Background: an optimization exercise with open tools, aiming at a short achievable clock period and few clock cycles. Do not read the settings as production practice.
In this exercise RTL edits were held to simulation tests only and were not proved equivalent to the original.
The series may have gaps, and a smaller design here may also do less where the tests do not look.
No activity file was given, so power comes from the tool's default toggle rates.

$ cat flow/design.v
package pcmux;
typedef enum bit {
     pc_plus4 = 1'b0
    ,alu_out  = 1'b1
} pcmux_sel_t;
endpackage
package cmpmux;
typedef enum bit {
     rs2_out = 1'b0
    ,i_imm   = 1'b1
} cmpmux_sel_t;
endpackage
package alumux;
typedef enum bit {
     rs1_out = 1'b0
    ,pc_out  = 1'b1
} alumux1_sel_t;
typedef enum bit [2:0] {
     i_imm   = 3'b000
    ,u_imm   = 3'b001
    ,b_imm   = 3'b010
    ,s_imm   = 3'b011
    ,j_imm   = 3'b100
    ,rs2_out = 3'b101
} alumux2_sel_t;
endpackage
package regfilemux;      
typedef enum bit [3:0] {
     alu_out  = 4'b0000
    ,br_en    = 4'b0001
    ,u_imm    = 4'b0010
    ,pc_plus4 = 4'b0011
    ,lw       = 4'b0100
    ,lb       = 4'b0101
    ,lbu      = 4'b0110   
    ,lh       = 4'b0111
    ,lhu      = 4'b1000   
} regfilemux_sel_t;
endpackage
package exmem_rd_mux;
typedef enum bit [1:0] {
     alu_out  = 2'b00
    ,br_en    = 2'b01
    ,u_imm    = 2'b10
    ,pc_plus4 = 2'b11
} exmem_rd_mux_sel_t;
endpackage
package ex_rsmux;
typedef enum bit [1:0] {
     id_ex  = 2'b00
    ,ex_mem = 2'b01
    ,mem_wb = 2'b10
} ex_rsmux_sel_t;
endpackage
package mem_rsmux;
typedef enum bit {
     ex_mem = 1'b0
    ,mem_wb = 1'b1
} mem_rsmux_sel_t;
endpackage
package rv32i_types;
typedef logic [31:0] rv32i_word;
typedef logic [4:0]  rv32i_reg;
typedef logic [3:0]  rv32i_mem_wmask;
typedef enum bit [6:0] {
    op_lui   = 7'b0110111,  
    op_auipc = 7'b0010111,  
    op_jal   = 7'b1101111,  
    op_jalr  = 7'b1100111,  
    op_br    = 7'b1100011,  
    op_load  = 7'b0000011,  
    op_store = 7'b0100011,  
    op_imm   = 7'b0010011,  
    op_reg   = 7'b0110011,  
    op_csr   = 7'b1110011,  
    no_op    = 7'b0000000
} rv32i_opcode;
typedef enum bit [2:0] {
    beq  = 3'b000,
    bne  = 3'b001,
    blt  = 3'b100,
    bge  = 3'b101,
    bltu = 3'b110,
    bgeu = 3'b111
} branch_funct3_t;
typedef enum bit [2:0] {
    lb  = 3'b000,
    lh  = 3'b001,
    lw  = 3'b010,
    lbu = 3'b100,
    lhu = 3'b101
} load_funct3_t;
typedef enum bit [2:0] {
    sb = 3'b000,
    sh = 3'b001,
    sw = 3'b010
} store_funct3_t;
typedef enum bit [2:0] {
    add  = 3'b000,  
    sll  = 3'b001,
    slt  = 3'b010,
    sltu = 3'b011,
    axor = 3'b100,
    sr   = 3'b101,  
    aor  = 3'b110,
    aand = 3'b111
} arith_funct3_t;
typedef enum bit [2:0] {
    alu_add = 3'b000,
    alu_sll = 3'b001,
    alu_sra = 3'b010,
    alu_sub = 3'b011,
    alu_xor = 3'b100,
    alu_srl = 3'b101,
    alu_or  = 3'b110,
    alu_and = 3'b111
} alu_ops;
typedef struct packed {
    logic [6:0]      opcode;          
    logic [2:0]      funct3;
    logic            alumux1_sel;     
    logic [2:0]      alumux2_sel;     
    logic            cmpmux_sel;      
    logic [3:0]      regfilemux_sel;  
    logic [2:0]      aluop;           
    logic [2:0]      cmpop;           
    logic            load_regfile;
    logic            data_read;
    logic            data_write;
    logic            do_jump;        
    logic            is_ujump;       
} control_word_t;
typedef struct packed {
    logic [31:0] inst;
    logic [4:0]  rs1_addr;
    logic [4:0]  rs2_addr;
    logic [31:0] rs1_rdata;
    logic [31:0] rs2_rdata;
    logic        load_regfile;
    logic [4:0]  rd_addr;
    logic [31:0] rd_wdata;
    logic [31:0] pc_rdata;
    logic [31:0] pc_wdata;
    logic [31:0] mem_addr;
    logic [3:0]  mem_rmask;
    logic [3:0]  mem_wmask;
    logic [31:0] mem_rdata;
    logic [31:0] mem_wdata;
} monitor_signals;
endpackage : rv32i_types
import rv32i_types::*;
module alu
(
    input logic [2:0] aluop,
    input [31:0] a, b,
    output logic [31:0] f
);
always_comb
begin
    unique case (aluop)
        alu_add:  f = a + b;
        alu_sll:  f = a << b[4:0];
        alu_sra:  f = $signed(a) >>> b[4:0];
        alu_sub:  f = a - b;
        alu_xor:  f = a ^ b;
        alu_srl:  f = a >> b[4:0];
        alu_or:   f = a | b;
        alu_and:  f = a & b;
    endcase
end
endmodule
import rv32i_types::*;
module cmp
(
    input logic [2:0] cmpop,
    input rv32i_types::rv32i_word rs1,
    input rv32i_types::rv32i_word cmpmux_out,
    output logic br_en
);
always_comb
begin
    unique case (cmpop)
    beq:     br_en = (rs1 == cmpmux_out);
    bne:     br_en = (rs1 != cmpmux_out);
    blt:     br_en = ($signed(rs1) < $signed(cmpmux_out));
    bge:     br_en = ($signed(rs1) >= $signed(cmpmux_out));
    bltu:    br_en = (rs1 < cmpmux_out);
    bgeu:    br_en = (rs1 >= cmpmux_out);
    default: br_en = 1'b0;
    endcase
end
endmodule
import rv32i_types::*;
module control_rom(
    input logic [6:0] opcode,
    input logic [2:0] funct3,
    input logic [6:0] funct7,
    output rv32i_types::control_word_t ctrl
);
always_comb
begin : control_word_logic
    ctrl.opcode         = opcode;
    ctrl.funct3         = funct3;
    ctrl.alumux1_sel    = alumux::rs1_out;
    ctrl.alumux2_sel    = alumux::i_imm;
    ctrl.cmpmux_sel     = cmpmux::rs2_out;
    ctrl.regfilemux_sel = regfilemux::alu_out;
    ctrl.aluop          = funct3;
    ctrl.cmpop          = funct3;
    ctrl.load_regfile   = 1'b0;
    ctrl.data_read      = 1'b0;
    ctrl.data_write     = 1'b0;
    ctrl.do_jump        = 1'b0;
    ctrl.is_ujump       = 1'b0;
    unique case (opcode)
        op_lui: begin
            ctrl.regfilemux_sel = regfilemux::u_imm;
            ctrl.load_regfile = 1'b1;
        end
        op_auipc: begin
            ctrl.aluop = alu_add;
            ctrl.alumux1_sel = alumux::pc_out;
            ctrl.alumux2_sel = alumux::u_imm;
            ctrl.regfilemux_sel = regfilemux::alu_out;
            ctrl.load_regfile = 1'b1;
        end
        op_jal: begin
            ctrl.aluop = alu_add;
            ctrl.alumux1_sel = alumux::pc_out;
            ctrl.alumux2_sel = alumux::j_imm;
            ctrl.regfilemux_sel = regfilemux::pc_plus4;
            ctrl.load_regfile = 1'b1;
            ctrl.do_jump  = 1'b1;
            ctrl.is_ujump = 1'b1;
        end
        op_jalr: begin
            ctrl.aluop = alu_add;
            ctrl.alumux1_sel = alumux::rs1_out;
            ctrl.alumux2_sel = alumux::i_imm;
            ctrl.regfilemux_sel = regfilemux::pc_plus4;
            ctrl.load_regfile = 1'b1;
            ctrl.do_jump  = 1'b1;
            ctrl.is_ujump = 1'b1;
        end
        op_br: begin
            ctrl.aluop = alu_add;
            ctrl.alumux1_sel = alumux::pc_out;
            ctrl.alumux2_sel = alumux::b_imm;
            ctrl.cmpmux_sel = cmpmux::rs2_out;
            ctrl.cmpop = funct3;
            ctrl.do_jump  = 1'b1;
            ctrl.is_ujump = 1'b0;
        end
        op_load: begin
            ctrl.aluop = alu_add;
            ctrl.alumux1_sel = alumux::rs1_out;
            ctrl.alumux2_sel = alumux::i_imm;
            ctrl.data_read = 1'b1;
            ctrl.load_regfile = 1'b1;
            case (funct3)
                lb:  ctrl.regfilemux_sel = regfilemux::lb;
                lh:  ctrl.regfilemux_sel = regfilemux::lh;
                lw:  ctrl.regfilemux_sel = regfilemux::lw;
                lbu: ctrl.regfilemux_sel = regfilemux::lbu;
                lhu: ctrl.regfilemux_sel = regfilemux::lhu;
                default: ctrl.regfilemux_sel = regfilemux::alu_out;
            endcase
        end
        op_store: begin
            ctrl.aluop = alu_add;
            ctrl.alumux1_sel = alumux::rs1_out;
            ctrl.alumux2_sel = alumux::s_imm;
            ctrl.data_write = 1'b1;
        end
        op_imm: begin
            ctrl.alumux1_sel = alumux::rs1_out;
            ctrl.alumux2_sel = alumux::i_imm;
            ctrl.load_regfile = 1'b1;
            case (funct3)
                slt: begin
                    ctrl.regfilemux_sel = regfilemux::br_en;
                    ctrl.cmpmux_sel = cmpmux::i_imm;
                    ctrl.cmpop = rv32i_types::blt;
                end
                sltu: begin
                    ctrl.regfilemux_sel = regfilemux::br_en;
                    ctrl.cmpmux_sel = cmpmux::i_imm;
                    ctrl.cmpop = rv32i_types::bltu;
                end
                sr: begin
                    if (funct7[5]) ctrl.aluop = alu_sra;  
                    else           ctrl.aluop = alu_srl;  
                end
					 default: ;
            endcase
        end
        op_reg: begin
            ctrl.alumux1_sel = alumux::rs1_out;
            ctrl.alumux2_sel = alumux::rs2_out;
            ctrl.load_regfile = 1'b1;
            case (funct3)
                add: begin
                    if (funct7[5]) ctrl.aluop = alu_sub;  
                    else           ctrl.aluop = alu_add;  
                end
                slt: begin
                    ctrl.regfilemux_sel = regfilemux::br_en;
                    ctrl.cmpop = rv32i_types::blt;
                end
                sltu: begin
                    ctrl.regfilemux_sel = regfilemux::br_en;
                    ctrl.cmpop = rv32i_types::bltu;
                end
                sr: begin
                    if (funct7[5]) ctrl.aluop = alu_sra;  
                    else           ctrl.aluop = alu_srl;  
                end
					 default: ;
            endcase
        end
        default: ctrl = 0;  
    endcase
end
endmodule
import rv32i_types::*;
module fw_control
(
    input logic exmem_load_regfile,
    input logic memwb_load_regfile,
    input logic [6:0] idex_opcode,
    input logic [6:0] exmem_opcode,
    input logic [4:0] idex_rs1,
    input logic [4:0] idex_rs2,
    input logic [4:0] exmem_rs2,
    input logic [4:0] exmem_rd,
    input logic [4:0] memwb_rd,
    output logic [1:0] ex_rs1mux_sel,
    output logic [1:0] ex_rs2mux_sel
);
always_comb
begin
    ex_rs1mux_sel  = ex_rsmux::id_ex;
    ex_rs2mux_sel  = ex_rsmux::id_ex;
    if (idex_rs1 == exmem_rd) begin
        if (exmem_load_regfile && (exmem_rd != 0)) ex_rs1mux_sel = ex_rsmux::ex_mem;
        else                                       ex_rs1mux_sel = ex_rsmux::id_ex;
    end else if (idex_rs1 == memwb_rd) begin
        if (memwb_load_regfile && (memwb_rd != 0)) ex_rs1mux_sel = ex_rsmux::mem_wb;
        else                                       ex_rs1mux_sel = ex_rsmux::id_ex;
    end else ;
    if (idex_rs2 == exmem_rd) begin
        if (exmem_load_regfile && (exmem_rd != 0)) ex_rs2mux_sel = ex_rsmux::ex_mem;
        else                                       ex_rs2mux_sel = ex_rsmux::id_ex;
    end else if (idex_rs2 == memwb_rd) begin
        if (memwb_load_regfile && (memwb_rd != 0)) ex_rs2mux_sel = ex_rsmux::mem_wb;
        else                                       ex_rs2mux_sel = ex_rsmux::id_ex;
    end else ;
end
endmodule
import rv32i_types::*;
module hd_control
(
    input logic [6:0] ifid_opcode,
    input logic [6:0] idex_opcode,
    input logic [4:0]  idex_rd,
    input logic [4:0]  ifid_rs1,
    input logic [4:0]  ifid_rs2,
    input logic do_jump,
    input logic is_ujump,
    input logic br_en,
    output logic lu_hazard
);
always_comb
begin
    if (idex_opcode == op_load) begin
        if (ifid_rs1 == idex_rd) begin
            if (ifid_opcode == op_jalr ||
                ifid_opcode == op_br ||
                ifid_opcode == op_load ||
                ifid_opcode == op_store ||
                ifid_opcode == op_imm ||
                ifid_opcode == op_reg) lu_hazard = 1'b1;
            else                       lu_hazard = 1'b0;
        end else if (ifid_rs2 == idex_rd) begin
            if (ifid_opcode == op_br ||
                ifid_opcode == op_store ||
                ifid_opcode == op_imm ||
                ifid_opcode == op_reg) lu_hazard = 1'b1;
            else                       lu_hazard = 1'b0;
        end else lu_hazard = 1'b0;
    end else lu_hazard = 1'b0;
end
endmodule
module regfile
(
    input clk,
    input rst,
    input load,
    input [31:0] in,
    input [4:0] src_a, src_b, dest,
    output logic [31:0] reg_a, reg_b
);
logic [31:0] data [32];
always_ff @(posedge clk)
begin
    if (rst)
    begin
        for (int i=0; i<32; i=i+1) begin
            data[i] <= '0;
        end
    end
    else if (load && dest)
    begin
        data[dest] <= in;
    end
end
always_comb
begin
    if (load & (dest == src_a)) reg_a = src_a ? in : 0; 
    else               reg_a = src_a ? data[src_a] : 0;
    if (load & (dest == src_b)) reg_b = src_b ? in : 0;
    else               reg_b = src_b ? data[src_b] : 0;
end
endmodule
module pc_register #(parameter width = 32)
(
    input clk,
    input rst,
    input load,
    input [width-1:0] in,
    output logic [width-1:0] out
);
logic [width-1:0] data;
always_ff @(posedge clk)
begin
    if (rst)
    begin
        data <= 32'h00000060;
    end
    else if (load)
    begin
        data <= in;
    end
    else
    begin
        data <= data;
    end
end
always_comb
begin
    out = data;
end
endmodule
module shift_reg  #(parameter MSB=8)
(
    input clk,                   
    input rst,                   
    input d,                     
    input en,                    
    output reg [MSB-1:0] out     
);
always @ (posedge clk)
begin
    if (rst)
        out <= 0;
    else begin
        if (en)
            out <= {out[MSB-2:0], d};
        else
            out <= out;
    end
end
endmodule
module array_16set #(parameter width = 1)
(
  input  clk,
  input  rst,
  input  logic load,
  input  logic [3:0] rindex,
  input  logic [3:0] windex,
  input  logic [width-1:0] datain,
  output logic [width-1:0] dataout
);
logic [width-1:0] data [16];
always_comb
begin
    dataout = (load & (rindex == windex)) ? datain : data[rindex];
end
always_ff @(posedge clk)
begin
    if (rst) begin
        for (int i = 0; i < 16; i++)
            data[i] <= '0;
    end
    else begin
        if (load)
            data[windex] <= datain;
    end
end
endmodule
import rv32i_types::*;
module bc_stage_reg
#(parameter idx_width = 4)
(
    input clk,
    input rst,
    input load,
    input [idx_width-1:0] btb_idx_in,
    input [idx_width-1:0] bht_idx_in,
    input        cond_in,
    input [31:0] addr_in,
    output logic [idx_width-1:0] btb_idx_out,
    output logic [idx_width-1:0] bht_idx_out,
    output logic        cond_out,
    output logic [31:0] addr_out
);
logic [idx_width-1:0] btb_idx, bht_idx;
logic        cond;
logic [31:0] addr;
always_ff @(posedge clk)
begin
    if (rst) begin
        btb_idx <= '0;
        bht_idx <= '0;
        cond <= '0;
        addr <= '0;
    end
    else begin
        if (load) begin
            btb_idx <= btb_idx_in;
            bht_idx <= bht_idx_in;
            cond <= cond_in;
            addr <= addr_in;
        end
        else begin
            btb_idx <= btb_idx;
            bht_idx <= bht_idx;
            cond <= cond;
            addr <= addr;
        end
    end
end
always_comb
begin
    btb_idx_out = btb_idx;
    bht_idx_out = bht_idx;
    cond_out = cond;
    addr_out = addr;
end
endmodule
import rv32i_types::*;
module branch_control_global
(
    input clk,
    input rst,
    input [31:0] pc,
    input do_jump,
    input is_ujump,
    input br_en,
    input [31:0] true_addr,
    input [31:0] pc_idex,
    input load_ifid,
    input load_idex,
    input ifid_rst,
    input idex_rst,
    output logic [31:0] pred_addr,
    output logic [31:0] recv_addr,
    output logic br_hazard
);
logic load_gbh, load_tag, load_btb, load_bht;
logic [3:0] gbh;
logic [3:0] btb_rindex, btb_windex, bht_rindex, bht_windex;
logic [3:0] btb_idx_id, btb_idx_ex, bht_idx_id, bht_idx_ex;
logic [25:0] tag_in, tag_out;
logic [31:0] btb_in, btb_out, addr_ifid, addr_idex;
logic        bht_in, bht_out, cond_ifid, cond_idex, pred_cond;
assign btb_rindex = pc[5:2];
assign bht_rindex = pc[5:2] ^ gbh;
assign btb_windex = btb_idx_ex;
assign bht_windex = bht_idx_ex;
assign tag_in = pc_idex[31:6];
assign btb_in = true_addr;
assign pred_cond = bht_out & (pc[31:6] == tag_out);
assign pred_addr = pred_cond ? btb_out : (pc + 4);
always_comb
begin : btb_bht_update_logic
    br_hazard = 1'b0;
    recv_addr = true_addr;
    bht_in    = 1'b0;
    load_gbh  = 1'b0;
    load_tag  = 1'b0;
    load_btb  = 1'b0;
    load_bht  = 1'b0;
    if (do_jump) begin
        load_gbh = (is_ujump) ? 1'b0 : 1'b1;
        if (is_ujump | br_en) begin
            if (cond_idex) begin
                if (addr_idex == true_addr) ;
                else begin
                    br_hazard = 1'b1;
                    load_btb  = 1'b1;
                end
            end
            else begin
                br_hazard = 1'b1;
                bht_in    = 1'b1;
                load_tag  = 1'b1;
                load_btb  = 1'b1;
                load_bht  = 1'b1;
            end
        end
        else begin
            if (cond_idex) begin
                br_hazard = 1'b1;
                recv_addr = pc_idex + 4;
                load_bht  = 1'b1;
            end
            else ;
        end
    end
    else begin
        if (cond_idex) begin
            br_hazard = 1'b1;
            recv_addr = pc_idex + 4;
            load_bht  = 1'b1;
        end
        else ;
    end
end
shift_reg #(4) bhr (.clk(clk), .rst(rst), .d(br_en), .en(load_gbh), .out(gbh));
array_16set #(26) tag (clk, rst, load_tag, btb_rindex, btb_windex, tag_in, tag_out);
array_16set #(32) btb (clk, rst, load_btb, btb_rindex, btb_windex, btb_in, btb_out);
array_16set #(1)  bht (clk, rst, load_bht, bht_rindex, bht_windex, bht_in, bht_out);
bc_stage_reg ifid (clk, ifid_rst, load_ifid, btb_rindex, bht_rindex, pred_cond, btb_out,   btb_idx_id, bht_idx_id, cond_ifid, addr_ifid);
bc_stage_reg idex (clk, idex_rst, load_idex, btb_idx_id, bht_idx_id, cond_ifid, addr_ifid, btb_idx_ex, bht_idx_ex, cond_idex, addr_idex);
endmodule
import rv32i_types::*;
module if_id_reg(
    input clk,
    input rst,
    input load,
    input [31:0] pc_i,
    input [31:0] ir_i,
    output [31:0] pc_o,
    output [31:0] ir_o,
    output logic [6:0] opcode,
    output [2:0] funct3,
    output [6:0] funct7,
    output [4:0] rs1,
    output [4:0] rs2,
    output [4:0] rd
);
logic[31:0] pc_;
logic[31:0] ir_;
assign pc_o = pc_;
assign ir_o = ir_;
assign opcode = ir_[6:0];
assign funct3 = ir_[14:12];
assign funct7 = ir_[31:25];
assign rs1    = ir_[19:15];
assign rs2    = ir_[24:20];
assign rd     = ir_[11:7];
always_ff @(posedge clk)
begin
    if (rst)
    begin
        pc_ <= '0;
        ir_ <= '0;
    end
    else if (load == 1'b1)
    begin
        pc_ <= pc_i;
        ir_ <= ir_i;
    end
    else
    begin
        pc_ <= pc_;
        ir_ <= ir_;
    end
end
endmodule
import rv32i_types::*;
module id_ex_reg(
    input clk,
    input rst,
    input load,
    input [31:0] pc_i,
    input [31:0] ir_i,
    input [31:0] rs1_val_i,
    input [31:0] rs2_val_i,
    input rv32i_types::control_word_t ctrl_wd_i,
    output [31:0] i_imm,
    output [31:0] s_imm,
    output [31:0] b_imm,
    output [31:0] u_imm,
    output [31:0] j_imm,
    output [31:0] pc_o,
    output [31:0] ir_o,
    output [31:0] rs1_val_o,
    output [31:0] rs2_val_o,
    output [4:0]  rs1,
    output [4:0]  rs2,
    output [4:0]  rd,
    output rv32i_types::control_word_t ctrl_wd_o
);
logic[31:0] pc_;
logic[31:0] ir_;
logic[31:0] rs1_val_;
logic[31:0] rs2_val_;
rv32i_types::control_word_t ctrl_wd_;
assign i_imm = {{21{ir_[31]}}, ir_[30:20]};
assign s_imm = {{21{ir_[31]}}, ir_[30:25], ir_[11:7]};
assign b_imm = {{20{ir_[31]}}, ir_[7], ir_[30:25], ir_[11:8], 1'b0};
assign u_imm = {ir_[31:12], 12'h000};
assign j_imm = {{12{ir_[31]}}, ir_[19:12], ir_[20], ir_[30:21], 1'b0};
assign rs1   = ir_[19:15];
assign rs2   = ir_[24:20];
assign rd    = ir_[11:7];
assign pc_o = pc_;
assign ir_o = ir_;
assign rs1_val_o = rs1_val_;
assign rs2_val_o = rs2_val_;
assign ctrl_wd_o = ctrl_wd_;
always_ff @(posedge clk)
begin
    if (rst)
    begin
        pc_      <= '0;
        ir_      <= '0;
        ctrl_wd_ <= '0;
        rs1_val_ <= '0;
        rs2_val_ <= '0;
    end
    else if (load == 1'b1)
    begin
        pc_      <= pc_i;
        ir_      <= ir_i;
        ctrl_wd_ <= ctrl_wd_i;
        rs1_val_ <= rs1_val_i;
        rs2_val_ <= rs2_val_i;
    end
    else
    begin
        pc_      <= pc_;
        ir_      <= ir_;
        ctrl_wd_ <= ctrl_wd_;  
        rs1_val_ <= rs1_val_;
        rs2_val_ <= rs2_val_;
    end
end
endmodule
import rv32i_types::*;
module ex_mem_reg(
    input clk,
    input rst,
    input load,
    input [31:0] pc_i,
    input [31:0] pc_next_i,
    input [31:0] ir_i,
    input [31:0] alu_i,
    input        br_en_i,
    input [31:0] rs2_val_i,
    input rv32i_types::control_word_t ctrl_wd_i,
    output [31:0] pc_o,
    output [31:0] pc_next_o,
    output [31:0] ir_o,
    output [31:0] alu_o,
    output        br_en_o,
    output [31:0] u_imm,
    output [4:0]  rs2,
    output [4:0]  rd,
    output [31:0] rs2_val_o,
    output rv32i_types::control_word_t ctrl_wd_o
);
logic [31:0] pc_;
logic [31:0] pc_next_;
logic [31:0] ir_;
logic [31:0] alu_;
logic        br_en_;
logic [31:0] rs2_val_;
rv32i_types::control_word_t ctrl_wd_;
assign pc_o    = pc_;
assign ir_o    = ir_;
assign alu_o   = alu_;
assign br_en_o = br_en_;
assign u_imm   = {ir_[31:12], 12'h000};
assign rs2       = ir_[24:20];
assign rd        = ir_[11:7];
assign rs2_val_o = rs2_val_;
assign ctrl_wd_o = ctrl_wd_;
assign pc_next_o = pc_next_;
always_ff @(posedge clk)
begin
    if (rst)
    begin
        pc_      <= '0;
        ir_      <= '0;
        ctrl_wd_ <= '0;
        alu_     <= '0;
        br_en_   <= '0;
        rs2_val_ <= '0;
        pc_next_ <= '0;    
    end
    else if (load == 1'b1)
    begin
        pc_      <= pc_i;
        ir_      <= ir_i;
        ctrl_wd_ <= ctrl_wd_i;
        alu_     <= alu_i;
        br_en_   <= br_en_i;
        rs2_val_ <= rs2_val_i;
        pc_next_ <= pc_next_i;
    end
    else
    begin
        pc_      <= pc_;
        ir_      <= ir_;
        ctrl_wd_ <= ctrl_wd_;
        alu_     <= alu_;
        br_en_   <= br_en_;
        rs2_val_ <= rs2_val_;
        pc_next_ <= pc_next_;
    end
end
endmodule
import rv32i_types::*;
module mem_wb_reg(
    input clk,
    input rst,
    input load,
    input [31:0] pc_i,
    input [31:0] pc_next_i,
    input [31:0] ir_i,
    input [31:0] alu_i,
    input        br_en_i,
    input [31:0] data_rdata_i,
    input rv32i_types::control_word_t ctrl_wd_i,
    output [31:0] pc_o,
    output [31:0] pc_next_o,
    output [31:0] ir_o,
    output [31:0] alu_o,
    output        br_en_o,
    output [31:0] data_rdata_o,
    output [31:0] u_imm,
    output [4:0]  rd,
    output rv32i_types::control_word_t ctrl_wd_o
);
logic [31:0] pc_;
logic [31:0] pc_next_;
logic [31:0] ir_;
logic [31:0] alu_;
logic        br_en_;
logic [31:0] data_rdata_;
rv32i_types::control_word_t ctrl_wd_;
assign pc_o         = pc_;
assign ir_o         = ir_;
assign alu_o        = alu_;
assign br_en_o      = br_en_;
assign data_rdata_o = data_rdata_;
assign u_imm        = {ir_[31:12], 12'h000};
assign rd           = ir_[11:7];
assign ctrl_wd_o    = ctrl_wd_;
assign pc_next_o    = pc_next_;
always_ff @(posedge clk)
begin
    if (rst)
    begin
        pc_         <= '0;
        ir_         <= '0;
        ctrl_wd_    <= '0;
        alu_        <= '0;
        br_en_      <= '0; 
        data_rdata_ <= '0;
        pc_next_    <= '0;      
    end
    else if (load == 1'b1)
    begin
        pc_         <= pc_i;
        ir_         <= ir_i;
        ctrl_wd_    <= ctrl_wd_i;
        alu_        <= alu_i;
        br_en_      <= br_en_i;
        data_rdata_ <= data_rdata_i;
        pc_next_    <= pc_next_i;
    end
    else
    begin
        pc_         <= pc_;
        ir_         <= ir_;
        ctrl_wd_    <= ctrl_wd_;
        alu_        <= alu_;
        br_en_      <= br_en_;
        data_rdata_ <= data_rdata_;
        pc_next_    <= pc_next_;
    end
end
endmodule
import rv32i_types::*;
module datapath(
    input clk,
    input rst,
    output logic inst_read,
    output logic [31:0] inst_addr,
    input  logic inst_resp,
    input  logic [31:0] inst_rdata,
    output logic data_read,
    output logic data_write,
    output logic [3:0]  data_mbe,
    output logic [31:0] data_addr,
    output logic [31:0] data_wdata,
    input  logic data_resp,
    input  logic [31:0] data_rdata
);
logic load_pc;
logic [1:0]  pcmux_sel;
logic [31:0] pcmux_out;
logic [31:0] pc_out;
logic load_ifid;
logic [31:0] ifid_pc;
logic [31:0] ifid_ir;
logic [6:0] ifid_opcode;
logic [2:0]  ifid_funct3;
logic [6:0]  ifid_funct7;
logic [4:0]  ifid_rs1;
logic [4:0]  ifid_rs2;
logic [4:0]  ifid_rd;
logic [31:0] rs1_out;
logic [31:0] rs2_out;
logic [31:0] regfilemux_out;
rv32i_types::control_word_t ctrl_wd;
logic load_idex;
logic [31:0] idex_i_imm;
logic [31:0] idex_s_imm;
logic [31:0] idex_b_imm;
logic [31:0] idex_u_imm;
logic [31:0] idex_j_imm;
logic [4:0]  idex_rs1;
logic [4:0]  idex_rs2;
logic [4:0]  idex_rd;
logic [31:0] idex_pc;
logic [31:0] idex_ir;
logic [31:0] idex_rs1_val;
logic [31:0] idex_rs2_val;
rv32i_types::control_word_t idex_ctrl_wd;
logic [31:0] alumux1_out;
logic [31:0] alumux2_out;
logic [31:0] cmpmux_out;
logic [31:0] alu_out;
logic br_en;
logic load_exmem;
logic [31:0] exmem_pc;
logic [31:0] exmem_ir;
logic [31:0] exmem_alu;
logic        exmem_br_en;
logic [31:0] exmem_u_imm;
logic [4:0]  exmem_rs2;
logic [4:0]  exmem_rd;
logic [31:0] exmem_rs2_val;
logic [31:0] exmem_rd_val;
rv32i_types::control_word_t exmem_ctrl_wd;
logic load_memwb;
logic [31:0] memwb_pc;
logic [31:0] memwb_ir;
logic [31:0] memwb_alu;
logic        memwb_br_en;
logic [31:0] memwb_rdata;
logic [31:0] memwb_u_imm;
logic [4:0]  memwb_rd;
rv32i_types::control_word_t memwb_ctrl_wd;
logic [1:0]  ex_rs1mux_sel;
logic [1:0]  ex_rs2mux_sel;
logic [31:0] ex_rs1mux_out;
logic [31:0] ex_rs2mux_out;
logic [31:0] mem_rs2mux_out;
logic lu_hazard;
logic br_hazard;
logic inst_ready;
logic data_ready;
logic ifid_rst;
logic idex_rst;
logic exmem_rst;
logic memwb_rst;
logic [31:0] exmem_pcn, memwb_pcn;
logic [31:0] pred_addr, recv_addr;
assign inst_addr  = pc_out;
assign inst_read  = 1'b1;
assign inst_ready = inst_resp;
assign data_ready = data_resp | (~exmem_ctrl_wd.data_read & ~exmem_ctrl_wd.data_write);
assign load_pc    = inst_ready & data_ready & (~lu_hazard);
assign load_ifid  = inst_ready & data_ready & (~lu_hazard);
assign load_idex  = inst_ready & data_ready;
assign load_exmem = inst_ready & data_ready;
assign load_memwb = inst_ready & data_ready;
assign ifid_rst  = rst |  (br_hazard & inst_ready & data_ready);
assign idex_rst  = rst | ((br_hazard | lu_hazard) & inst_ready & data_ready);
assign exmem_rst = rst;
assign memwb_rst = rst;
always_comb
begin
    if (br_hazard) pcmux_sel = pcmux::alu_out;
    else           pcmux_sel = pcmux::pc_plus4;
end
always_comb
begin
    unique case (pcmux_sel)
        pcmux::pc_plus4:    pcmux_out = pred_addr;
        pcmux::alu_out:     pcmux_out = recv_addr;
        default: pcmux_out = '0;
    endcase
end
pc_register PC(
    .clk    (clk),
    .rst    (rst),
    .load   (load_pc),
    .in     (pcmux_out),
    .out    (pc_out)
);
if_id_reg IF_ID(
    .clk    (clk),
    .rst    (ifid_rst),
    .load   (load_ifid),
    .pc_i   (pc_out),
    .ir_i   (inst_rdata),
    .pc_o   (ifid_pc),
    .ir_o   (ifid_ir),
    .opcode (ifid_opcode),
    .funct3 (ifid_funct3),
    .funct7 (ifid_funct7),
    .rs1    (ifid_rs1),
    .rs2    (ifid_rs2),
    .rd     (ifid_rd)
);
regfile regfile(
    .clk    (clk),
    .rst    (rst),
    .load   (memwb_ctrl_wd.load_regfile),
    .in     (regfilemux_out),
    .src_a  (ifid_rs1),
    .src_b  (ifid_rs2),
    .dest   (memwb_rd),
    .reg_a  (rs1_out),
    .reg_b  (rs2_out)
);
control_rom control_rom(
    .opcode (ifid_opcode),
    .funct3 (ifid_funct3),
    .funct7 (ifid_funct7),
    .ctrl   (ctrl_wd)
);
id_ex_reg ID_EX(
    .clk       (clk),
    .rst       (idex_rst),
    .load      (load_idex),
    .pc_i      (ifid_pc),
    .ir_i      (ifid_ir),
    .rs1_val_i (rs1_out),
    .rs2_val_i (rs2_out),
    .ctrl_wd_i (ctrl_wd),
    .i_imm     (idex_i_imm),
    .s_imm     (idex_s_imm),
    .b_imm     (idex_b_imm),
    .u_imm     (idex_u_imm),
    .j_imm     (idex_j_imm),
    .rs1       (idex_rs1),
    .rs2       (idex_rs2),
    .rd        (idex_rd),
    .pc_o      (idex_pc),
    .ir_o      (idex_ir),
    .rs1_val_o (idex_rs1_val),
    .rs2_val_o (idex_rs2_val),
    .ctrl_wd_o (idex_ctrl_wd)
);
always_comb
begin
    unique case (idex_ctrl_wd.alumux1_sel)
        alumux::rs1_out:    alumux1_out = ex_rs1mux_out;
        alumux::pc_out:     alumux1_out = idex_pc;
        default: alumux1_out = '0;
    endcase
    unique case (idex_ctrl_wd.alumux2_sel)
        alumux::i_imm:      alumux2_out = idex_i_imm;
        alumux::u_imm:      alumux2_out = idex_u_imm;
        alumux::b_imm:      alumux2_out = idex_b_imm;
        alumux::s_imm:      alumux2_out = idex_s_imm;
        alumux::j_imm:      alumux2_out = idex_j_imm;
        alumux::rs2_out:    alumux2_out = ex_rs2mux_out;
        default: alumux2_out = '0;
    endcase
    unique case (idex_ctrl_wd.cmpmux_sel)
        cmpmux::rs2_out:    cmpmux_out = ex_rs2mux_out;
        cmpmux::i_imm:      cmpmux_out = idex_i_imm;
        default: cmpmux_out = '0;
    endcase
end
alu ALU(
    .aluop (idex_ctrl_wd.aluop),
    .a     (alumux1_out),
    .b     (alumux2_out),
    .f     (alu_out)
);
cmp CMP(
    .rs1        (ex_rs1mux_out),
    .cmpop      (idex_ctrl_wd.cmpop),
    .cmpmux_out (cmpmux_out),
    .br_en      (br_en)
);
ex_mem_reg EX_MEM(
    .clk        (clk),
    .rst        (exmem_rst),
    .load       (load_exmem),
    .pc_i       (idex_pc),
    .ir_i       (idex_ir),
    .alu_i      (alu_out),
    .br_en_i    (br_en),
    .rs2_val_i  (ex_rs2mux_out),
    .ctrl_wd_i  (idex_ctrl_wd),
    .pc_o       (exmem_pc),
    .ir_o       (exmem_ir),
    .alu_o      (exmem_alu),
    .br_en_o    (exmem_br_en),
    .u_imm      (exmem_u_imm),
    .rs2        (exmem_rs2),
    .rd         (exmem_rd),
    .rs2_val_o  (exmem_rs2_val),
    .ctrl_wd_o  (exmem_ctrl_wd),
    .pc_next_i  (pcmux_out),
    .pc_next_o  (exmem_pcn)
);
assign data_read  = exmem_ctrl_wd.data_read;
assign data_write = exmem_ctrl_wd.data_write;
assign data_addr  = {exmem_alu[31:2], 2'd0};
assign data_wdata = exmem_rs2_val << (exmem_alu[1:0] * 8);
always_comb
begin : data_mbe_logic
    data_mbe   = '0;
    case (exmem_ctrl_wd.opcode)
        op_load: begin
            unique case (exmem_ctrl_wd.funct3)
                lb:  data_mbe = 4'b0001 << (exmem_alu[1:0]);
                lh:  data_mbe = 4'b0011 << {exmem_alu[1], 1'b0};
                lw:  data_mbe = 4'b1111;
                lbu: data_mbe = 4'b0001 << (exmem_alu[1:0]);
                lhu: data_mbe = 4'b0011 << {exmem_alu[1], 1'b0};
                default: data_mbe = 4'b0000;
            endcase
        end
        op_store: begin
            unique case (exmem_ctrl_wd.funct3)
                sb: data_mbe = 4'b0001 << (exmem_alu[1:0]);
                sh: data_mbe = 4'b0011 << {exmem_alu[1], 1'b0};
                sw: data_mbe = 4'b1111;
                default: data_mbe = 4'b0000;
            endcase
        end
		  default: data_mbe = 4'b0000;
    endcase
end
mem_wb_reg MEM_WB(
    .clk          (clk),
    .rst          (memwb_rst),
    .load         (load_memwb),
    .pc_i         (exmem_pc),
    .ir_i         (exmem_ir),
    .alu_i        (exmem_alu),
    .br_en_i      (exmem_br_en),
    .data_rdata_i (data_rdata),
    .ctrl_wd_i    (exmem_ctrl_wd),
    .pc_o         (memwb_pc),
    .ir_o         (memwb_ir),
    .alu_o        (memwb_alu),
    .br_en_o      (memwb_br_en),
    .data_rdata_o (memwb_rdata),
    .u_imm        (memwb_u_imm),
    .rd           (memwb_rd),
    .ctrl_wd_o    (memwb_ctrl_wd),
    .pc_next_i    (exmem_pcn),
    .pc_next_o    (memwb_pcn)
);
always_comb begin : MUXES
    unique case (memwb_ctrl_wd.regfilemux_sel)
        regfilemux::alu_out:    regfilemux_out = memwb_alu;
        regfilemux::br_en:      regfilemux_out = {31'd0, memwb_br_en};
        regfilemux::u_imm:      regfilemux_out = memwb_u_imm;
        regfilemux::pc_plus4:   regfilemux_out = memwb_pc + 4;
        regfilemux::lw:         regfilemux_out = memwb_rdata;
        regfilemux::lb: begin
            case (memwb_alu[1:0])
                2'b00: regfilemux_out = {{24{memwb_rdata[7]}},  memwb_rdata[7:0]};
                2'b01: regfilemux_out = {{24{memwb_rdata[15]}}, memwb_rdata[15:8]};
                2'b10: regfilemux_out = {{24{memwb_rdata[23]}}, memwb_rdata[23:16]};
                2'b11: regfilemux_out = {{24{memwb_rdata[31]}}, memwb_rdata[31:24]};
            endcase
        end
        regfilemux::lbu: begin
            case (memwb_alu[1:0])
                2'b00: regfilemux_out = {24'd0, memwb_rdata[7:0]};
                2'b01: regfilemux_out = {24'd0, memwb_rdata[15:8]};
                2'b10: regfilemux_out = {24'd0, memwb_rdata[23:16]};
                2'b11: regfilemux_out = {24'd0, memwb_rdata[31:24]};
            endcase
        end
        regfilemux::lh: begin
            case (memwb_alu[1])
                1'b0: regfilemux_out = {{16{memwb_rdata[15]}}, memwb_rdata[15:0]};
                1'b1: regfilemux_out = {{16{memwb_rdata[31]}}, memwb_rdata[31:16]};
            endcase
        end
        regfilemux::lhu: begin
            case (memwb_alu[1])
                1'b0: regfilemux_out = {16'd0, memwb_rdata[15:0]};
                1'b1: regfilemux_out = {16'd0, memwb_rdata[31:16]};
            endcase
        end
        default: regfilemux_out = '0;
    endcase 
end
hd_control hd_control(
    .ifid_opcode (ifid_opcode),
    .idex_opcode (idex_ctrl_wd.opcode),
    .idex_rd     (idex_rd),
    .ifid_rs1    (ifid_rs1),
    .ifid_rs2    (ifid_rs2),
    .do_jump     (idex_ctrl_wd.do_jump),
    .is_ujump    (idex_ctrl_wd.is_ujump),
    .br_en       (br_en),
    .lu_hazard   (lu_hazard)
);
branch_control_global bc (
    .pc        (pc_out),
    .do_jump   (idex_ctrl_wd.do_jump),
    .is_ujump  (idex_ctrl_wd.is_ujump),
    .br_en     (br_en),
    .true_addr (alu_out),
    .pc_idex   (idex_pc),
    .*
);
fw_control fw_control(
    .exmem_load_regfile (exmem_ctrl_wd.load_regfile),
    .memwb_load_regfile (memwb_ctrl_wd.load_regfile),
    .idex_opcode        (idex_ctrl_wd.opcode),
    .exmem_opcode       (exmem_ctrl_wd.opcode),
    .idex_rs1           (idex_rs1),
    .idex_rs2           (idex_rs2),
    .exmem_rs2          (exmem_rs2),
    .exmem_rd           (exmem_rd),
    .memwb_rd           (memwb_rd),
    .ex_rs1mux_sel      (ex_rs1mux_sel),
    .ex_rs2mux_sel      (ex_rs2mux_sel)
);
always_comb
begin
    unique case (exmem_ctrl_wd.regfilemux_sel[1:0])
        exmem_rd_mux::alu_out:  exmem_rd_val = exmem_alu;
        exmem_rd_mux::br_en:    exmem_rd_val = {31'd0, exmem_br_en};
        exmem_rd_mux::u_imm:    exmem_rd_val = exmem_u_imm;
        exmem_rd_mux::pc_plus4: exmem_rd_val = exmem_pc + 4;
    endcase
    unique case (ex_rs1mux_sel)
        ex_rsmux::id_ex:  ex_rs1mux_out = idex_rs1_val;
        ex_rsmux::ex_mem: ex_rs1mux_out = exmem_rd_val;
        ex_rsmux::mem_wb: ex_rs1mux_out = regfilemux_out;
        default: ex_rs1mux_out = '0;      
    endcase
    unique case (ex_rs2mux_sel)
        ex_rsmux::id_ex:  ex_rs2mux_out = idex_rs2_val;
        ex_rsmux::ex_mem: ex_rs2mux_out = exmem_rd_val;
        ex_rsmux::mem_wb: ex_rs2mux_out = regfilemux_out;
        default: ex_rs2mux_out = '0;      
    endcase
end
endmodule
$ cat flow/run.sh
#!/bin/bash
# synth_recipe.tcl (not shown) runs the flow's synth.tcl, then flattens the netlist and writes it again
# the make line also repeats each setting of config.mk as NAME=value (left out here)
make -C /OpenROAD-flow-scripts/flow DESIGN_CONFIG=/design/flow/config.mk WORK_HOME=/design/flow/orfs CLKGATE_MAP_FILE= SYNTH_SCRIPT=/design/flow/synth_recipe.tcl finish
$ cat flow/config.mk
export PLATFORM = sky130hd
export DESIGN_NAME = datapath
export DESIGN_NICKNAME = datapath
export VERILOG_FILES = /design/flow/design.v
export SDC_FILE = /design/flow/constraint.sdc
export NUM_CORES = 4
export LEC_CHECK = 0
export CAP_MARGIN = 25
export CORE_MARGIN = 2
export CORE_UTILIZATION = 35
export PLACE_DENSITY = 0.55
export SLEW_MARGIN = 35
$ cat flow/constraint.sdc
create_clock -name core_clock -period 11.0 [get_ports {clk}]
set_input_delay 2.2000 -clock core_clock [delete_from_list [all_inputs] [get_ports {clk}]]
set_output_delay 2.2000 -clock core_clock [all_outputs]
set_load 0.01 [all_outputs]
==> run_1/registers.png <==
Scale bar: 200 um.
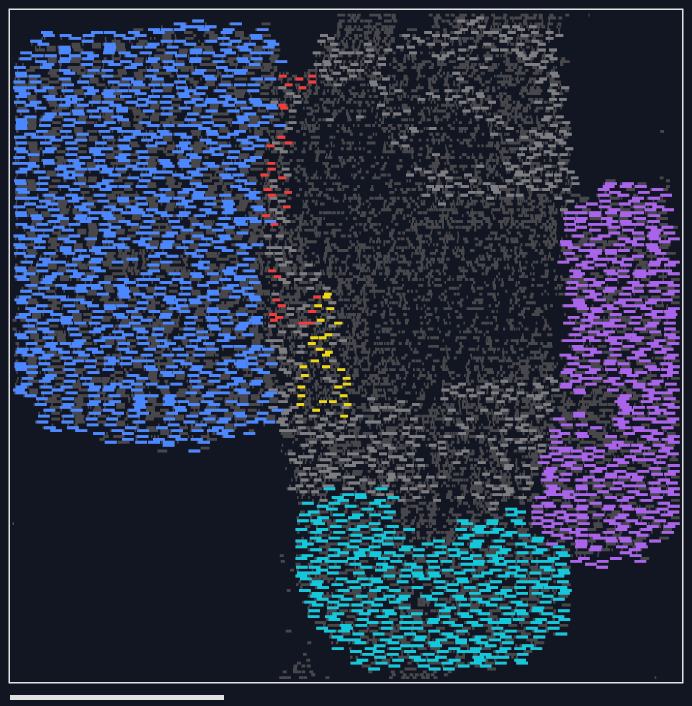
[blue] `regfile.data` | placed flops: 1024
[yellow] `ID_EX.ctrl_wd_` | placed flops: 30 | where: centre
[cyan] `bc.tag.data` | placed flops: 416
[purple] `bc.btb.data` | placed flops: 512
[red] `ID_EX.rs2_val_` | placed flops: 32
not coloured: 559
fraction of area in registers: 0.459
Register Area: 71300 um^2

==> run_1/pins.png <==
Pins as bars across the die edge, other pins in grey.
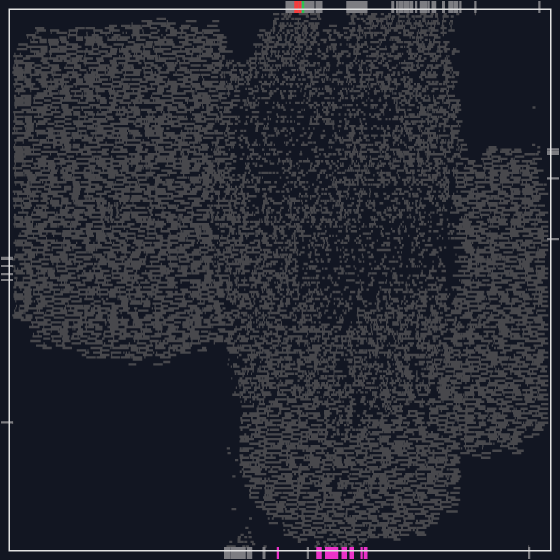
[green] `data_write` | pins: 1 | direction: output | edge: top
[magenta] `inst_addr` | pins: 32 | direction: output | edge: bottom
[red] `data_mbe` | pins: 4 | direction: output | edge: top
PortBufs: 167
Chip Width: 629 um
Die H: 629 um

==> results.py, run 1 <==
metrics = {
    "yosys": {
        "synth_top_cell_by_area": "edfxtp_1",
        "synth_seq_area_share": 0.521,
        "synth_edf_count": 1968,
        "syn_area_um2": 137000,
        "ys_seq_elements": 2573,
        "ys_warn_count": 18,
        "avgSynthCellArea_um2": 11.5,
        "synth_async_sr_flop_share": 0,
        "synth_top_area_share": 0.432,
        "ys.flop_type": "edfxtp_1",
    },
    "timing": {
        "skew_ns": 0.0746,
        "maxSlewHeadroom": 0.262,
        "fmax_mhz": 94.8,
        "worst_slack_ns": 0.450,
        "drv_slew": 0,
        "worst_slew_pin_slew_ns": 1.11,
        "setup_violations": 0,
        "fin_hold_ws_ns": 0.422,
        "fin_crit_sh": 0.959,
        "finalHoldViolCount": 0,
        "tns_ns": 0,
        "rsz0062_at_grt": "no",
    },
    "clock_tree": {
        "clockRootBuffer": "clkbuf_16",
        "cts_tree": "built",
        "cts-resized-gates": 0,
        "cts.sinks": 2573,
        "postCtsHoldBufs": 0,
        "numCtsBuffers": 298,
        "clock_latency_ns": 0.99,
        "htreeDepth": 5,
        "cts_buffer_depth": 4,
        "postCtsSetupRepairBufs": 0,
    },
    "global_route": {
        "antenna_found_initial": 36,
        "met1_usage": 0.367,
        "grt.met3_usage": 0.0553,
        "grt_overflow_total": 0,
        "globalRouteMet2Util": 0.450,
        "grt_max_degree": 160,
        "grt_usage": 0.285,
        "first_global_vias": 100533,
    },
    "routing": {
        "wl_per_cell_um": 33.8,
        "wl_um": 580000,
        "drc": 0,
        "drt.antenna.violating_nets": 0,
        "via_per_inst": 6.14,
        "drt_pass1_iterations": 6,
    },
    "place": {
        "gp_congestion": 1.06,
        "dp_cells": 16590,
        "post-dp-hpwl_um": 390000,
        "place_ws_ns": 0.797,
    },
    "power": {
        "ir_worst_vdd_mv": 0.136,
        "power_density_nw_per_um2": 164,
        "power.leakage_uw": 0.0533,
        "power.total_uw": 25400,
    },
    "critical_path": {
        "cp_num_buf_inv": 8,
        "crit_path_end_kind": "flop",
        "worstPathArrival_ns": 11.19,
        "reg2reg_setup_slack_ns": 0.45,
        "critPathLaunchType": "flop",
        "path_max_fanout": 29,
        "slowest_delay_ns": 0.79,
        "cp_slowest_cell": "o31ai_4",
        "crit_family": "compound AO/OA/AOI/OAI gates",
        "critPathKind": "flop to flop",
        "crit_top_cell": "buf_4",
    },
    "finish": {
        "final_cell_mix": "nor2_1, edfxtp_1, nand2_1",
        "drive_gt1_frac": 0.188,
        "area_growth_syn_to_layout_pct": 13.6,
        "layout_commonest_cell": "nor2_1",
    },
    "run": {
        "drv_cap": 0,
    },
    "floorplan": {
        "start_util": 0.351,
        "pin_count": 171,
        "fp-row-count": 229,
        "die_area_um2": 396000,
    },
    "worst_hold_path": {
        "hp-class": "flop to flop",
    },
    "status": {
        "status": "complete, no violations",
    },
}
Testbench counts for the RTL of run 1, summed over its fixed seeds: cycles 81,443.
==> run_1/met2.png <==
Scale bar: 200 um.
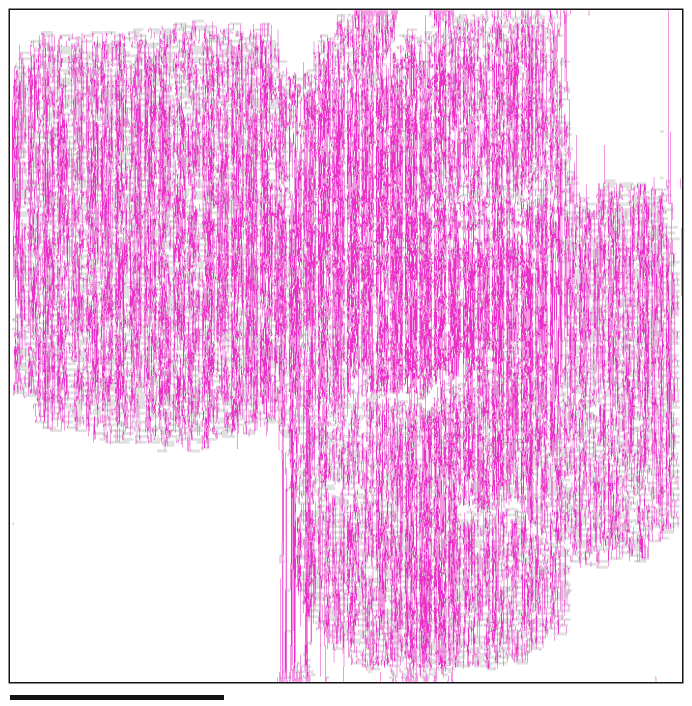
main direction: vertical
share of all routed wire: 46%
wire length on this layer: 266 mm
nets with wire on the layer: 9772
longest straight run: 208 um

## run 1: cells in the mapped netlist (all sizes together) (15+ instances only)
cell / n
a2111oi: 34
a211oi: 137
a21o: 76
a21oi: 641
a221oi: 33
a22oi: 37
a2bb2oi: 15
a311oi: 17
a31oi: 47
a32oi: 76
and2: 79
and3: 431
and4: 24
buf: 315
clkbuf: 898
dfxtp: 605
edfxtp: 1968
ha: 138
inv: 150
mux2: 23
mux2i: 230
mux4: 943
nand2: 1269
nand2b: 36
nand3: 135
nand4: 82
nor2: 2088
nor2b: 28
nor3: 165
nor4: 47
o2111ai: 21
o211a: 32
o211ai: 62
o21a: 43
o21ai: 278
o221ai: 41
o22ai: 49
o31ai: 42
o32ai: 15
o41ai: 16
or2: 36
or3: 44
or4: 22
xnor2: 131
xor2: 73
## run 1: final timing paths
| path | from | to | depth (start not counted) |
|---|---|---|---|
| worst min register to register | ID_EX.ctrl_wd_[22] | EX_MEM.ctrl_wd_[22] | 2 |
| worst max-delay path | MEM_WB.ctrl_wd_[13] | bc.btb.data[13][21] | 33 |
| worst min-delay path | ID_EX.ctrl_wd_[22] | EX_MEM.ctrl_wd_[22] | 2 |
| worst max register to register | MEM_WB.ctrl_wd_[13] | bc.btb.data[13][21] | 33 |
## run 1: sequential cells by signal, summed over array words and instances, names as in the netlist, 32 cells and up, named ones only
register and count:
MEM_WB.data_rdata_ 32, IF_ID.ir_ 32, MEM_WB.alu_ 32, EX_MEM.rs2_val_ 32, bc.tag.data 416, ID_EX.rs1_val_ 32, bc.btb.data 512, EX_MEM.alu_ 32
MEM_WB.pc_ 32, PC.data 32, IF_ID.pc_ 32, bc.idex.addr 32, EX_MEM.pc_ 32, ID_EX.rs2_val_ 32, bc.ifid.addr 32, regfile.data 1024
## run 1: routing by layer
metal  wire, um  vias up  part of all wire
met5         99        -           0.00017
met4      38400       16             0.066
met3      52800     1317             0.091
met2     266000     5770              0.46
met1     223000    54245              0.38
li1           -    43906                 -
## run 1: worst register-to-register path: cells and delay by family, from the launching register on
family | cells | cell delay [ns]
compound gates | 14 | 3.97
xor+xnor | 2 | 0.46
fa+ha+maj | 1 | 0.39
buf+inv | 8 | 1.82
flops | 1 | 0.62
mux | 1 | 0.42
simple gates | 7 | 2.54
## run 1: area by class of cell
class                   instances  area [um^2]
fillers                     37355       234000
flip-flops and latches       2573        71300
multi-input cells            7994        61100
clock buffers                 391         8140
well taps                    5197         6500
repair buffers                687         6380
clock inverters               145         1270
inverters                     151          569
diodes                         13         32.5
## run 1: through the flow
stage	util	area, um^2
5_1_grt	0.399	155000
4_1_cts	0.398	155000
3_5_place_dp	0.374	146000
6_report	0.399	155000
3_3_place_gp	0.374	145000
2_1_floorplan	-	137000
## run 1: kinds of logic (layout without fill, tap and decap cells)
group                      count (synthesis)  after routing  synth area share
and+or+nand+nor                         4539           4539             0.146
AOI/OAI and AO/OA                       1881           1881            0.0928
DFF                                     2573           2573             0.521
adders and majority gates                139            139            0.0128
buffers and inverters                   1364           1374            0.0404
muxes                                   1196           1196             0.174
xor gates and xnor gates                 204            204            0.0132
other                                      2             48         0.0000549
## run 1: report_power, final
group | switching [uW] | internal, uW
logic | 3010 | 1470
clock network | 4190 | 5620
registers | 345 | 10800
total | 7550 | 17900
==> run_1/wire_density.png <==
Scale bar: 200 um. The die is cut into 31 by 31 equal tiles; black is low, pale yellow is high, scaled to the fullest tile. Values are wire area over tile area, all layers added.
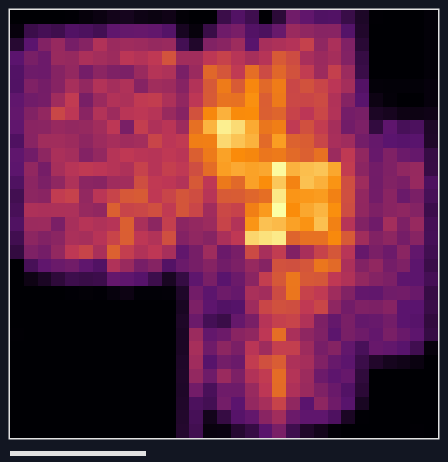

--- run 2 (changed files replaced; the others as in run 1) ---
==> flow/design.v <==
package pcmux;
typedef enum bit {
     pc_plus4 = 1'b0
    ,alu_out  = 1'b1
} pcmux_sel_t;
endpackage
package cmpmux;
typedef enum bit {
     rs2_out = 1'b0
    ,i_imm   = 1'b1
} cmpmux_sel_t;
endpackage
package alumux;
typedef enum bit {
     rs1_out = 1'b0
    ,pc_out  = 1'b1
} alumux1_sel_t;
typedef enum bit [2:0] {
     i_imm   = 3'b000
    ,u_imm   = 3'b001
    ,b_imm   = 3'b010
    ,s_imm   = 3'b011
    ,j_imm   = 3'b100
    ,rs2_out = 3'b101
} alumux2_sel_t;
endpackage
package regfilemux;      
typedef enum bit [3:0] {
     alu_out  = 4'b0000
    ,br_en    = 4'b0001
    ,u_imm    = 4'b0010
    ,pc_plus4 = 4'b0011
    ,lw       = 4'b0100
    ,lb       = 4'b0101
    ,lbu      = 4'b0110   
    ,lh       = 4'b0111
    ,lhu      = 4'b1000   
} regfilemux_sel_t;
endpackage
package exmem_rd_mux;
typedef enum bit [1:0] {
     alu_out  = 2'b00
    ,br_en    = 2'b01
    ,u_imm    = 2'b10
    ,pc_plus4 = 2'b11
} exmem_rd_mux_sel_t;
endpackage
package ex_rsmux;
typedef enum bit [1:0] {
     id_ex  = 2'b00
    ,ex_mem = 2'b01
    ,mem_wb = 2'b10
} ex_rsmux_sel_t;
endpackage
package mem_rsmux;
typedef enum bit {
     ex_mem = 1'b0
    ,mem_wb = 1'b1
} mem_rsmux_sel_t;
endpackage
package rv32i_types;
typedef logic [31:0] rv32i_word;
typedef logic [4:0]  rv32i_reg;
typedef logic [3:0]  rv32i_mem_wmask;
typedef enum bit [6:0] {
    op_lui   = 7'b0110111,  
    op_auipc = 7'b0010111,  
    op_jal   = 7'b1101111,  
    op_jalr  = 7'b1100111,  
    op_br    = 7'b1100011,  
    op_load  = 7'b0000011,  
    op_store = 7'b0100011,  
    op_imm   = 7'b0010011,  
    op_reg   = 7'b0110011,  
    op_csr   = 7'b1110011,  
    no_op    = 7'b0000000
} rv32i_opcode;
typedef enum bit [2:0] {
    beq  = 3'b000,
    bne  = 3'b001,
    blt  = 3'b100,
    bge  = 3'b101,
    bltu = 3'b110,
    bgeu = 3'b111
} branch_funct3_t;
typedef enum bit [2:0] {
    lb  = 3'b000,
    lh  = 3'b001,
    lw  = 3'b010,
    lbu = 3'b100,
    lhu = 3'b101
} load_funct3_t;
typedef enum bit [2:0] {
    sb = 3'b000,
    sh = 3'b001,
    sw = 3'b010
} store_funct3_t;
typedef enum bit [2:0] {
    add  = 3'b000,  
    sll  = 3'b001,
    slt  = 3'b010,
    sltu = 3'b011,
    axor = 3'b100,
    sr   = 3'b101,  
    aor  = 3'b110,
    aand = 3'b111
} arith_funct3_t;
typedef enum bit [2:0] {
    alu_add = 3'b000,
    alu_sll = 3'b001,
    alu_sra = 3'b010,
    alu_sub = 3'b011,
    alu_xor = 3'b100,
    alu_srl = 3'b101,
    alu_or  = 3'b110,
    alu_and = 3'b111
} alu_ops;
typedef struct packed {
    logic [6:0]      opcode;          
    logic [2:0]      funct3;
    logic            alumux1_sel;     
    logic [2:0]      alumux2_sel;     
    logic            cmpmux_sel;      
    logic [3:0]      regfilemux_sel;  
    logic [2:0]      aluop;           
    logic [2:0]      cmpop;           
    logic            load_regfile;
    logic            data_read;
    logic            data_write;
    logic            do_jump;        
    logic            is_ujump;       
} control_word_t;
typedef struct packed {
    logic [31:0] inst;
    logic [4:0]  rs1_addr;
    logic [4:0]  rs2_addr;
    logic [31:0] rs1_rdata;
    logic [31:0] rs2_rdata;
    logic        load_regfile;
    logic [4:0]  rd_addr;
    logic [31:0] rd_wdata;
    logic [31:0] pc_rdata;
    logic [31:0] pc_wdata;
    logic [31:0] mem_addr;
    logic [3:0]  mem_rmask;
    logic [3:0]  mem_wmask;
    logic [31:0] mem_rdata;
    logic [31:0] mem_wdata;
} monitor_signals;
endpackage : rv32i_types
module datapath (
    input clk,
    input rst,
    output logic        inst_read,
    output logic [31:0] inst_addr,
    input  logic        inst_resp,
    input  logic [31:0] inst_rdata,
    output logic        data_read,
    output logic        data_write,
    output logic [3:0]  data_mbe,
    output logic [31:0] data_addr,
    output logic [31:0] data_wdata,
    input  logic        data_resp,
    input  logic [31:0] data_rdata
);
localparam int BTB_IB = 5;               
localparam int BTB_N  = 1 << BTB_IB;
localparam int BTB_TB = 6;               
localparam int RAS_B  = 3;               
localparam int RAS_N  = 1 << RAS_B;
logic        gstall;         
logic        lu_stall;       
logic        ex_mis;         
logic [31:0] ex_redirect;
logic [31:0] pc;
logic             btb_v    [BTB_N];
logic [BTB_TB-1:0] btb_tag [BTB_N];
logic [29:0]      btb_tgt  [BTB_N];
logic             btb_jmp  [BTB_N];     
logic             btb_ret  [BTB_N];     
logic [1:0]       btb_ctr  [BTB_N];
logic [29:0]      ras [RAS_N];
logic [RAS_B-1:0] ras_sp;
logic        d_v;
logic [31:0] d_pc, d_ir, d_pnext;
logic        e_v, e_we, e_load, e_store, e_br, e_jal, e_jalr, e_mis_s;
logic [4:0]  e_rd;
logic [31:0] e_a, e_b, e_sd, e_pre, e_pc, e_pc4, e_redir, e_jcmp;
logic        e_okt, e_okn;
logic        e_aR, e_aEM, e_aMW, e_bR, e_bEM, e_bMW, e_sR, e_sEM, e_sMW, e_sWB;
logic        e_sub, e_sra;
logic        e_add, e_sll, e_sr, e_slt, e_sltu, e_xor, e_or, e_and, e_pres;
logic        e_beq, e_blt, e_bltu, e_binv;
logic        e_mb, e_mh, e_mw;
logic [2:0]  e_f3;
logic        e_call, e_ret;
logic        e_nw;           
logic [4:0]  e_rs1, e_rs2;
logic        m_we, m_load, m_store, m_sWB, m_jmp;
logic [4:0]  m_rd;
logic [31:0] m_res, m_wdata;
logic [3:0]  m_mbe;
logic [2:0]  m_f3;
logic        w_we;
logic [4:0]  w_rd;
logic [31:0] w_res;
logic [31:0] rf [32];
logic        u_v, u_br, u_taken, u_jmp, u_ret, u_call, u_clear;
logic [31:0] u_pc, u_tgt, u_pc4;
assign inst_addr = pc;
assign inst_read = 1'b1;
wire [BTB_IB-1:0] f_idx = pc[BTB_IB+1:2];
wire [BTB_TB-1:0] f_tag = pc[BTB_IB+BTB_TB+1:BTB_IB+2];
wire        f_hit   = btb_v[f_idx] && (btb_tag[f_idx] == f_tag);
wire        f_taken = f_hit && (btb_jmp[f_idx] || btb_ctr[f_idx][1]);
wire [29:0] f_tgt   = btb_ret[f_idx] ? ras[ras_sp] : btb_tgt[f_idx];
wire [31:0] f_pc4   = pc + 32'd4;
wire [31:0] f_next  = f_taken ? {f_tgt, 2'b00} : f_pc4;
always_ff @(posedge clk) begin
    if (rst) begin
        pc  <= 32'h0000_0060;
        d_v <= 1'b0;
    end else if (!gstall) begin
        if (ex_mis) begin
            pc  <= ex_redirect;
            d_v <= 1'b0;
        end else if (!lu_stall) begin
            pc  <= f_next;
            d_v <= 1'b1;
        end
    end
end
always_ff @(posedge clk) begin
    if (!gstall && !lu_stall) begin
        d_pc    <= pc;
        d_ir    <= inst_rdata;
        d_pnext <= f_next;
    end
end
wire [6:0] op  = d_ir[6:0];
wire [4:0] rd  = d_ir[11:7];
wire [4:0] rs1 = d_ir[19:15];
wire [4:0] rs2 = d_ir[24:20];
wire [2:0] f3  = d_ir[14:12];
wire       f7b = d_ir[30];
wire i_lui   = (op == 7'b0110111);
wire i_auipc = (op == 7'b0010111);
wire i_jal   = (op == 7'b1101111);
wire i_jalr  = (op == 7'b1100111);
wire i_br    = (op == 7'b1100011);
wire i_load  = (op == 7'b0000011);
wire i_store = (op == 7'b0100011);
wire i_opimm = (op == 7'b0010011);
wire i_op    = (op == 7'b0110011);
wire i_alu   = i_opimm | i_op;
wire use1 = i_jalr | i_br | i_load | i_store | i_alu;
wire use2 = i_br | i_op;                  
wire wr   = (i_lui | i_auipc | i_jal | i_jalr | i_load | i_alu) && (rd != 5'd0);
wire [31:0] imm_i = {{21{d_ir[31]}}, d_ir[30:20]};
wire [31:0] imm_s = {{21{d_ir[31]}}, d_ir[30:25], d_ir[11:7]};
wire [31:0] imm_b = {{20{d_ir[31]}}, d_ir[7], d_ir[30:25], d_ir[11:8], 1'b0};
wire [31:0] imm_u = {d_ir[31:12], 12'h000};
wire [31:0] imm_j = {{12{d_ir[31]}}, d_ir[19:12], d_ir[20], d_ir[30:21], 1'b0};
wire [31:0] pcimm   = i_br ? imm_b : (i_jal ? imm_j : imm_u);
wire [31:0] d_tgt   = d_pc + pcimm;
wire [31:0] d_pc4   = d_pc + 32'd4;
wire [31:0] d_bimm  = i_store ? imm_s : imm_i;
wire [31:0] d_pre   = i_lui ? imm_u : (i_auipc ? d_tgt : d_pc4);
wire        d_okt   = (d_pnext == d_tgt);
wire        d_okn   = (d_pnext == d_pc4);
wire [31:0] d_jcmp  = d_pnext - imm_i;
wire [31:0] rv1 = (rs1 == 5'd0) ? 32'd0 : ((w_we && w_rd == rs1) ? w_res : rf[rs1]);
wire [31:0] rv2 = (rs2 == 5'd0) ? 32'd0 : ((w_we && w_rd == rs2) ? w_res : rf[rs2]);
wire ex_w    = e_we;                      
wire h1_ex   = ex_w && (e_rd == rs1);
wire h2_ex   = ex_w && (e_rd == rs2);
wire h1_mem  = m_we && (m_rd == rs1);
wire h2_mem  = m_we && (m_rd == rs2);
assign lu_stall = d_v && e_load && ((use1 && h1_ex) || (use2 && h2_ex));
wire useimm = !i_op && !i_br;
wire qz_ok = !m_jmp && !(m_load && e_store && (e_rs2 == m_rd));
wire q1 = e_nw && (e_rd == rs1) && qz_ok;
wire q2 = e_nw && (e_rd == rs2) && qz_ok;
wire alu_add  = (i_alu && f3 == 3'd0) || i_load || i_store;
wire alu_sub  = i_op && f3 == 3'd0 && f7b;
wire link1 = (rd == 5'd1) || (rd == 5'd5);
wire link2 = (rs1 == 5'd1) || (rs1 == 5'd5);
wire bubble = lu_stall || ex_mis || !d_v;
always_ff @(posedge clk) begin
    if (rst) begin
        e_v <= 1'b0; e_we <= 1'b0; e_load <= 1'b0; e_store <= 1'b0;
        e_br <= 1'b0; e_jal <= 1'b0; e_jalr <= 1'b0; e_mis_s <= 1'b0; e_nw <= 1'b0;
    end else if (!gstall) begin
        e_v     <= !bubble;
        e_we    <= !bubble && wr;
        e_load  <= !bubble && i_load;
        e_store <= !bubble && i_store;
        e_br    <= !bubble && i_br;
        e_jal   <= !bubble && i_jal;
        e_jalr  <= !bubble && i_jalr;
        e_nw    <= !bubble && (i_store || i_br);
        e_mis_s <= !bubble && (i_jal ? !d_okt : (!i_br && !i_jalr && !d_okn));
    end
end
always_ff @(posedge clk) begin
    if (!gstall) begin
        e_rd    <= rd;
        e_rs1   <= rs1;
        e_rs2   <= rs2;
        e_a     <= rv1;
        e_b     <= useimm ? d_bimm : rv2;
        e_sd    <= rv2;
        e_pre   <= d_pre;
        e_pc    <= d_pc;
        e_pc4   <= d_pc4;
        e_redir <= (i_br || i_jal) ? d_tgt : d_pc4;
        e_jcmp  <= d_jcmp;
        e_okt   <= d_okt;
        e_okn   <= d_okn;
        e_aEM <= h1_ex;
        e_aMW <= !h1_ex && h1_mem && !q1;
        e_aR  <= !h1_ex && !(h1_mem && !q1);
        e_bEM <= !useimm && h2_ex;
        e_bMW <= !useimm && !h2_ex && h2_mem && !q2;
        e_bR  <= useimm || (!h2_ex && !(h2_mem && !q2));
        e_sEM <= h2_ex && !e_load;
        e_sWB <= h2_ex && e_load;
        e_sMW <= !h2_ex && h2_mem && !q2;
        e_sR  <= !h2_ex && !(h2_mem && !q2);
        e_sub  <= alu_sub;
        e_sra  <= f7b;
        e_add  <= alu_add;
        e_sll  <= i_alu && f3 == 3'd1;
        e_slt  <= i_alu && f3 == 3'd2;
        e_sltu <= i_alu && f3 == 3'd3;
        e_xor  <= i_alu && f3 == 3'd4;
        e_sr   <= i_alu && f3 == 3'd5;
        e_or   <= i_alu && f3 == 3'd6;
        e_and  <= i_alu && f3 == 3'd7;
        e_pres <= i_lui || i_auipc || i_jal || i_jalr;
        e_beq  <= f3[2:1] == 2'b00;
        e_blt  <= f3[2:1] == 2'b10;
        e_bltu <= f3[2:1] == 2'b11;
        e_binv <= f3[0] && f3[2:1] != 2'b01;
        e_mb <= f3 == 3'd0 || (i_load && f3 == 3'd4);
        e_mh <= f3 == 3'd1 || (i_load && f3 == 3'd5);
        e_mw <= f3 == 3'd2;
        e_f3 <= f3;
        e_call <= link1;
        e_ret  <= i_jalr && link2 && !link1;
    end
end
wire [31:0] A  = ({32{e_aR}} & e_a)  | ({32{e_aEM}} & m_res) | ({32{e_aMW}} & w_res);
wire [31:0] B  = ({32{e_bR}} & e_b)  | ({32{e_bEM}} & m_res) | ({32{e_bMW}} & w_res);
wire [31:0] SD = ({32{e_sR}} & e_sd) | ({32{e_sEM}} & m_res) | ({32{e_sMW}} & w_res);
wire [31:0] sum  = A + (B ^ {32{e_sub}}) + {31'd0, e_sub};
wire        eq   = (A == B);
wire        lt   = ($signed(A) < $signed(B));
wire        ltu  = (A < B);
wire [31:0] shl  = A << B[4:0];
wire [31:0] shr  = $signed({e_sra & A[31], A}) >>> B[4:0];
wire [31:0] ex_res =
      ({32{e_add}}  & sum)
    | ({32{e_sll}}  & shl)
    | ({32{e_sr}}   & shr)
    | ({32{e_slt}}  & {31'd0, lt})
    | ({32{e_sltu}} & {31'd0, ltu})
    | ({32{e_xor}}  & (A ^ B))
    | ({32{e_or}}   & (A | B))
    | ({32{e_and}}  & (A & B))
    | ({32{e_pres}} & e_pre);
wire taken = e_binv ^ ((e_beq & eq) | (e_blt & lt) | (e_bltu & ltu));
wire jalr_bad = (A != e_jcmp);
assign ex_mis = e_mis_s
              | (e_br & (taken ? !e_okt : !e_okn))
              | (e_jalr & jalr_bad);
assign ex_redirect = e_jalr ? sum : ((e_br & !taken) ? e_pc4 : e_redir);
wire [3:0] ex_mbe = e_mb ? (4'b0001 << sum[1:0]) :
                    e_mh ? (4'b0011 << {sum[1], 1'b0}) :
                    e_mw ? 4'b1111 : 4'b0000;
always_ff @(posedge clk) begin
    if (rst) begin
        m_we <= 1'b0; m_load <= 1'b0; m_store <= 1'b0;
    end else if (!gstall) begin
        m_we    <= e_we;
        m_load  <= e_load;
        m_store <= e_store;
    end
end
always_ff @(posedge clk) begin
    if (!gstall) begin
        m_rd    <= e_rd;
        m_res   <= ex_res;
        m_wdata <= SD << {sum[1:0], 3'b000};
        m_mbe   <= (e_load || e_store) ? ex_mbe : 4'b0000;
        m_sWB   <= e_sWB;
        m_f3    <= e_f3;
        m_jmp   <= e_jal | e_jalr;
    end
end
always_ff @(posedge clk) begin
    if (rst) u_v <= 1'b0;
    else     u_v <= !gstall && e_v;
    u_br    <= e_br;
    u_taken <= taken;
    u_jmp   <= e_jal | e_jalr;
    u_ret   <= e_jalr & e_ret;
    u_call  <= (e_jal | e_jalr) & e_call;
    u_clear <= !e_br && !e_jal && !e_jalr && !e_okn;
    u_pc    <= e_pc;
    u_tgt   <= e_jalr ? sum : e_redir;
    u_pc4   <= e_pc4;
end
wire [BTB_IB-1:0] u_idx = u_pc[BTB_IB+1:2];
wire [BTB_TB-1:0] u_tag = u_pc[BTB_IB+BTB_TB+1:BTB_IB+2];
wire u_hit = btb_v[u_idx] && (btb_tag[u_idx] == u_tag);
wire [1:0] u_ctr = btb_ctr[u_idx];
always_ff @(posedge clk) begin
    if (rst) begin
        for (int i = 0; i < BTB_N; i++) btb_v[i] <= 1'b0;
    end else if (u_v) begin
        if (u_clear) begin
            if (u_hit) btb_v[u_idx] <= 1'b0;
        end else if (u_jmp || (u_br && u_taken && !(u_hit && !btb_jmp[u_idx]))) begin
            btb_v[u_idx]   <= 1'b1;
            btb_tag[u_idx] <= u_tag;
            btb_tgt[u_idx] <= u_tgt[31:2];
            btb_jmp[u_idx] <= u_jmp;
            btb_ret[u_idx] <= u_ret;
            btb_ctr[u_idx] <= 2'b10;
        end else if (u_br && u_hit && !btb_jmp[u_idx]) begin
            if (u_taken) begin
                btb_tgt[u_idx] <= u_tgt[31:2];
                if (u_ctr != 2'b11) btb_ctr[u_idx] <= u_ctr + 2'b01;
            end else begin
                if (u_ctr != 2'b00) btb_ctr[u_idx] <= u_ctr - 2'b01;
            end
        end
    end
end
always_ff @(posedge clk) begin
    if (rst) begin
        ras_sp <= '0;
        for (int i = 0; i < RAS_N; i++) ras[i] <= '0;
    end else if (u_v) begin
        if (u_call) begin
            ras_sp <= ras_sp + 1'b1;
            ras[ras_sp + 1'b1] <= u_pc4[31:2];
        end else if (u_ret) begin
            ras_sp <= ras_sp - 1'b1;
        end
    end
end
assign gstall = ~inst_resp | ((m_load | m_store) & ~data_resp);
assign data_read  = m_load;
assign data_write = m_store;
assign data_addr  = {m_res[31:2], 2'b00};
assign data_mbe   = m_mbe;
assign data_wdata = m_sWB ? (w_res << {m_res[1:0], 3'b000}) : m_wdata;
logic [31:0] ld_val;
logic [7:0]  by;
logic [15:0] hw;
always_comb begin
    case (m_res[1:0])
        2'd0: by = data_rdata[7:0];
        2'd1: by = data_rdata[15:8];
        2'd2: by = data_rdata[23:16];
        default: by = data_rdata[31:24];
    endcase
    hw = m_res[1] ? data_rdata[31:16] : data_rdata[15:0];
    case (m_f3)
        3'd0:    ld_val = {{24{by[7]}}, by};
        3'd1:    ld_val = {{16{hw[15]}}, hw};
        3'd4:    ld_val = {24'd0, by};
        3'd5:    ld_val = {16'd0, hw};
        3'd2:    ld_val = data_rdata;
        default: ld_val = m_res;
    endcase
end
always_ff @(posedge clk) begin
    if (rst) w_we <= 1'b0;
    else if (!gstall) w_we <= m_we;
end
always_ff @(posedge clk) begin
    if (!gstall) begin
        w_rd  <= m_rd;
        w_res <= m_load ? ld_val : m_res;
    end
end
always_ff @(posedge clk) begin
    if (rst) begin
        for (int i = 0; i < 32; i++) rf[i] <= 32'd0;
    end else if (w_we) begin
        rf[w_rd] <= w_res;
    end
end
endmodule
==> run_2/wire_density.png <==
Scale bar: 200 um. The die is cut into 34 by 34 equal tiles; black is low, pale yellow is high, scaled to the fullest tile. Values are wire area over tile area, all layers added.
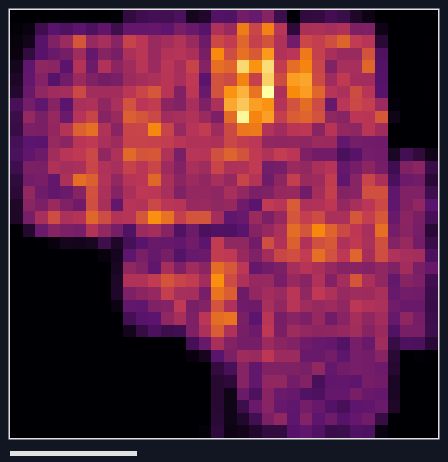
fullest tile: 0.68
mean over tiles: 0.20
emptiest ninth of the die: lower left
via count: 99469
Avg WL per Cell: 33.4 um
Total Wirelength: 567000 um
total track usage: 0.242

==> run_2/pins.png <==
Pins as bars across the die edge, other pins in grey.
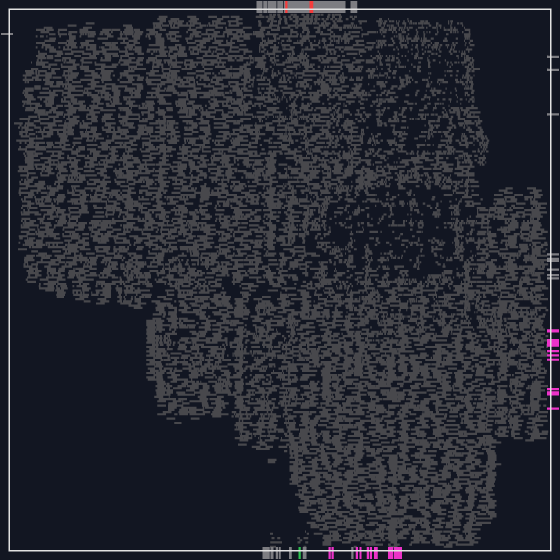
[red] `data_mbe` | pins: 4 | direction: output | edge: top
[magenta] `inst_addr` | pins: 32 | direction: output | edge: 17 bottom, 15 right
[green] `data_write` | pins: 1 | direction: output | edge: bottom
Die H: 676 um
Chip Width: 676 um

==> run_2/final_placement.png <==
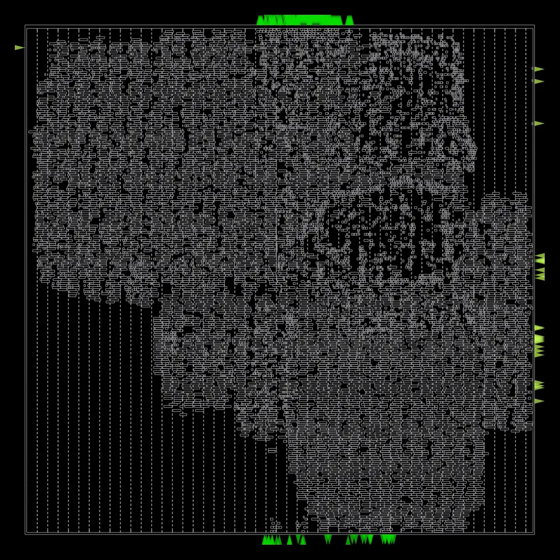
FFs & Latches: 3211
Post-Layout Cell Count: 16967

==> run_2/met2.png <==
Scale bar: 200 um.
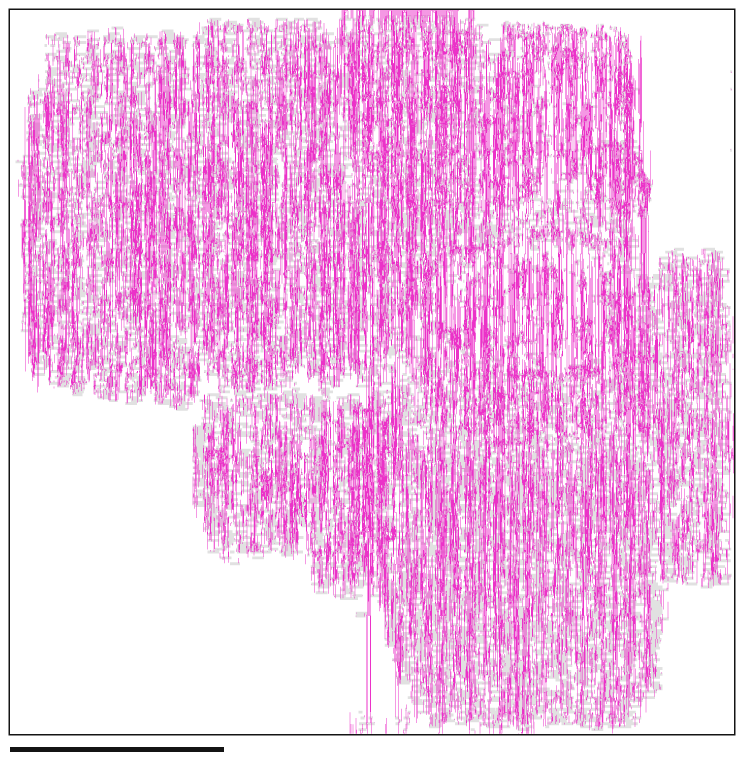
wire length on this layer: 273 mm
share of all routed wire: 48%
nets with wire on the layer: 9509
met2 usage in global routing: 0.400

==> run 2 against run 1 <==
  * Still clean on timing, DRC and antenna
  * Clock skew up 0.032 ns
  * Combinational power down 9.4%
  * Register-to-register slack better by 3.0 ns
  * Clock power up 19%
  * First-iteration DRC count down 8.8%
  * Sequential power up 28%
  * Worst setup slack better by 3.0 ns
  * Core utilization up 0.29 points
  * Die area up 16%
  * Cell count down 1.1%
  * Maximum frequency up 40%
  * Global-route usage down 4.3 points
  * Largest power group unchanged
==> results.py, run 2 <==
metrics = {
    "global_route": {
        "grt_pass1_wl_um": 787000,
        "first_global_vias": 99077,
        "grt_max_degree": 129,
        "grt_overflow_total": 0,
        "antenna_found_initial": 34,
    },
    "yosys": {
        "avgSynthCellArea_um2": 14.8,
        "synth_most_common_cell": "edfxtp_1",
        "ys.flop_type": "edfxtp_1",
        "ys_warn_count": 1,
        "syn_area_um2": 158000,
        "synthTopCellsByArea": "edfxtp_1, mux4_2, and2_1, dfxtp_1, mux2i_1",
        "synth_seq_area_share": 0.600,
        "syn_inst": 10662,
        "ys_seq_elements": 3211,
        "synth_top_area_share": 0.582,
        "synth_async_sr_flop_share": 0,
        "netlist-cell-type-count": 98,
        "synth_common_cells": "edfxtp_1, and2_1, mux4_2",
        "synth_edf_count": 3066,
        "synth_top_cell_by_area": "edfxtp_1",
    },
    "timing": {
        "finalHoldViolCount": 0,
        "tns_ns": 0,
        "fmax_mhz": 133,
        "worst_slack_ns": 3.47,
        "fin_hold_ws_ns": 0.354,
        "period_needed_ns": 7.53,
        "maxSlewHeadroom": 0.319,
        "drv_slew": 0,
        "setup_violations": 0,
        "skew_ns": 0.106,
        "rsz0062_at_grt": "no",
        "worst_slew_pin_slew_ns": 1.01,
        "fin_crit_sh": 0.685,
    },
    "floorplan": {
        "pin_count": 171,
        "fp-row-count": 246,
        "die_area_um2": 458000,
        "design.core.area_um2": 450000,
        "start_util": 0.352,
    },
    "clock_tree": {
        "clockRootBuffer": "clkbuf_16",
        "clk_pin_slew_ns": 0.07,
        "htreeDepth": 5,
        "cts_tree": "built",
        "cts-resized-gates": 0,
        "postCtsSetupRepairBufs": 0,
        "cts_buffer_depth": 4,
        "numCtsBuffers": 354,
        "cts.sinks": 3211,
        "postCtsHoldBufs": 0,
        "clock_latency_ns": 0.98,
    },
    "routing": {
        "dr.first_iter.drc_count": 12757,
        "drt_pass1_iterations": 9,
        "drc": 0,
        "via_per_inst": 5.86,
        "drt.antenna.violating_nets": 0,
    },
    "critical_path": {
        "cp_slowest_cell": "nor2_1",
        "r2r-end": "e_mis_s",
        "r2r_cells": 20,
        "crit_path_end_kind": "flop",
        "path_max_fanout": 46,
        "cp_cell_sequence": "buf_4, nor2b_1, and3_1, and2_1, nor2_2, buf_4, nor2_1, a21o_1, ha_1, a21oi_1, o2111ai_1, nand3_1, nor3b_1, xor2_1, xor2_1, nand3_1, or4_1, or4_1, nor4_2, o21ai_1",
        "reg2reg_setup_slack_ns": 3.47,
        "worstPathArrival_ns": 8.32,
        "r2r_start": "d_ir[5]",
        "critPathKind": "flop to flop",
        "required_ns": 11.79,
        "critPathLaunchType": "flop",
        "slowest_delay_ns": 0.74,
    },
    "power": {
        "p_switching_uw": 8020,
        "power_density_nw_per_um2": 166,
        "pwr-share-comb": 0.136,
        "clkPwrFrac": 0.391,
        "ir_worst_vdd_mv": 0.156,
        "p_int_uw": 22000,
        "switching_share": 0.267,
        "power.leakage_uw": 0.0609,
        "power_frac_seq": 0.474,
    },
    "finish": {
        "fillers": 40707,
        "multiInputGateArea_um2": 60200,
        "drive_gt1_frac": 0.211,
        "fin_area_um2": 181000,
        "finalNetCount": 10959,
        "final_cell_mix": "edfxtp_1, and2_1, mux4_2",
        "largest_reg_flops": 1024,
        "biggestRegsByFlops": "rf: 1024 flops, btb_tgt: 960 flops, ras: 240 flops",
        "layout.area.seq_um2": 95100,
        "area_growth_syn_to_layout_pct": 14.2,
        "layout_commonest_cell": "edfxtp_1",
        "top_register": "rf",
    },
    "worst_hold_path": {
        "hold_start": "e_pc[6]",
        "whs_path_depth": 0,
        "hold-path-endpoint": "u_pc[6]",
        "hp-class": "flop to flop",
    },
    "place": {
        "dpl-instance-area_um2": 169000,
        "portBuffers": 167,
        "gp_congestion": 0.929,
        "place_ws_ns": 3.59,
        "dp_cells": 16283,
        "post-dp-hpwl_um": 378000,
    },
    "run": {
        "drv_cap": 0,
    },
    "status": {
        "status": "complete, no violations",
    },
}
Testbench counts for the RTL of run 2, summed over its fixed seeds: cycles 77,522.
## run 2: cell types whose count changed in the layout (fill, tap and decap cells not counted), sizes merged, moves of 73 or more
cell / change
edfxtp: +1098
a22oi: +77
buf: -116
and3: -397
a32oi: -73
clkbuf: +92
mux4: +184
and2: +1183
nand2: -802
dfxtp: -460
a21oi: -284
nor2: -1438
nor3: -77
o21ai: +106
## run 2: power by group through the flow
stage	clock, uW	sequential (uW)	combinational [uW]
3_3_place_gp	0	14400	3980
6_report	11700	14200	4070
2_1_floorplan	0	14200	2380
5_1_grt	12400	14200	4250
3_5_place_dp	0	14500	4020
4_1_cts	11900	14200	4030
## run 2: cell type report
type | instances | share of cell area
timing repair buffer | 571 | 0.0328
sequential | 3211 | 0.526
clock inverter | 159 | 0.00871
inverter | 204 | 0.00431
tap | 5952 | 0.0412
clock buffer | 483 | 0.0539
multi-input combinational | 6352 | 0.333
antenna | 35 | 0.000485
## run 2: worst max-delay path by stage
stage	from	to	slack [ns]	cells past startpoint
after detailed placement	d_ir[5]	e_mis_s	3.59	20
after CTS	d_ir[5]	e_mis_s	3.59	20
final	d_ir[5]	e_mis_s	3.47	20
after global placement	d_ir[5]	e_mis_s	3.20	20
after global routing	d_ir[5]	e_mis_s	3.11	20
after floorplan	data_resp	pc[1]	1.62	7
## run 2: logic make-up after synthesis
kind of cell,count (synthesis),share of synthesized area
xor gates and xnor gates,318,0.0180
AOI/OAI and AO/OA,1500,0.0620
muxes,1449,0.181
DFF,3211,0.600
other,2,0.0000475
buffers and inverters,1100,0.0274
and+or+nand+nor,2885,0.0956
adders and majority gates,197,0.0157
## run 2: layer usage
metal	routed length (um)	share of wire	GRT usage	up-vias
li1	-	-	-	41435
met1	222000	0.39	0.317	52205
met2	273000	0.48	0.400	4848
met3	45100	0.080	0.0401	975
met4	27000	0.048	0.0986	6
met5	43	0.000076	0	-
## run 2: stage by stage
stage / power [uW] / utilization
finish: 30000 / 0.402
global placement: 18400 / 0.372
detailed placement: 18500 / 0.376
global route: 30900 / 0.402
CTS: 30100 / 0.401
floorplan: 16600 / -
## run 2: worst max-delay path: cells and delay by family, from the launching register on
kind | cells | cell delay, ns
AOI/OAI and AO/OA | 4 | 0.77
xor gates and xnor gates | 2 | 0.72
and+or+nand+nor | 11 | 4.39
DFF | 1 | 0.33
adders and majority gates | 1 | 0.38
buffers and inverters | 2 | 0.80
==> run_2/registers.png <==
Scale bar: 200 um.
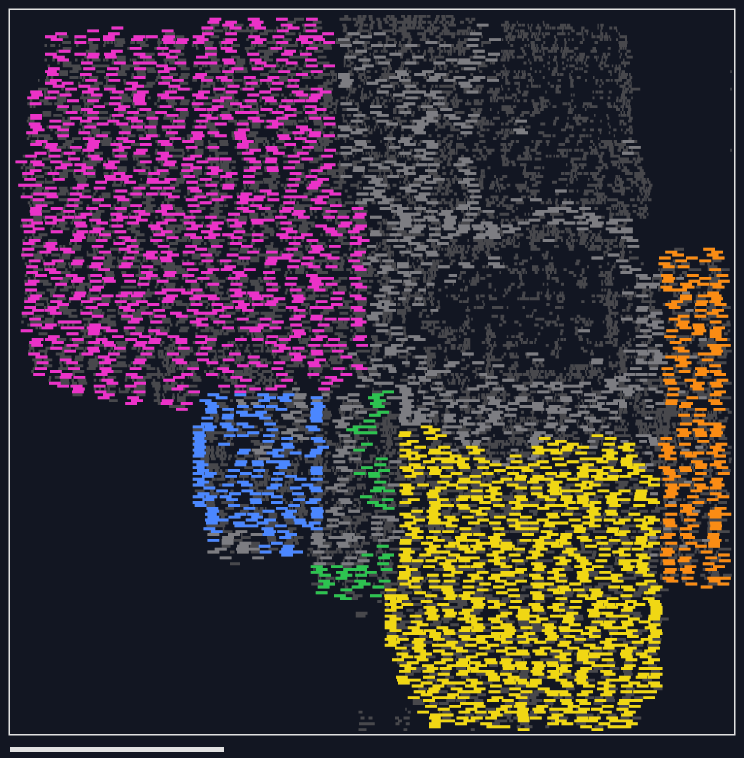

==> run 3, diff against run 2 <==
--- a/flow/design.v
+++ b/flow/design.v
@@ -183,9 +183,10 @@
 logic [RAS_B-1:0] ras_sp;
 logic        d_v;
-logic [31:0] d_pc, d_ir, d_pnext;
+logic [31:0] d_pc, d_ir, d_pnext, d_pc4;
 logic        e_v, e_we, e_load, e_store, e_br, e_jal, e_jalr, e_mis_s;
 logic [4:0]  e_rd;
 logic [31:0] e_a, e_b, e_sd, e_pre, e_pc, e_pc4, e_redir, e_jcmp;
-logic        e_okt, e_okn;
+logic        e_okn;
+logic [31:0] e_tgt, e_pnext;
 logic        e_aR, e_aEM, e_aMW, e_bR, e_bEM, e_bMW, e_sR, e_sEM, e_sMW, e_sWB;
 logic        e_sub, e_sra;
@@ -194,5 +195,5 @@
 logic        e_mb, e_mh, e_mw;
 logic [2:0]  e_f3;
-logic        e_call, e_ret;
+logic        e_ret;
 logic        e_nw;           
 logic [4:0]  e_rs1, e_rs2;
@@ -206,6 +207,6 @@
 logic [31:0] w_res;
 logic [31:0] rf [32];
-logic        u_v, u_br, u_taken, u_jmp, u_ret, u_call, u_clear;
-logic [31:0] u_pc, u_tgt, u_pc4;
+logic        u_v, u_br, u_taken, u_jmp, u_ret, u_clear;
+logic [31:0] u_pc, u_tgt;
 assign inst_addr = pc;
 assign inst_read = 1'b1;
@@ -236,4 +237,5 @@
         d_ir    <= inst_rdata;
         d_pnext <= f_next;
+        d_pc4   <= f_pc4;
     end
 end
@@ -264,8 +266,6 @@
 wire [31:0] pcimm   = i_br ? imm_b : (i_jal ? imm_j : imm_u);
 wire [31:0] d_tgt   = d_pc + pcimm;
-wire [31:0] d_pc4   = d_pc + 32'd4;
 wire [31:0] d_bimm  = i_store ? imm_s : imm_i;
 wire [31:0] d_pre   = i_lui ? imm_u : (i_auipc ? d_tgt : d_pc4);
-wire        d_okt   = (d_pnext == d_tgt);
 wire        d_okn   = (d_pnext == d_pc4);
 wire [31:0] d_jcmp  = d_pnext - imm_i;
@@ -300,5 +300,5 @@
         e_jalr  <= !bubble && i_jalr;
         e_nw    <= !bubble && (i_store || i_br);
-        e_mis_s <= !bubble && (i_jal ? !d_okt : (!i_br && !i_jalr && !d_okn));
+        e_mis_s <= !bubble && !i_jal && !i_br && !i_jalr && !d_okn;
     end
 end
@@ -316,5 +316,6 @@
         e_redir <= (i_br || i_jal) ? d_tgt : d_pc4;
         e_jcmp  <= d_jcmp;
-        e_okt   <= d_okt;
+        e_tgt   <= d_tgt;
+        e_pnext <= d_pnext;
         e_okn   <= d_okn;
         e_aEM <= h1_ex;
@@ -347,5 +348,4 @@
         e_mw <= f3 == 3'd2;
         e_f3 <= f3;
-        e_call <= link1;
         e_ret  <= i_jalr && link2 && !link1;
     end
@@ -371,6 +371,8 @@
     | ({32{e_pres}} & e_pre);
 wire taken = e_binv ^ ((e_beq & eq) | (e_blt & lt) | (e_bltu & ltu));
+wire e_okt = (e_pnext == e_tgt);
 wire jalr_bad = (A != e_jcmp);
 assign ex_mis = e_mis_s
+              | (e_jal & !e_okt)
               | (e_br & (taken ? !e_okt : !e_okn))
               | (e_jalr & jalr_bad);
@@ -406,9 +408,7 @@
     u_jmp   <= e_jal | e_jalr;
     u_ret   <= e_jalr & e_ret;
-    u_call  <= (e_jal | e_jalr) & e_call;
     u_clear <= !e_br && !e_jal && !e_jalr && !e_okn;
     u_pc    <= e_pc;
     u_tgt   <= e_jalr ? sum : e_redir;
-    u_pc4   <= e_pc4;
 end
 wire [BTB_IB-1:0] u_idx = u_pc[BTB_IB+1:2];
@@ -443,9 +443,9 @@
         ras_sp <= '0;
         for (int i = 0; i < RAS_N; i++) ras[i] <= '0;
-    end else if (u_v) begin
-        if (u_call) begin
+    end else if (!gstall && !bubble && (i_jal || i_jalr)) begin
+        if (link1) begin
             ras_sp <= ras_sp + 1'b1;
-            ras[ras_sp + 1'b1] <= u_pc4[31:2];
-        end else if (u_ret) begin
+            ras[ras_sp + 1'b1] <= d_pc4[31:2];
+        end else if (i_jalr && link2) begin
             ras_sp <= ras_sp - 1'b1;
         end
--- a/flow/config.mk
+++ b/flow/config.mk
@@ -10,3 +10,4 @@
 export CORE_UTILIZATION = 35
 export PLACE_DENSITY = 0.55
+export SETUP_SLACK_MARGIN = 5
 export SLEW_MARGIN = 35
==> run_3/registers.png <==
Scale bar: 200 um.
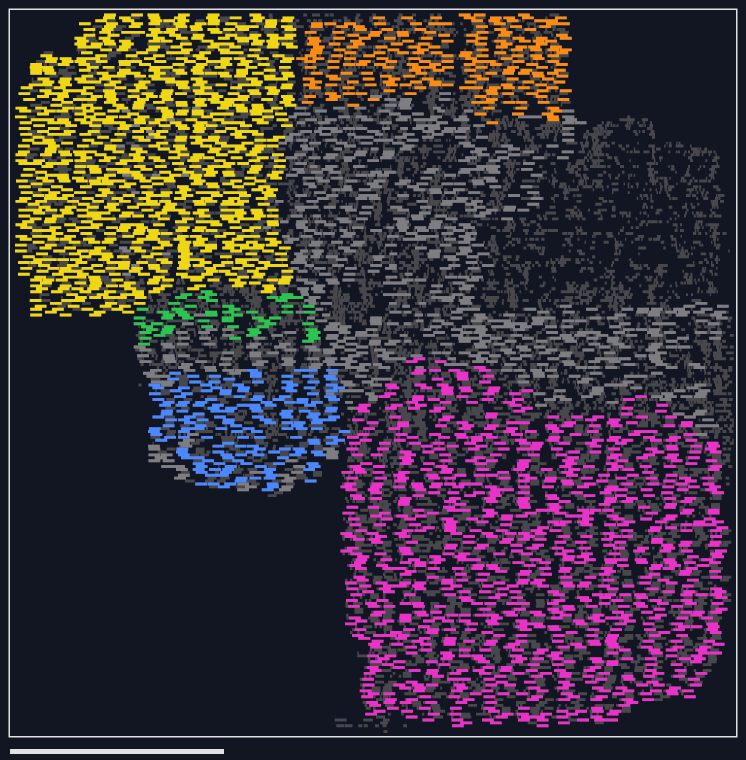
[magenta] `rf` | placed flops: 1024
[yellow] `btb_tgt` | placed flops: 960 | where: upper left
[green] `btb_ctr` | placed flops: 64
[orange] `ras` | placed flops: 240
[blue] `btb_tag` | placed flops: 192
fraction of area in registers: 0.536
Power Sequential: 14500 uW

==> run_3/wire_density.png <==
Scale bar: 200 um. The die is cut into 34 by 34 equal tiles; black is low, pale yellow is high, scaled to the fullest tile. Values are wire area over tile area, all layers added.
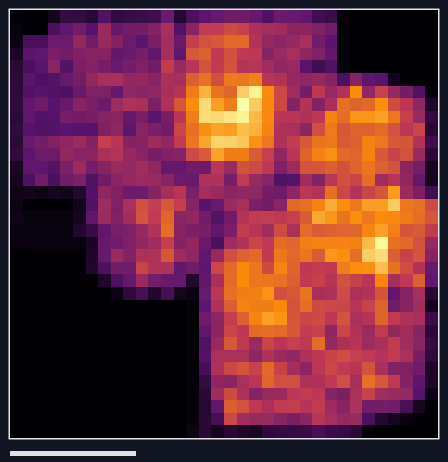
fullest tile: 0.65
nearly empty tiles: 22%
emptiest ninth of the die: lower left
tiles over half the peak: 28%
mean over tiles: 0.22
Total Wirelength: 592000 um
Avg WL per Cell: 35.2 um

==> run_3/met2.png <==
Scale bar: 200 um.
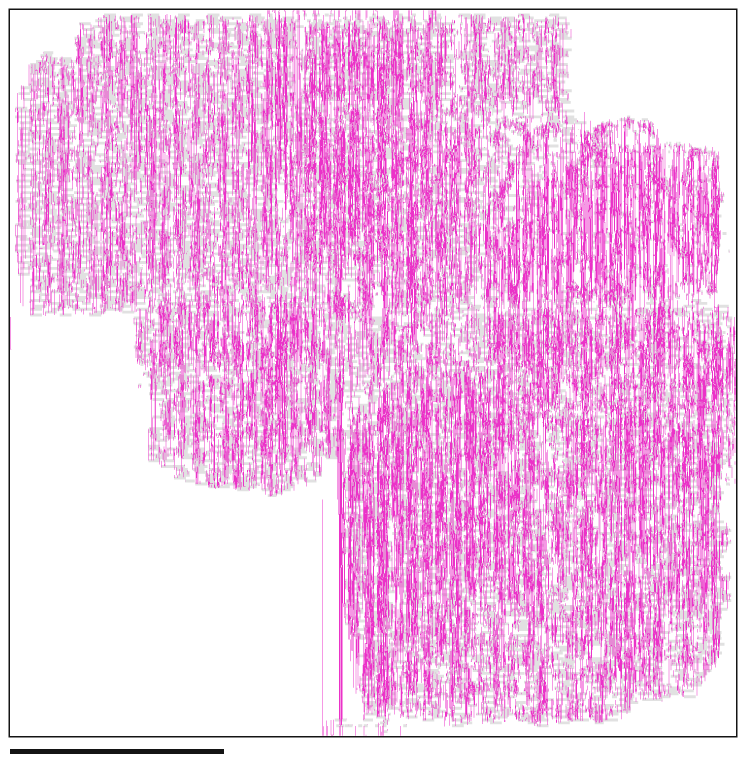
wire length on this layer: 266 mm
share of all routed wire: 45%
via count: 100598
met2 usage in global routing: 0.385

==> run_3/pins.png <==
Pins as bars across the die edge, other pins in grey.
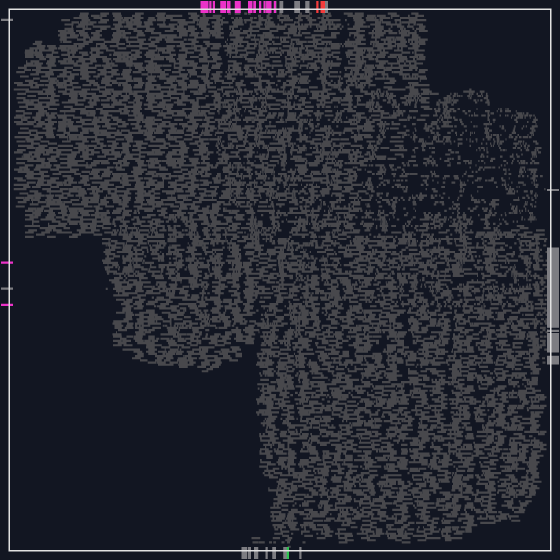
[magenta] `inst_addr` | pins: 32 | direction: output | edge: 30 top, 2 left
[green] `data_write` | pins: 1 | direction: output | edge: bottom
[red] `data_mbe` | pins: 4 | direction: output | edge: top
all pins by edge: 98 right, 51 top, 18 bottom, 4 left
Chip Width: 678 um
Die H: 678 um

==> run 3 against run 2 <==
  * Sequential share of layout area grew 1.0 points
  * Non-clock buffer count is 2 higher
  * Maximum frequency is 24% higher
  * Cell count is 0.89% lower
  * Total power increased by 2.9%
  * Die area increased by 0.41%
  * Global-route usage grew 0.99 points
  * Flip-flop and latch count up 60
  * Count of clock-buffer cells in the layout shrank 11
  * Clock power is 3% higher
  * First-iteration DRC count is 14% higher
  * Critical endpoint is now data_wdata[28]
==> results.py, run 3 <==
metrics = {
    "status": {
        "status": "complete, no violations",
    },
    "place": {
        "portBuffers": 167,
        "gp_congestion": 0.988,
        "dpl-instance-area_um2": 169000,
        "place_ws_ns": 3.60,
    },
    "yosys": {
        "syn_inst": 10455,
        "ys_warn_count": 1,
        "synth_top_area_share": 0.597,
        "synth_common_cells": "edfxtp_1, and2_1, mux4_2",
        "syn_area_um2": 159000,
        "ys_seq_elements": 3271,
        "avgSynthCellArea_um2": 15.2,
        "netlist-cell-type-count": 87,
        "synth_seq_area_share": 0.611,
        "synth_most_common_cell": "edfxtp_1",
        "synth_async_sr_flop_share": 0,
        "synthTopCellsByArea": "edfxtp_1, mux4_2, and2_1, clkbuf_1, ha_1",
    },
    "power": {
        "power_density_nw_per_um2": 170,
        "power.leakage_uw": 0.0616,
        "ir_worst_vdd_mv": 0.135,
    },
    "timing": {
        "setup_violations": 0,
        "drv_slew": 0,
        "worst_slew_pin_slew_ns": 1.10,
        "tns_ns": 0,
        "period_needed_ns": 6.07,
        "rsz0062_at_grt": "yes",
        "worst_slack_ns": 4.93,
        "skew_ns": 0.115,
        "fin_crit_sh": 0.552,
    },
    "critical_path": {
        "required_ns": 8.80,
        "path_max_fanout": 46,
        "critPathKind": "flop to output port",
        "crit_path_end_kind": "output port",
    },
    "floorplan": {
        "die_area_um2": 459000,
        "design.core.area_um2": 452000,
        "start_util": 0.351,
        "fp-row-count": 247,
    },
    "worst_hold_path": {
        "hp-class": "flop to flop",
    },
    "routing": {
        "drt_pass1_iterations": 8,
        "via_per_inst": 5.98,
        "dr.first_iter.drc_count": 14595,
        "drt.antenna.violating_nets": 0,
    },
    "clock_tree": {
        "numCtsBuffers": 362,
        "clock_latency_ns": 1.00,
        "cts.sinks": 3271,
        "clockRootBuffer": "clkbuf_16",
        "cts_tree": "built",
    },
    "finish": {
        "final_cell_mix": "edfxtp_1, and2_1, mux4_2",
        "multiInputGateArea_um2": 58800,
        "layout_commonest_cell": "edfxtp_1",
        "fin_area_um2": 181000,
        "top_register": "rf",
        "area_growth_syn_to_layout_pct": 14.1,
        "biggestRegsByFlops": "rf: 1024 flops, btb_tgt: 960 flops, ras: 240 flops",
        "drive_gt1_frac": 0.226,
        "finalNetCount": 10774,
        "fillers": 41244,
    },
    "global_route": {
        "grt_pass1_wl_um": 814000,
        "antenna_found_initial": 72,
        "grt_max_degree": 152,
        "first_global_vias": 99281,
        "grt_overflow_total": 0,
    },
}
Testbench counts for the RTL of run 3, summed over its fixed seeds: cycles 76,862.
[run 3: what timing repair did]
item,4_1_cts,5_1_grt
pin swaps,16,2
cloned,8,5
endpoints found under the hold margin,0,0
buffers inserted,35,7
hold buffers,0,0
resized for setup,28,19
setup endpoints to repair,529,1220
[run 3: final cells by class]
cell class | instances | share of cell area
Antenna cell | 27 | 0.000373
Clock buffer | 472 | 0.0541
Clock inverter | 195 | 0.0103
Inverter | 171 | 0.00371
Multi-Input combinational cell | 6131 | 0.324
Sequential cell | 3271 | 0.536
Tap cell | 5976 | 0.0412
Timing Repair Buffer | 573 | 0.0298
[run 3: path summary, 6_finish.rpt]
kind	start	end	depth (start not counted)
min	e_pc[3]	u_pc[3]	0
max	m_res[0]	data_wdata[28]	6
max reg2reg	e_bEM	ras[2][15]	19
min reg2reg	e_pc[3]	u_pc[3]	0
[run 3: worst max-delay path, cell delays in order, from the launching register on]
cell	delay (ns)
edfxtp_1	0.35
buf_4	0.59
nor2b_1	0.29
a211oi_1	0.76
a21oi_1	0.07
mux2_2	0.32
clkdlybuf4s50_1	0.48
[run 3: power by group]
group          switching [uW]  internal, uW  leakage [uW]
Clock                    5160          6940       0.00571
Combinational            2780          1510        0.0243
Sequential                406         14100        0.0315
[run 3: metal layers]
layer  share of wire  track usage  vias to the layer above
li1                -            -                    40691
met1            0.40        0.346                    53113
met2            0.45        0.385                     5738
met3           0.098       0.0519                     1042
met4           0.053        0.113                       14
met5         0.00014            0                        -
[run 3: cell families (layout without fill, tap and decap cells)]
family	Yosys count	count (layout)	share of synthesized area
flip-flops	3271	3271	0.611
AND/OR/NAND/NOR	2845	2858	0.0944
multiplexers	1410	1410	0.180
AO/OA/AOI/OAI	1374	1374	0.0569
buffers and inverters	1067	1411	0.0266
XOR/XNOR	290	290	0.0160
adder cells (fa/ha/maj)	196	196	0.0156
other	2	30	0.0000473
[run 3: stage by stage]
stage          std cells   util  hold WS, ns
5_1_grt            16795  0.401        0.342
4_1_cts            16770  0.400        0.343
6_report           16816  0.401        0.340
3_5_place_dp       16060  0.373        0.329
2_1_floorplan      10456      -        0.323
3_3_place_gp       16020  0.371        0.336
==> run_3/final_placement.png <==
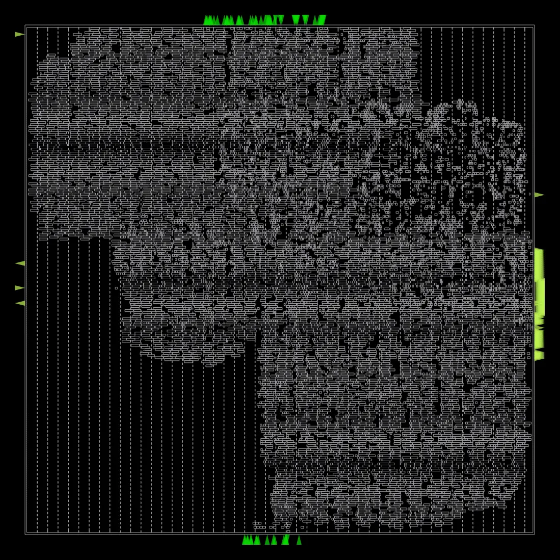

==> run 4, diff against run 3 <==
--- a/flow/design.v
+++ b/flow/design.v
@@ -195,5 +195,5 @@
 logic        e_mb, e_mh, e_mw;
 logic [2:0]  e_f3;
-logic        e_ret;
+logic        e_ret, e_call;
 logic        e_nw;           
 logic [4:0]  e_rs1, e_rs2;
@@ -291,4 +291,5 @@
         e_v <= 1'b0; e_we <= 1'b0; e_load <= 1'b0; e_store <= 1'b0;
         e_br <= 1'b0; e_jal <= 1'b0; e_jalr <= 1'b0; e_mis_s <= 1'b0; e_nw <= 1'b0;
+        e_call <= 1'b0; e_ret <= 1'b0;
     end else if (!gstall) begin
         e_v     <= !bubble;
@@ -300,4 +301,6 @@
         e_jalr  <= !bubble && i_jalr;
         e_nw    <= !bubble && (i_store || i_br);
+        e_call  <= !bubble && (i_jal || i_jalr) && link1;
+        e_ret   <= !bubble && i_jalr && link2 && !link1;
         e_mis_s <= !bubble && !i_jal && !i_br && !i_jalr && !d_okn;
     end
@@ -348,5 +351,4 @@
         e_mw <= f3 == 3'd2;
         e_f3 <= f3;
-        e_ret  <= i_jalr && link2 && !link1;
     end
 end
@@ -407,5 +409,5 @@
     u_taken <= taken;
     u_jmp   <= e_jal | e_jalr;
-    u_ret   <= e_jalr & e_ret;
+    u_ret   <= e_ret;
     u_clear <= !e_br && !e_jal && !e_jalr && !e_okn;
     u_pc    <= e_pc;
@@ -414,27 +416,49 @@
 wire [BTB_IB-1:0] u_idx = u_pc[BTB_IB+1:2];
 wire [BTB_TB-1:0] u_tag = u_pc[BTB_IB+BTB_TB+1:BTB_IB+2];
-wire u_hit = btb_v[u_idx] && (btb_tag[u_idx] == u_tag);
+wire       u_hit = btb_v[u_idx] && (btb_tag[u_idx] == u_tag);
+wire       u_hbr = u_hit && !btb_jmp[u_idx];       
 wire [1:0] u_ctr = btb_ctr[u_idx];
+logic             bw_en;
+logic [BTB_IB-1:0] bw_idx;
+logic             bw_v, bw_jmp, bw_ret;
+logic [BTB_TB-1:0] bw_tag;
+logic [29:0]      bw_tgt;
+logic [1:0]       bw_ctr;
+always_ff @(posedge clk) begin
+    if (rst) bw_en <= 1'b0;
+    else     bw_en <= u_v && ((u_clear && u_hit) || u_jmp || (u_br && (u_taken || u_hbr)));
+    bw_idx <= u_idx;
+    bw_tag <= u_tag;
+    if (u_clear) begin
+        bw_v   <= 1'b0;
+        bw_jmp <= btb_jmp[u_idx];
+        bw_ret <= btb_ret[u_idx];
+        bw_tgt <= btb_tgt[u_idx];
+        bw_ctr <= u_ctr;
+    end else if (u_jmp || !u_hbr) begin
+        bw_v   <= 1'b1;
+        bw_jmp <= u_jmp;
+        bw_ret <= u_ret;
+        bw_tgt <= u_tgt[31:2];
+        bw_ctr <= 2'b10;
+    end else begin
+        bw_v   <= 1'b1;
+        bw_jmp <= 1'b0;
+        bw_ret <= 1'b0;
+        bw_tgt <= u_taken ? u_tgt[31:2] : btb_tgt[u_idx];
+        bw_ctr <= u_taken ? ((u_ctr == 2'b11) ? 2'b11 : u_ctr + 2'b01)
+                          : ((u_ctr == 2'b00) ? 2'b00 : u_ctr - 2'b01);
+    end
+end
 always_ff @(posedge clk) begin
     if (rst) begin
         for (int i = 0; i < BTB_N; i++) btb_v[i] <= 1'b0;
-    end else if (u_v) begin
-        if (u_clear) begin
-            if (u_hit) btb_v[u_idx] <= 1'b0;
-        end else if (u_jmp || (u_br && u_taken && !(u_hit && !btb_jmp[u_idx]))) begin
-            btb_v[u_idx]   <= 1'b1;
-            btb_tag[u_idx] <= u_tag;
-            btb_tgt[u_idx] <= u_tgt[31:2];
-            btb_jmp[u_idx] <= u_jmp;
-            btb_ret[u_idx] <= u_ret;
-            btb_ctr[u_idx] <= 2'b10;
-        end else if (u_br && u_hit && !btb_jmp[u_idx]) begin
-            if (u_taken) begin
-                btb_tgt[u_idx] <= u_tgt[31:2];
-                if (u_ctr != 2'b11) btb_ctr[u_idx] <= u_ctr + 2'b01;
-            end else begin
-                if (u_ctr != 2'b00) btb_ctr[u_idx] <= u_ctr - 2'b01;
-            end
-        end
+    end else if (bw_en) begin
+        btb_v[bw_idx]   <= bw_v;
+        btb_tag[bw_idx] <= bw_tag;
+        btb_tgt[bw_idx] <= bw_tgt;
+        btb_jmp[bw_idx] <= bw_jmp;
+        btb_ret[bw_idx] <= bw_ret;
+        btb_ctr[bw_idx] <= bw_ctr;
     end
 end
@@ -443,9 +467,9 @@
         ras_sp <= '0;
         for (int i = 0; i < RAS_N; i++) ras[i] <= '0;
-    end else if (!gstall && !bubble && (i_jal || i_jalr)) begin
-        if (link1) begin
+    end else if (!gstall) begin
+        if (e_call) begin
             ras_sp <= ras_sp + 1'b1;
-            ras[ras_sp + 1'b1] <= d_pc4[31:2];
-        end else if (i_jalr && link2) begin
+            ras[ras_sp + 1'b1] <= e_pc4[31:2];
+        end else if (e_ret) begin
             ras_sp <= ras_sp - 1'b1;
         end
==> flow/flow/run.sh (new file) <==
#!/bin/bash
# Standard layout, with timing repair aiming further below the clock period.
set -euo pipefail
bash standard.sh SETUP_SLACK_MARGIN=7 finish > standard_flow.log 2>&1
==> flow/standard.sh (new file) <==
#!/bin/bash
# synth_recipe.tcl (not shown) runs the flow's synth.tcl, then flattens the netlist and writes it again
# the make line also repeats each setting of config.mk as NAME=value (left out here)
make -C /OpenROAD-flow-scripts/flow DESIGN_CONFIG=/design/flow/config.mk WORK_HOME=/design/flow/orfs CLKGATE_MAP_FILE= SYNTH_SCRIPT=/design/flow/synth_recipe.tcl "${@:-finish}"
removed: flow/run.sh
==> run_4/final_placement.png <==
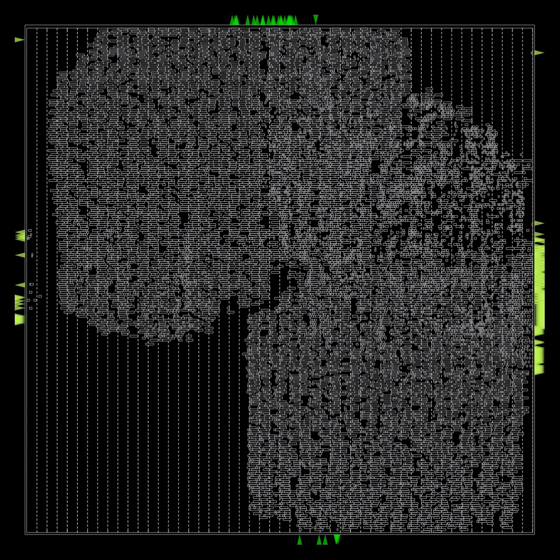
floorplan row count: 253
# fillers: 42086

==> run_4/wire_density.png <==
Scale bar: 200 um. The die is cut into 35 by 35 equal tiles; black is low, pale yellow is high, scaled to the fullest tile. Values are wire area over tile area, all layers added.
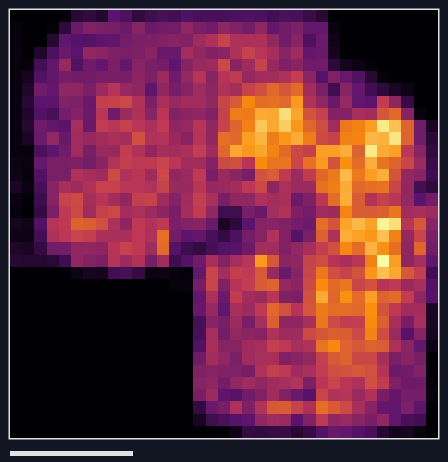
tiles over half the peak: 23%
mean over tiles: 0.24
nearly empty tiles: 22%
Avg WL per Cell: 36.8 um
Total Wirelength: 661000 um
total track usage: 0.266
via count: 110108

==> run_4/registers.png <==
Scale bar: 200 um.
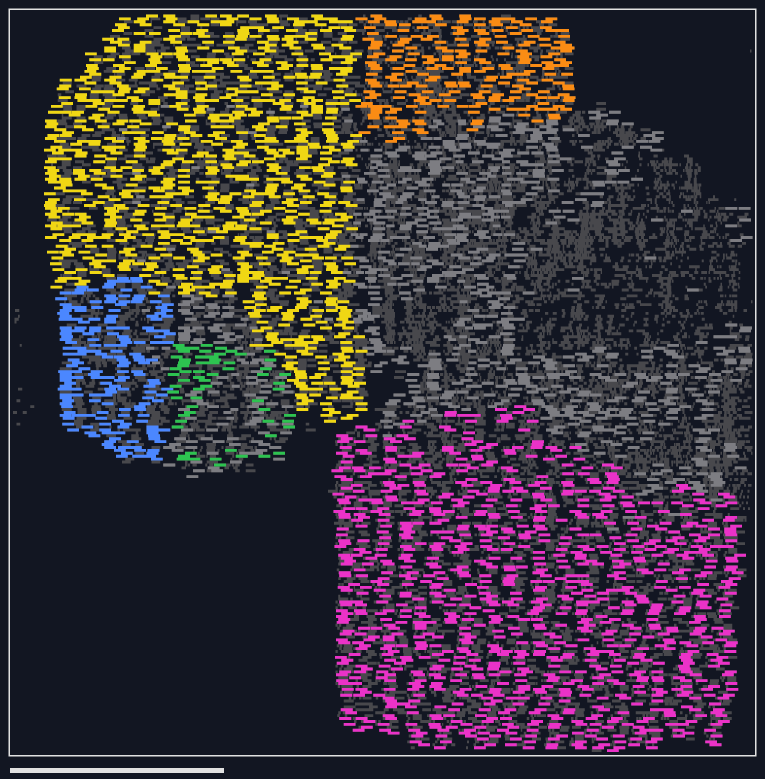
[yellow] `btb_tgt` | placed flops: 960
[magenta] `rf` | placed flops: 1024
[orange] `ras` | placed flops: 240 | where: top centre
[green] `btb_ctr` | placed flops: 64 | where: middle left
[blue] `btb_tag` | placed flops: 192 | where: middle left
not coloured: 839
Final Core Density: 0.421
fraction of area in registers: 0.491

==> run_4/pins.png <==
Pins as bars across the die edge, other pins in grey.
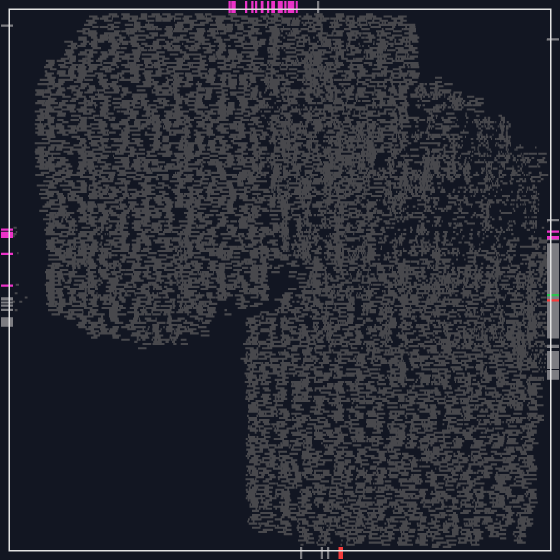
[green] `data_write` | pins: 1 | direction: output | edge: right
[magenta] `inst_addr` | pins: 32 | direction: output | edge: 23 top, 6 left, 3 right
[red] `data_mbe` | pins: 4 | direction: output | edge: 3 bottom, 1 right

==> run 4 against run 3 <==
  * Still clean
  * Count of clock-buffer cells in the layout is 15 higher
  * Die area is 5.2% higher
  * Cell count is 6.7% higher
  * Flip-flop and latch count is 48 higher
  * Sequential power is 3% higher
  * Sequential share of layout area is 4.5 points lower
  * Routed wire length is 12% higher
  * Worst setup slack better by 1.1 ns
  * Via count is 9.5% higher
  * Maximum frequency is 21% higher
  * Non-clock buffer count is 405 higher
  * First-iteration DRC count is 16% higher
  * Critical path type unchanged
  * Critical endpoint is now data_wdata[30]
==> results.py, run 4 <==
metrics = {
    "place": {
        "dp_cells": 16747,
        "portBuffers": 167,
        "post-dp-hpwl_um": 396000,
        "gp_congestion": 0.976,
    },
    "floorplan": {
        "design.core.area_um2": 475000,
        "die_y_um": 695,
        "pin_count": 171,
        "die_x_um": 695,
        "die_area_um2": 483000,
        "start_util": 0.352,
    },
    "finish": {
        "finalNetCount": 11495,
        "instances_no_fill": 17940,
        "layout_commonest_cell": "edfxtp_1",
        "biggestRegsByFlops": "rf: 1024 flops, btb_tgt: 960 flops, ras: 240 flops",
        "top_register": "rf",
        "largest_reg_flops": 1024,
        "area_growth_syn_to_layout_pct": 19.7,
        "drive_gt1_frac": 0.333,
        "final_cell_mix": "edfxtp_1, mux4_2, and2_1",
    },
    "power": {
        "power.leakage_uw": 0.0685,
        "ir_worst_vdd_mv": 0.127,
        "power.total_uw": 33000,
        "power_density_nw_per_um2": 165,
    },
    "yosys": {
        "netlist-cell-type-count": 84,
        "ys_warn_count": 1,
        "synthTopCellsByArea": "edfxtp_1, mux4_2, and2_1, dfxtp_1, clkbuf_1",
        "synth_async_sr_flop_share": 0,
        "synth_most_common_cell": "edfxtp_1",
        "synth_seq_area_share": 0.586,
        "synth_edf_count": 3156,
        "synth_common_cells": "edfxtp_1, mux4_2, and2_1",
        "syn_area_um2": 167000,
        "syn_inst": 10810,
        "ys.flop_type": "edfxtp_1",
        "synth_top_cell_by_area": "edfxtp_1",
        "synth_top_area_share": 0.567,
        "avgSynthCellArea_um2": 15.5,
        "ys_seq_elements": 3319,
    },
    "timing": {
        "worst_slew_pin_slew_ns": 1.05,
        "tns_ns": 0,
        "period_needed_ns": 5.01,
        "fin_crit_sh": 0.455,
        "maxSlewHeadroom": 0.302,
        "skew_ns": 0.121,
        "fmax_mhz": 200,
        "drv_slew": 0,
        "rsz0062_at_grt": "yes",
        "setup_violations": 0,
        "finalHoldViolCount": 0,
    },
    "routing": {
        "dr.first_iter.drc_count": 16962,
        "via_per_inst": 6.14,
        "drt.antenna.violating_nets": 0,
        "drt_pass1_iterations": 12,
        "drc": 0,
    },
    "critical_path": {
        "path_max_fanout": 9,
        "r2r-end": "pc[12]",
        "slowest_delay_ns": 0.46,
        "required_ns": 8.80,
        "cp_slowest_cell": "edfxtp_1",
        "critPathKind": "flop to output port",
        "reg2reg_setup_slack_ns": 6.17,
        "cp_cell_sequence": "buf_4, nor2b_1, a211oi_4, a21oi_1, mux2_2, dlygate4sd2_1",
        "r2r_cells": 21,
        "worstPathArrival_ns": 2.81,
        "crit_path_end_kind": "output port",
        "critPathLaunchType": "flop",
        "r2r_start": "e_aR",
    },
    "run": {
        "drv_cap": 0,
    },
    "clock_tree": {
        "clock_latency_ns": 1.02,
        "postCtsHoldBufs": 0,
        "htreeDepth": 5,
        "clockRootBuffer": "clkbuf_16",
        "cts_tree": "built",
        "clk_pin_slew_ns": 0.06,
        "cts.sinks": 3319,
        "numCtsBuffers": 375,
        "cts_buffer_depth": 4,
    },
    "worst_hold_path": {
        "hold_start": "e_pc[2]",
        "hold-path-endpoint": "u_pc[2]",
        "hp-class": "flop to flop",
        "whs_path_depth": 0,
    },
    "global_route": {
        "grt_overflow_total": 0,
        "grt_max_degree": 141,
        "antenna_found_initial": 70,
        "grt_pass1_wl_um": 898000,
        "first_global_vias": 108829,
    },
    "status": {
        "status": "complete, no violations",
    },
}
Testbench counts for the RTL of run 4, summed over its fixed seeds: cycles 76,862.
-- run 4: cell count changes in the layout (fill, tap and decap cells not counted), moves of 40 or more --
| cell | change |
|---|---|
| a22oi_1 | -48 |
| nor2_1 | -108 |
| buf_2 | +48 |
| mux4_2 | +325 |
| buf_6 | +148 |
| buf_12 | +55 |
| buf_4 | +144 |
| ha_1 | -40 |
| a21oi_1 | -101 |
| clkdlybuf4s50_1 | -100 |
| a21oi_2 | +95 |
| buf_16 | +50 |
-- run 4: power by group --
part,switching [uW],internal [uW]
Clock,5380,7410
Sequential,506,14300
Combinational,3220,2180
Total,9100,23900
-- run 4: cell type report --
type	instances	area, um^2
antenna	28	70.1
timing repair inverter	1	16.3
timing repair buffer	978	11000
sequential	3319	98300
inverter	161	692
multi-input combinational	6397	69800
fill	42086	275000
clock buffer	487	10200
tap	6375	7980
clock inverter	194	2100
-- run 4: cells by family after synthesis --
family          synth area share
compound gates            0.0538
fa+ha+maj                 0.0147
buf+inv                   0.0262
flops                      0.586
mux                        0.219
simple gates              0.0846
xor+xnor                  0.0155
other cells            0.0000449
-- run 4: what timing repair did --
action / in CTS / in global routing
setup endpoints to repair: 2569 / 1027
buffers inserted: 337 / 83
gates cloned: 52 / 9
pin swaps: 236 / 155
resized for setup: 1255 / 338
-- run 4: worst max path at each step --
stage / startpoint / to / slack (ns) / cells after the start
2_1_floorplan: rst / btb_ctr[3][0] / 6.65 / 4
3_3_place_gp: e_bEM / pc[10] / 4.47 / 17
3_5_place_dp: e_bEM / flop / 4.43 / 17
4_1_cts: m_res[0] / data_wdata[19] / 6.01 / 8
5_1_grt: m_res[0] / data_wdata[30] / 6.00 / 6
6_report: m_res[0] / data_wdata[30] / 5.99 / 6
-- run 4: through the flow --
| step | hold slack [ns] | util | cell area (um^2) | setup WS (ns) |
|---|---|---|---|---|
| finish | 0.345 | 0.421 | 200000 | 5.99 |
| global route | 0.363 | 0.421 | 200000 | 6.00 |
| CTS | 0.347 | 0.416 | 198000 | 6.01 |
| detailed placement | 0.327 | 0.374 | 177000 | 4.43 |
| global placement | 0.334 | 0.372 | 177000 | 4.47 |
| floorplan | 0.323 | - | 168000 | 6.65 |
-- run 4: critical path: cells and delay by family (launching register included) --
kind	cells	cell delay, ns
AOI/OAI and AO/OA	2	0.39
buffers and inverters	2	0.55
muxes	1	0.31
DFF	1	0.46
and+or+nand+nor	1	0.11
-- run 4: routing by layer --
| metal | vias up | track usage | wire length [um] |
|---|---|---|---|
| met3 | 1531 | 0.0602 | 73000 |
| met4 | 34 | 0.127 | 38800 |
| li1 | 43479 | - | - |
| met2 | 7126 | 0.413 | 299000 |
| met5 | - | 0 | 243 |
| met1 | 57938 | 0.355 | 249000 |
==> run_4/met2.png <==
Scale bar: 200 um.
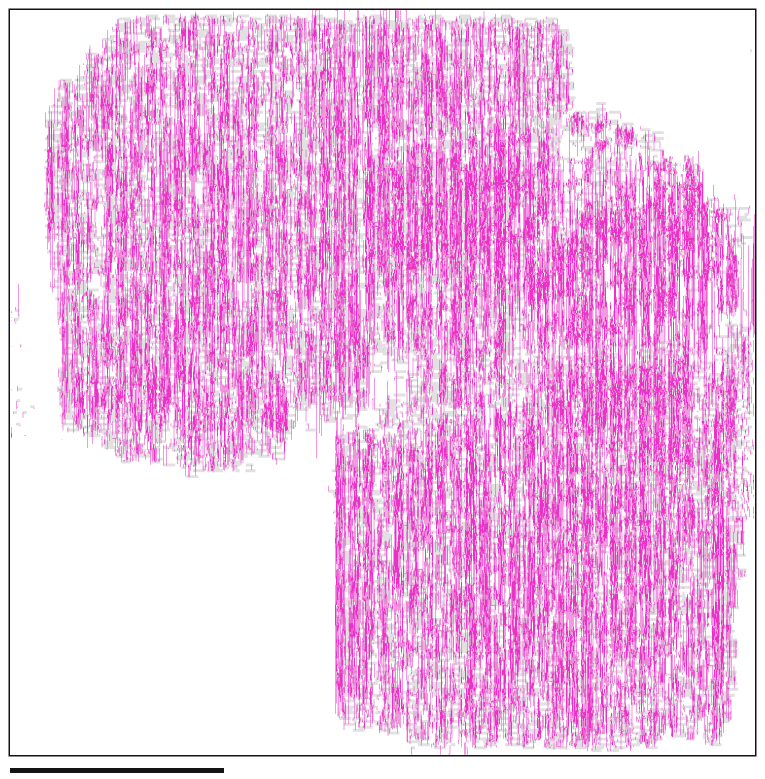

==> run 5, diff against run 4 <==
==> flow/run.sh (new file) <==
#!/bin/bash
# synth_recipe.tcl (not shown) runs the flow's synth.tcl, then flattens the netlist and writes it again
# the make line also repeats each setting of config.mk as NAME=value (left out here)
make -C /OpenROAD-flow-scripts/flow DESIGN_CONFIG=/design/flow/config.mk WORK_HOME=/design/flow/orfs CLKGATE_MAP_FILE= SYNTH_SCRIPT=/design/flow/synth_recipe.tcl finish
removed: flow/flow/run.sh
removed: flow/standard.sh
==> run_5/met2.png <==
Scale bar: 200 um.
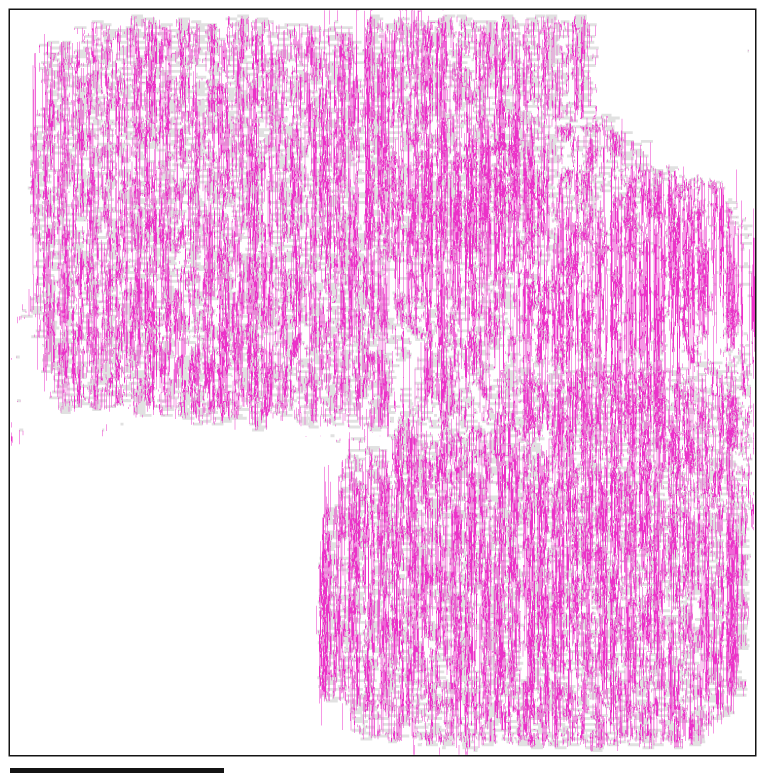
wire length on this layer: 285 mm
longest straight run: 310 um

==> run_5/final_placement.png <==
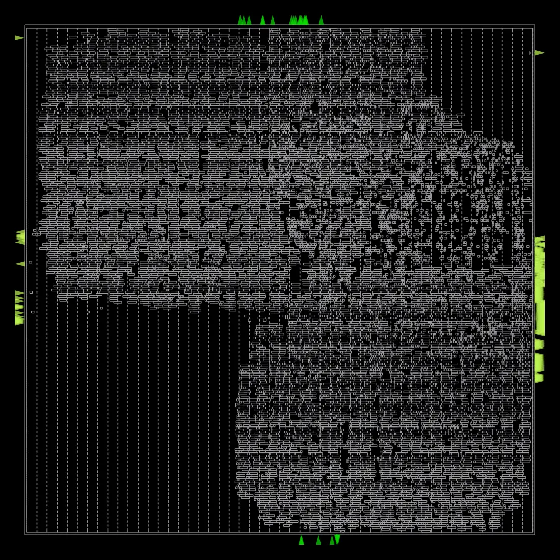
Core Region: 475000 um^2
# Taps: 6375

==> run_5/wire_density.png <==
Scale bar: 200 um. The die is cut into 35 by 35 equal tiles; black is low, pale yellow is high, scaled to the fullest tile. Values are wire area over tile area, all layers added.
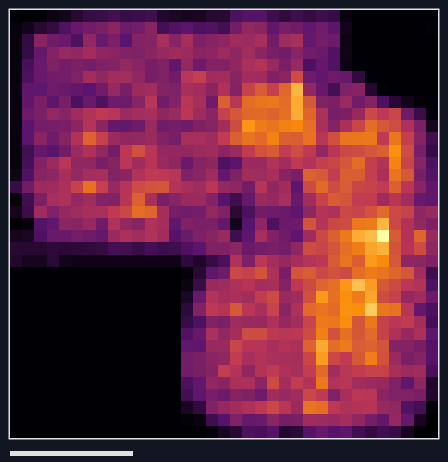
tiles over half the peak: 19%
mean over tiles: 0.22
emptiest ninth of the die: lower left
densest ninth of the die: middle right
fullest tile: 0.71
nearly empty tiles: 21%

==> run_5/registers.png <==
Scale bar: 200 um.
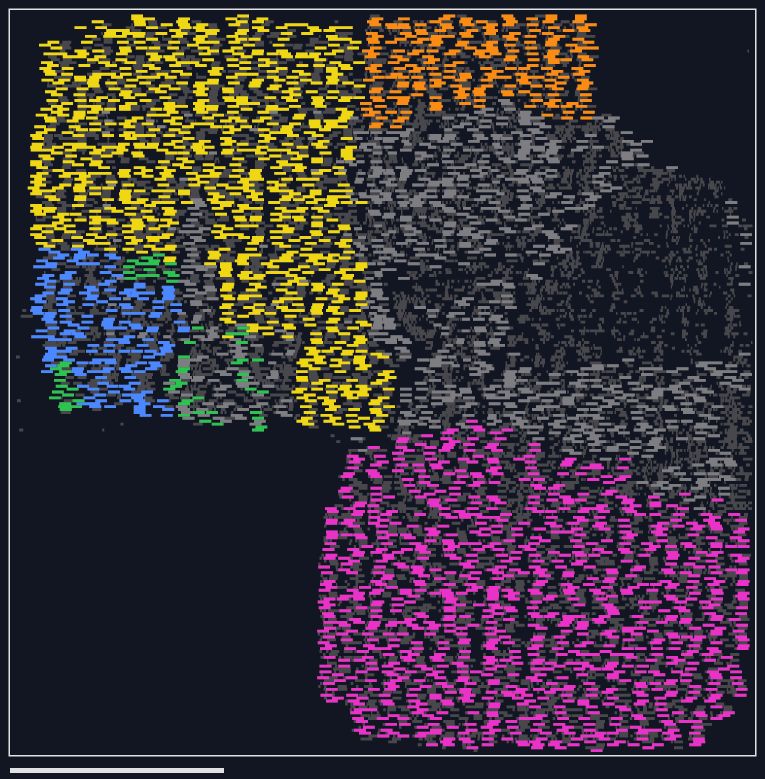
[orange] `ras` | placed flops: 240
[magenta] `rf` | placed flops: 1024
[blue] `btb_tag` | placed flops: 192 | where: middle left
[yellow] `btb_tgt` | placed flops: 960
[green] `btb_ctr` | placed flops: 64 | where: middle left
Register Area: 98200 um^2
Final Core Density: 0.400

==> run 5 against run 4 <==
  * Still clean
  * Maximum frequency fell by 14%
  * Critical path depth did not move
  * Flip-flop and latch count did not move
  * Die area did not move
  * Critical endpoint is now data_wdata[29]
  * Largest power group unchanged
==> results.py, run 5 <==
metrics = {
    "worst_hold_path": {
        "hp-class": "flop to flop",
    },
    "timing": {
        "setup_violations": 0,
    },
    "finish": {
        "multiInputGateArea_um2": 66000,
        "largest_class": "flip-flops and latches",
        "fillers": 43094,
        "clk_share": 0.0616,
    },
    "routing": {
        "wl_met2_um": 285000,
        "wl_met1_um": 247000,
    },
    "critical_path": {
        "crit_family": "buffers and inverters",
    },
    "status": {
        "status": "complete, no violations",
    },
    "place": {
        "dp_cells": 16785,
    },
}
## run 5: cell types whose count changed in the layout (fill, tap and decap cells not counted), sizes merged, moves of 4 or more
cell | before | now
buf | 869 | 392
clkdlybuf4s50 | 66 | 166
bufinv | 36 | 23
bufbuf | 12 | 0
clkdlybuf4s15 | 10 | 0
clkinvlp | 18 | 8
diode | 28 | 19
dlygate4sd2 | 9 | 0
inv | 161 | 169
clkinv | 141 | 137
or2 | 16 | 12
## run 5: final timing paths
path                 start              to  slack (ns)  depth (start not counted)
hold reg to reg    e_pc[5]         u_pc[5]        0.34                          0
setup / recovery  m_res[0]  data_wdata[29]        5.16                          6
setup reg to reg      e_aR           pc[1]        5.17                         19
hold / removal     e_pc[5]         u_pc[5]        0.34                          0

## port drivers added, routing unchanged
In the flow no input, the clock included, has a driving cell. The finished layouts below were timed again as built, in two steps. Step 1 assumes that a clkbuf_16 drives the clock port and a buf_2 every other input. Step 2 adds t to the input delays and takes it off the output delays; t is the mean of the earliest and latest rising clock arrival at the registers after step 1. Input paths then give back, and output paths get back, about the clock's delay inside the block. Three values: ideal ports, drivers, drivers and shift; two values: the first two.
run | t (ns) | slack for setup (ns) | hold WS [ns] | pins driven straight from the clock port
run 1 | 1.056 | 0.450 / 0.450 / 0.450 | 0.422 / 0.422 / 0.422 | 1
run 2 | 1.046 | 3.468 / 3.468 / 3.468 | 0.354 / 0.354 / 0.354 | 1
run 3 | 1.048 | 4.933 / 4.826 / 5.001 | 0.340 / 0.340 / 0.340 | 1
run 4 | 1.067 | 5.991 / 5.877 / 5.925 | 0.345 / 0.345 / 0.345 | 1
run 5 | 1.053 | 5.163 / 5.050 / 4.888 | 0.345 / 0.345 / 0.345 | 1
After both steps every run listed still meets setup and hold. The setup slack of run 5, which loses most, moves by -0.113 ns with the drivers and by -0.275 ns with both steps.
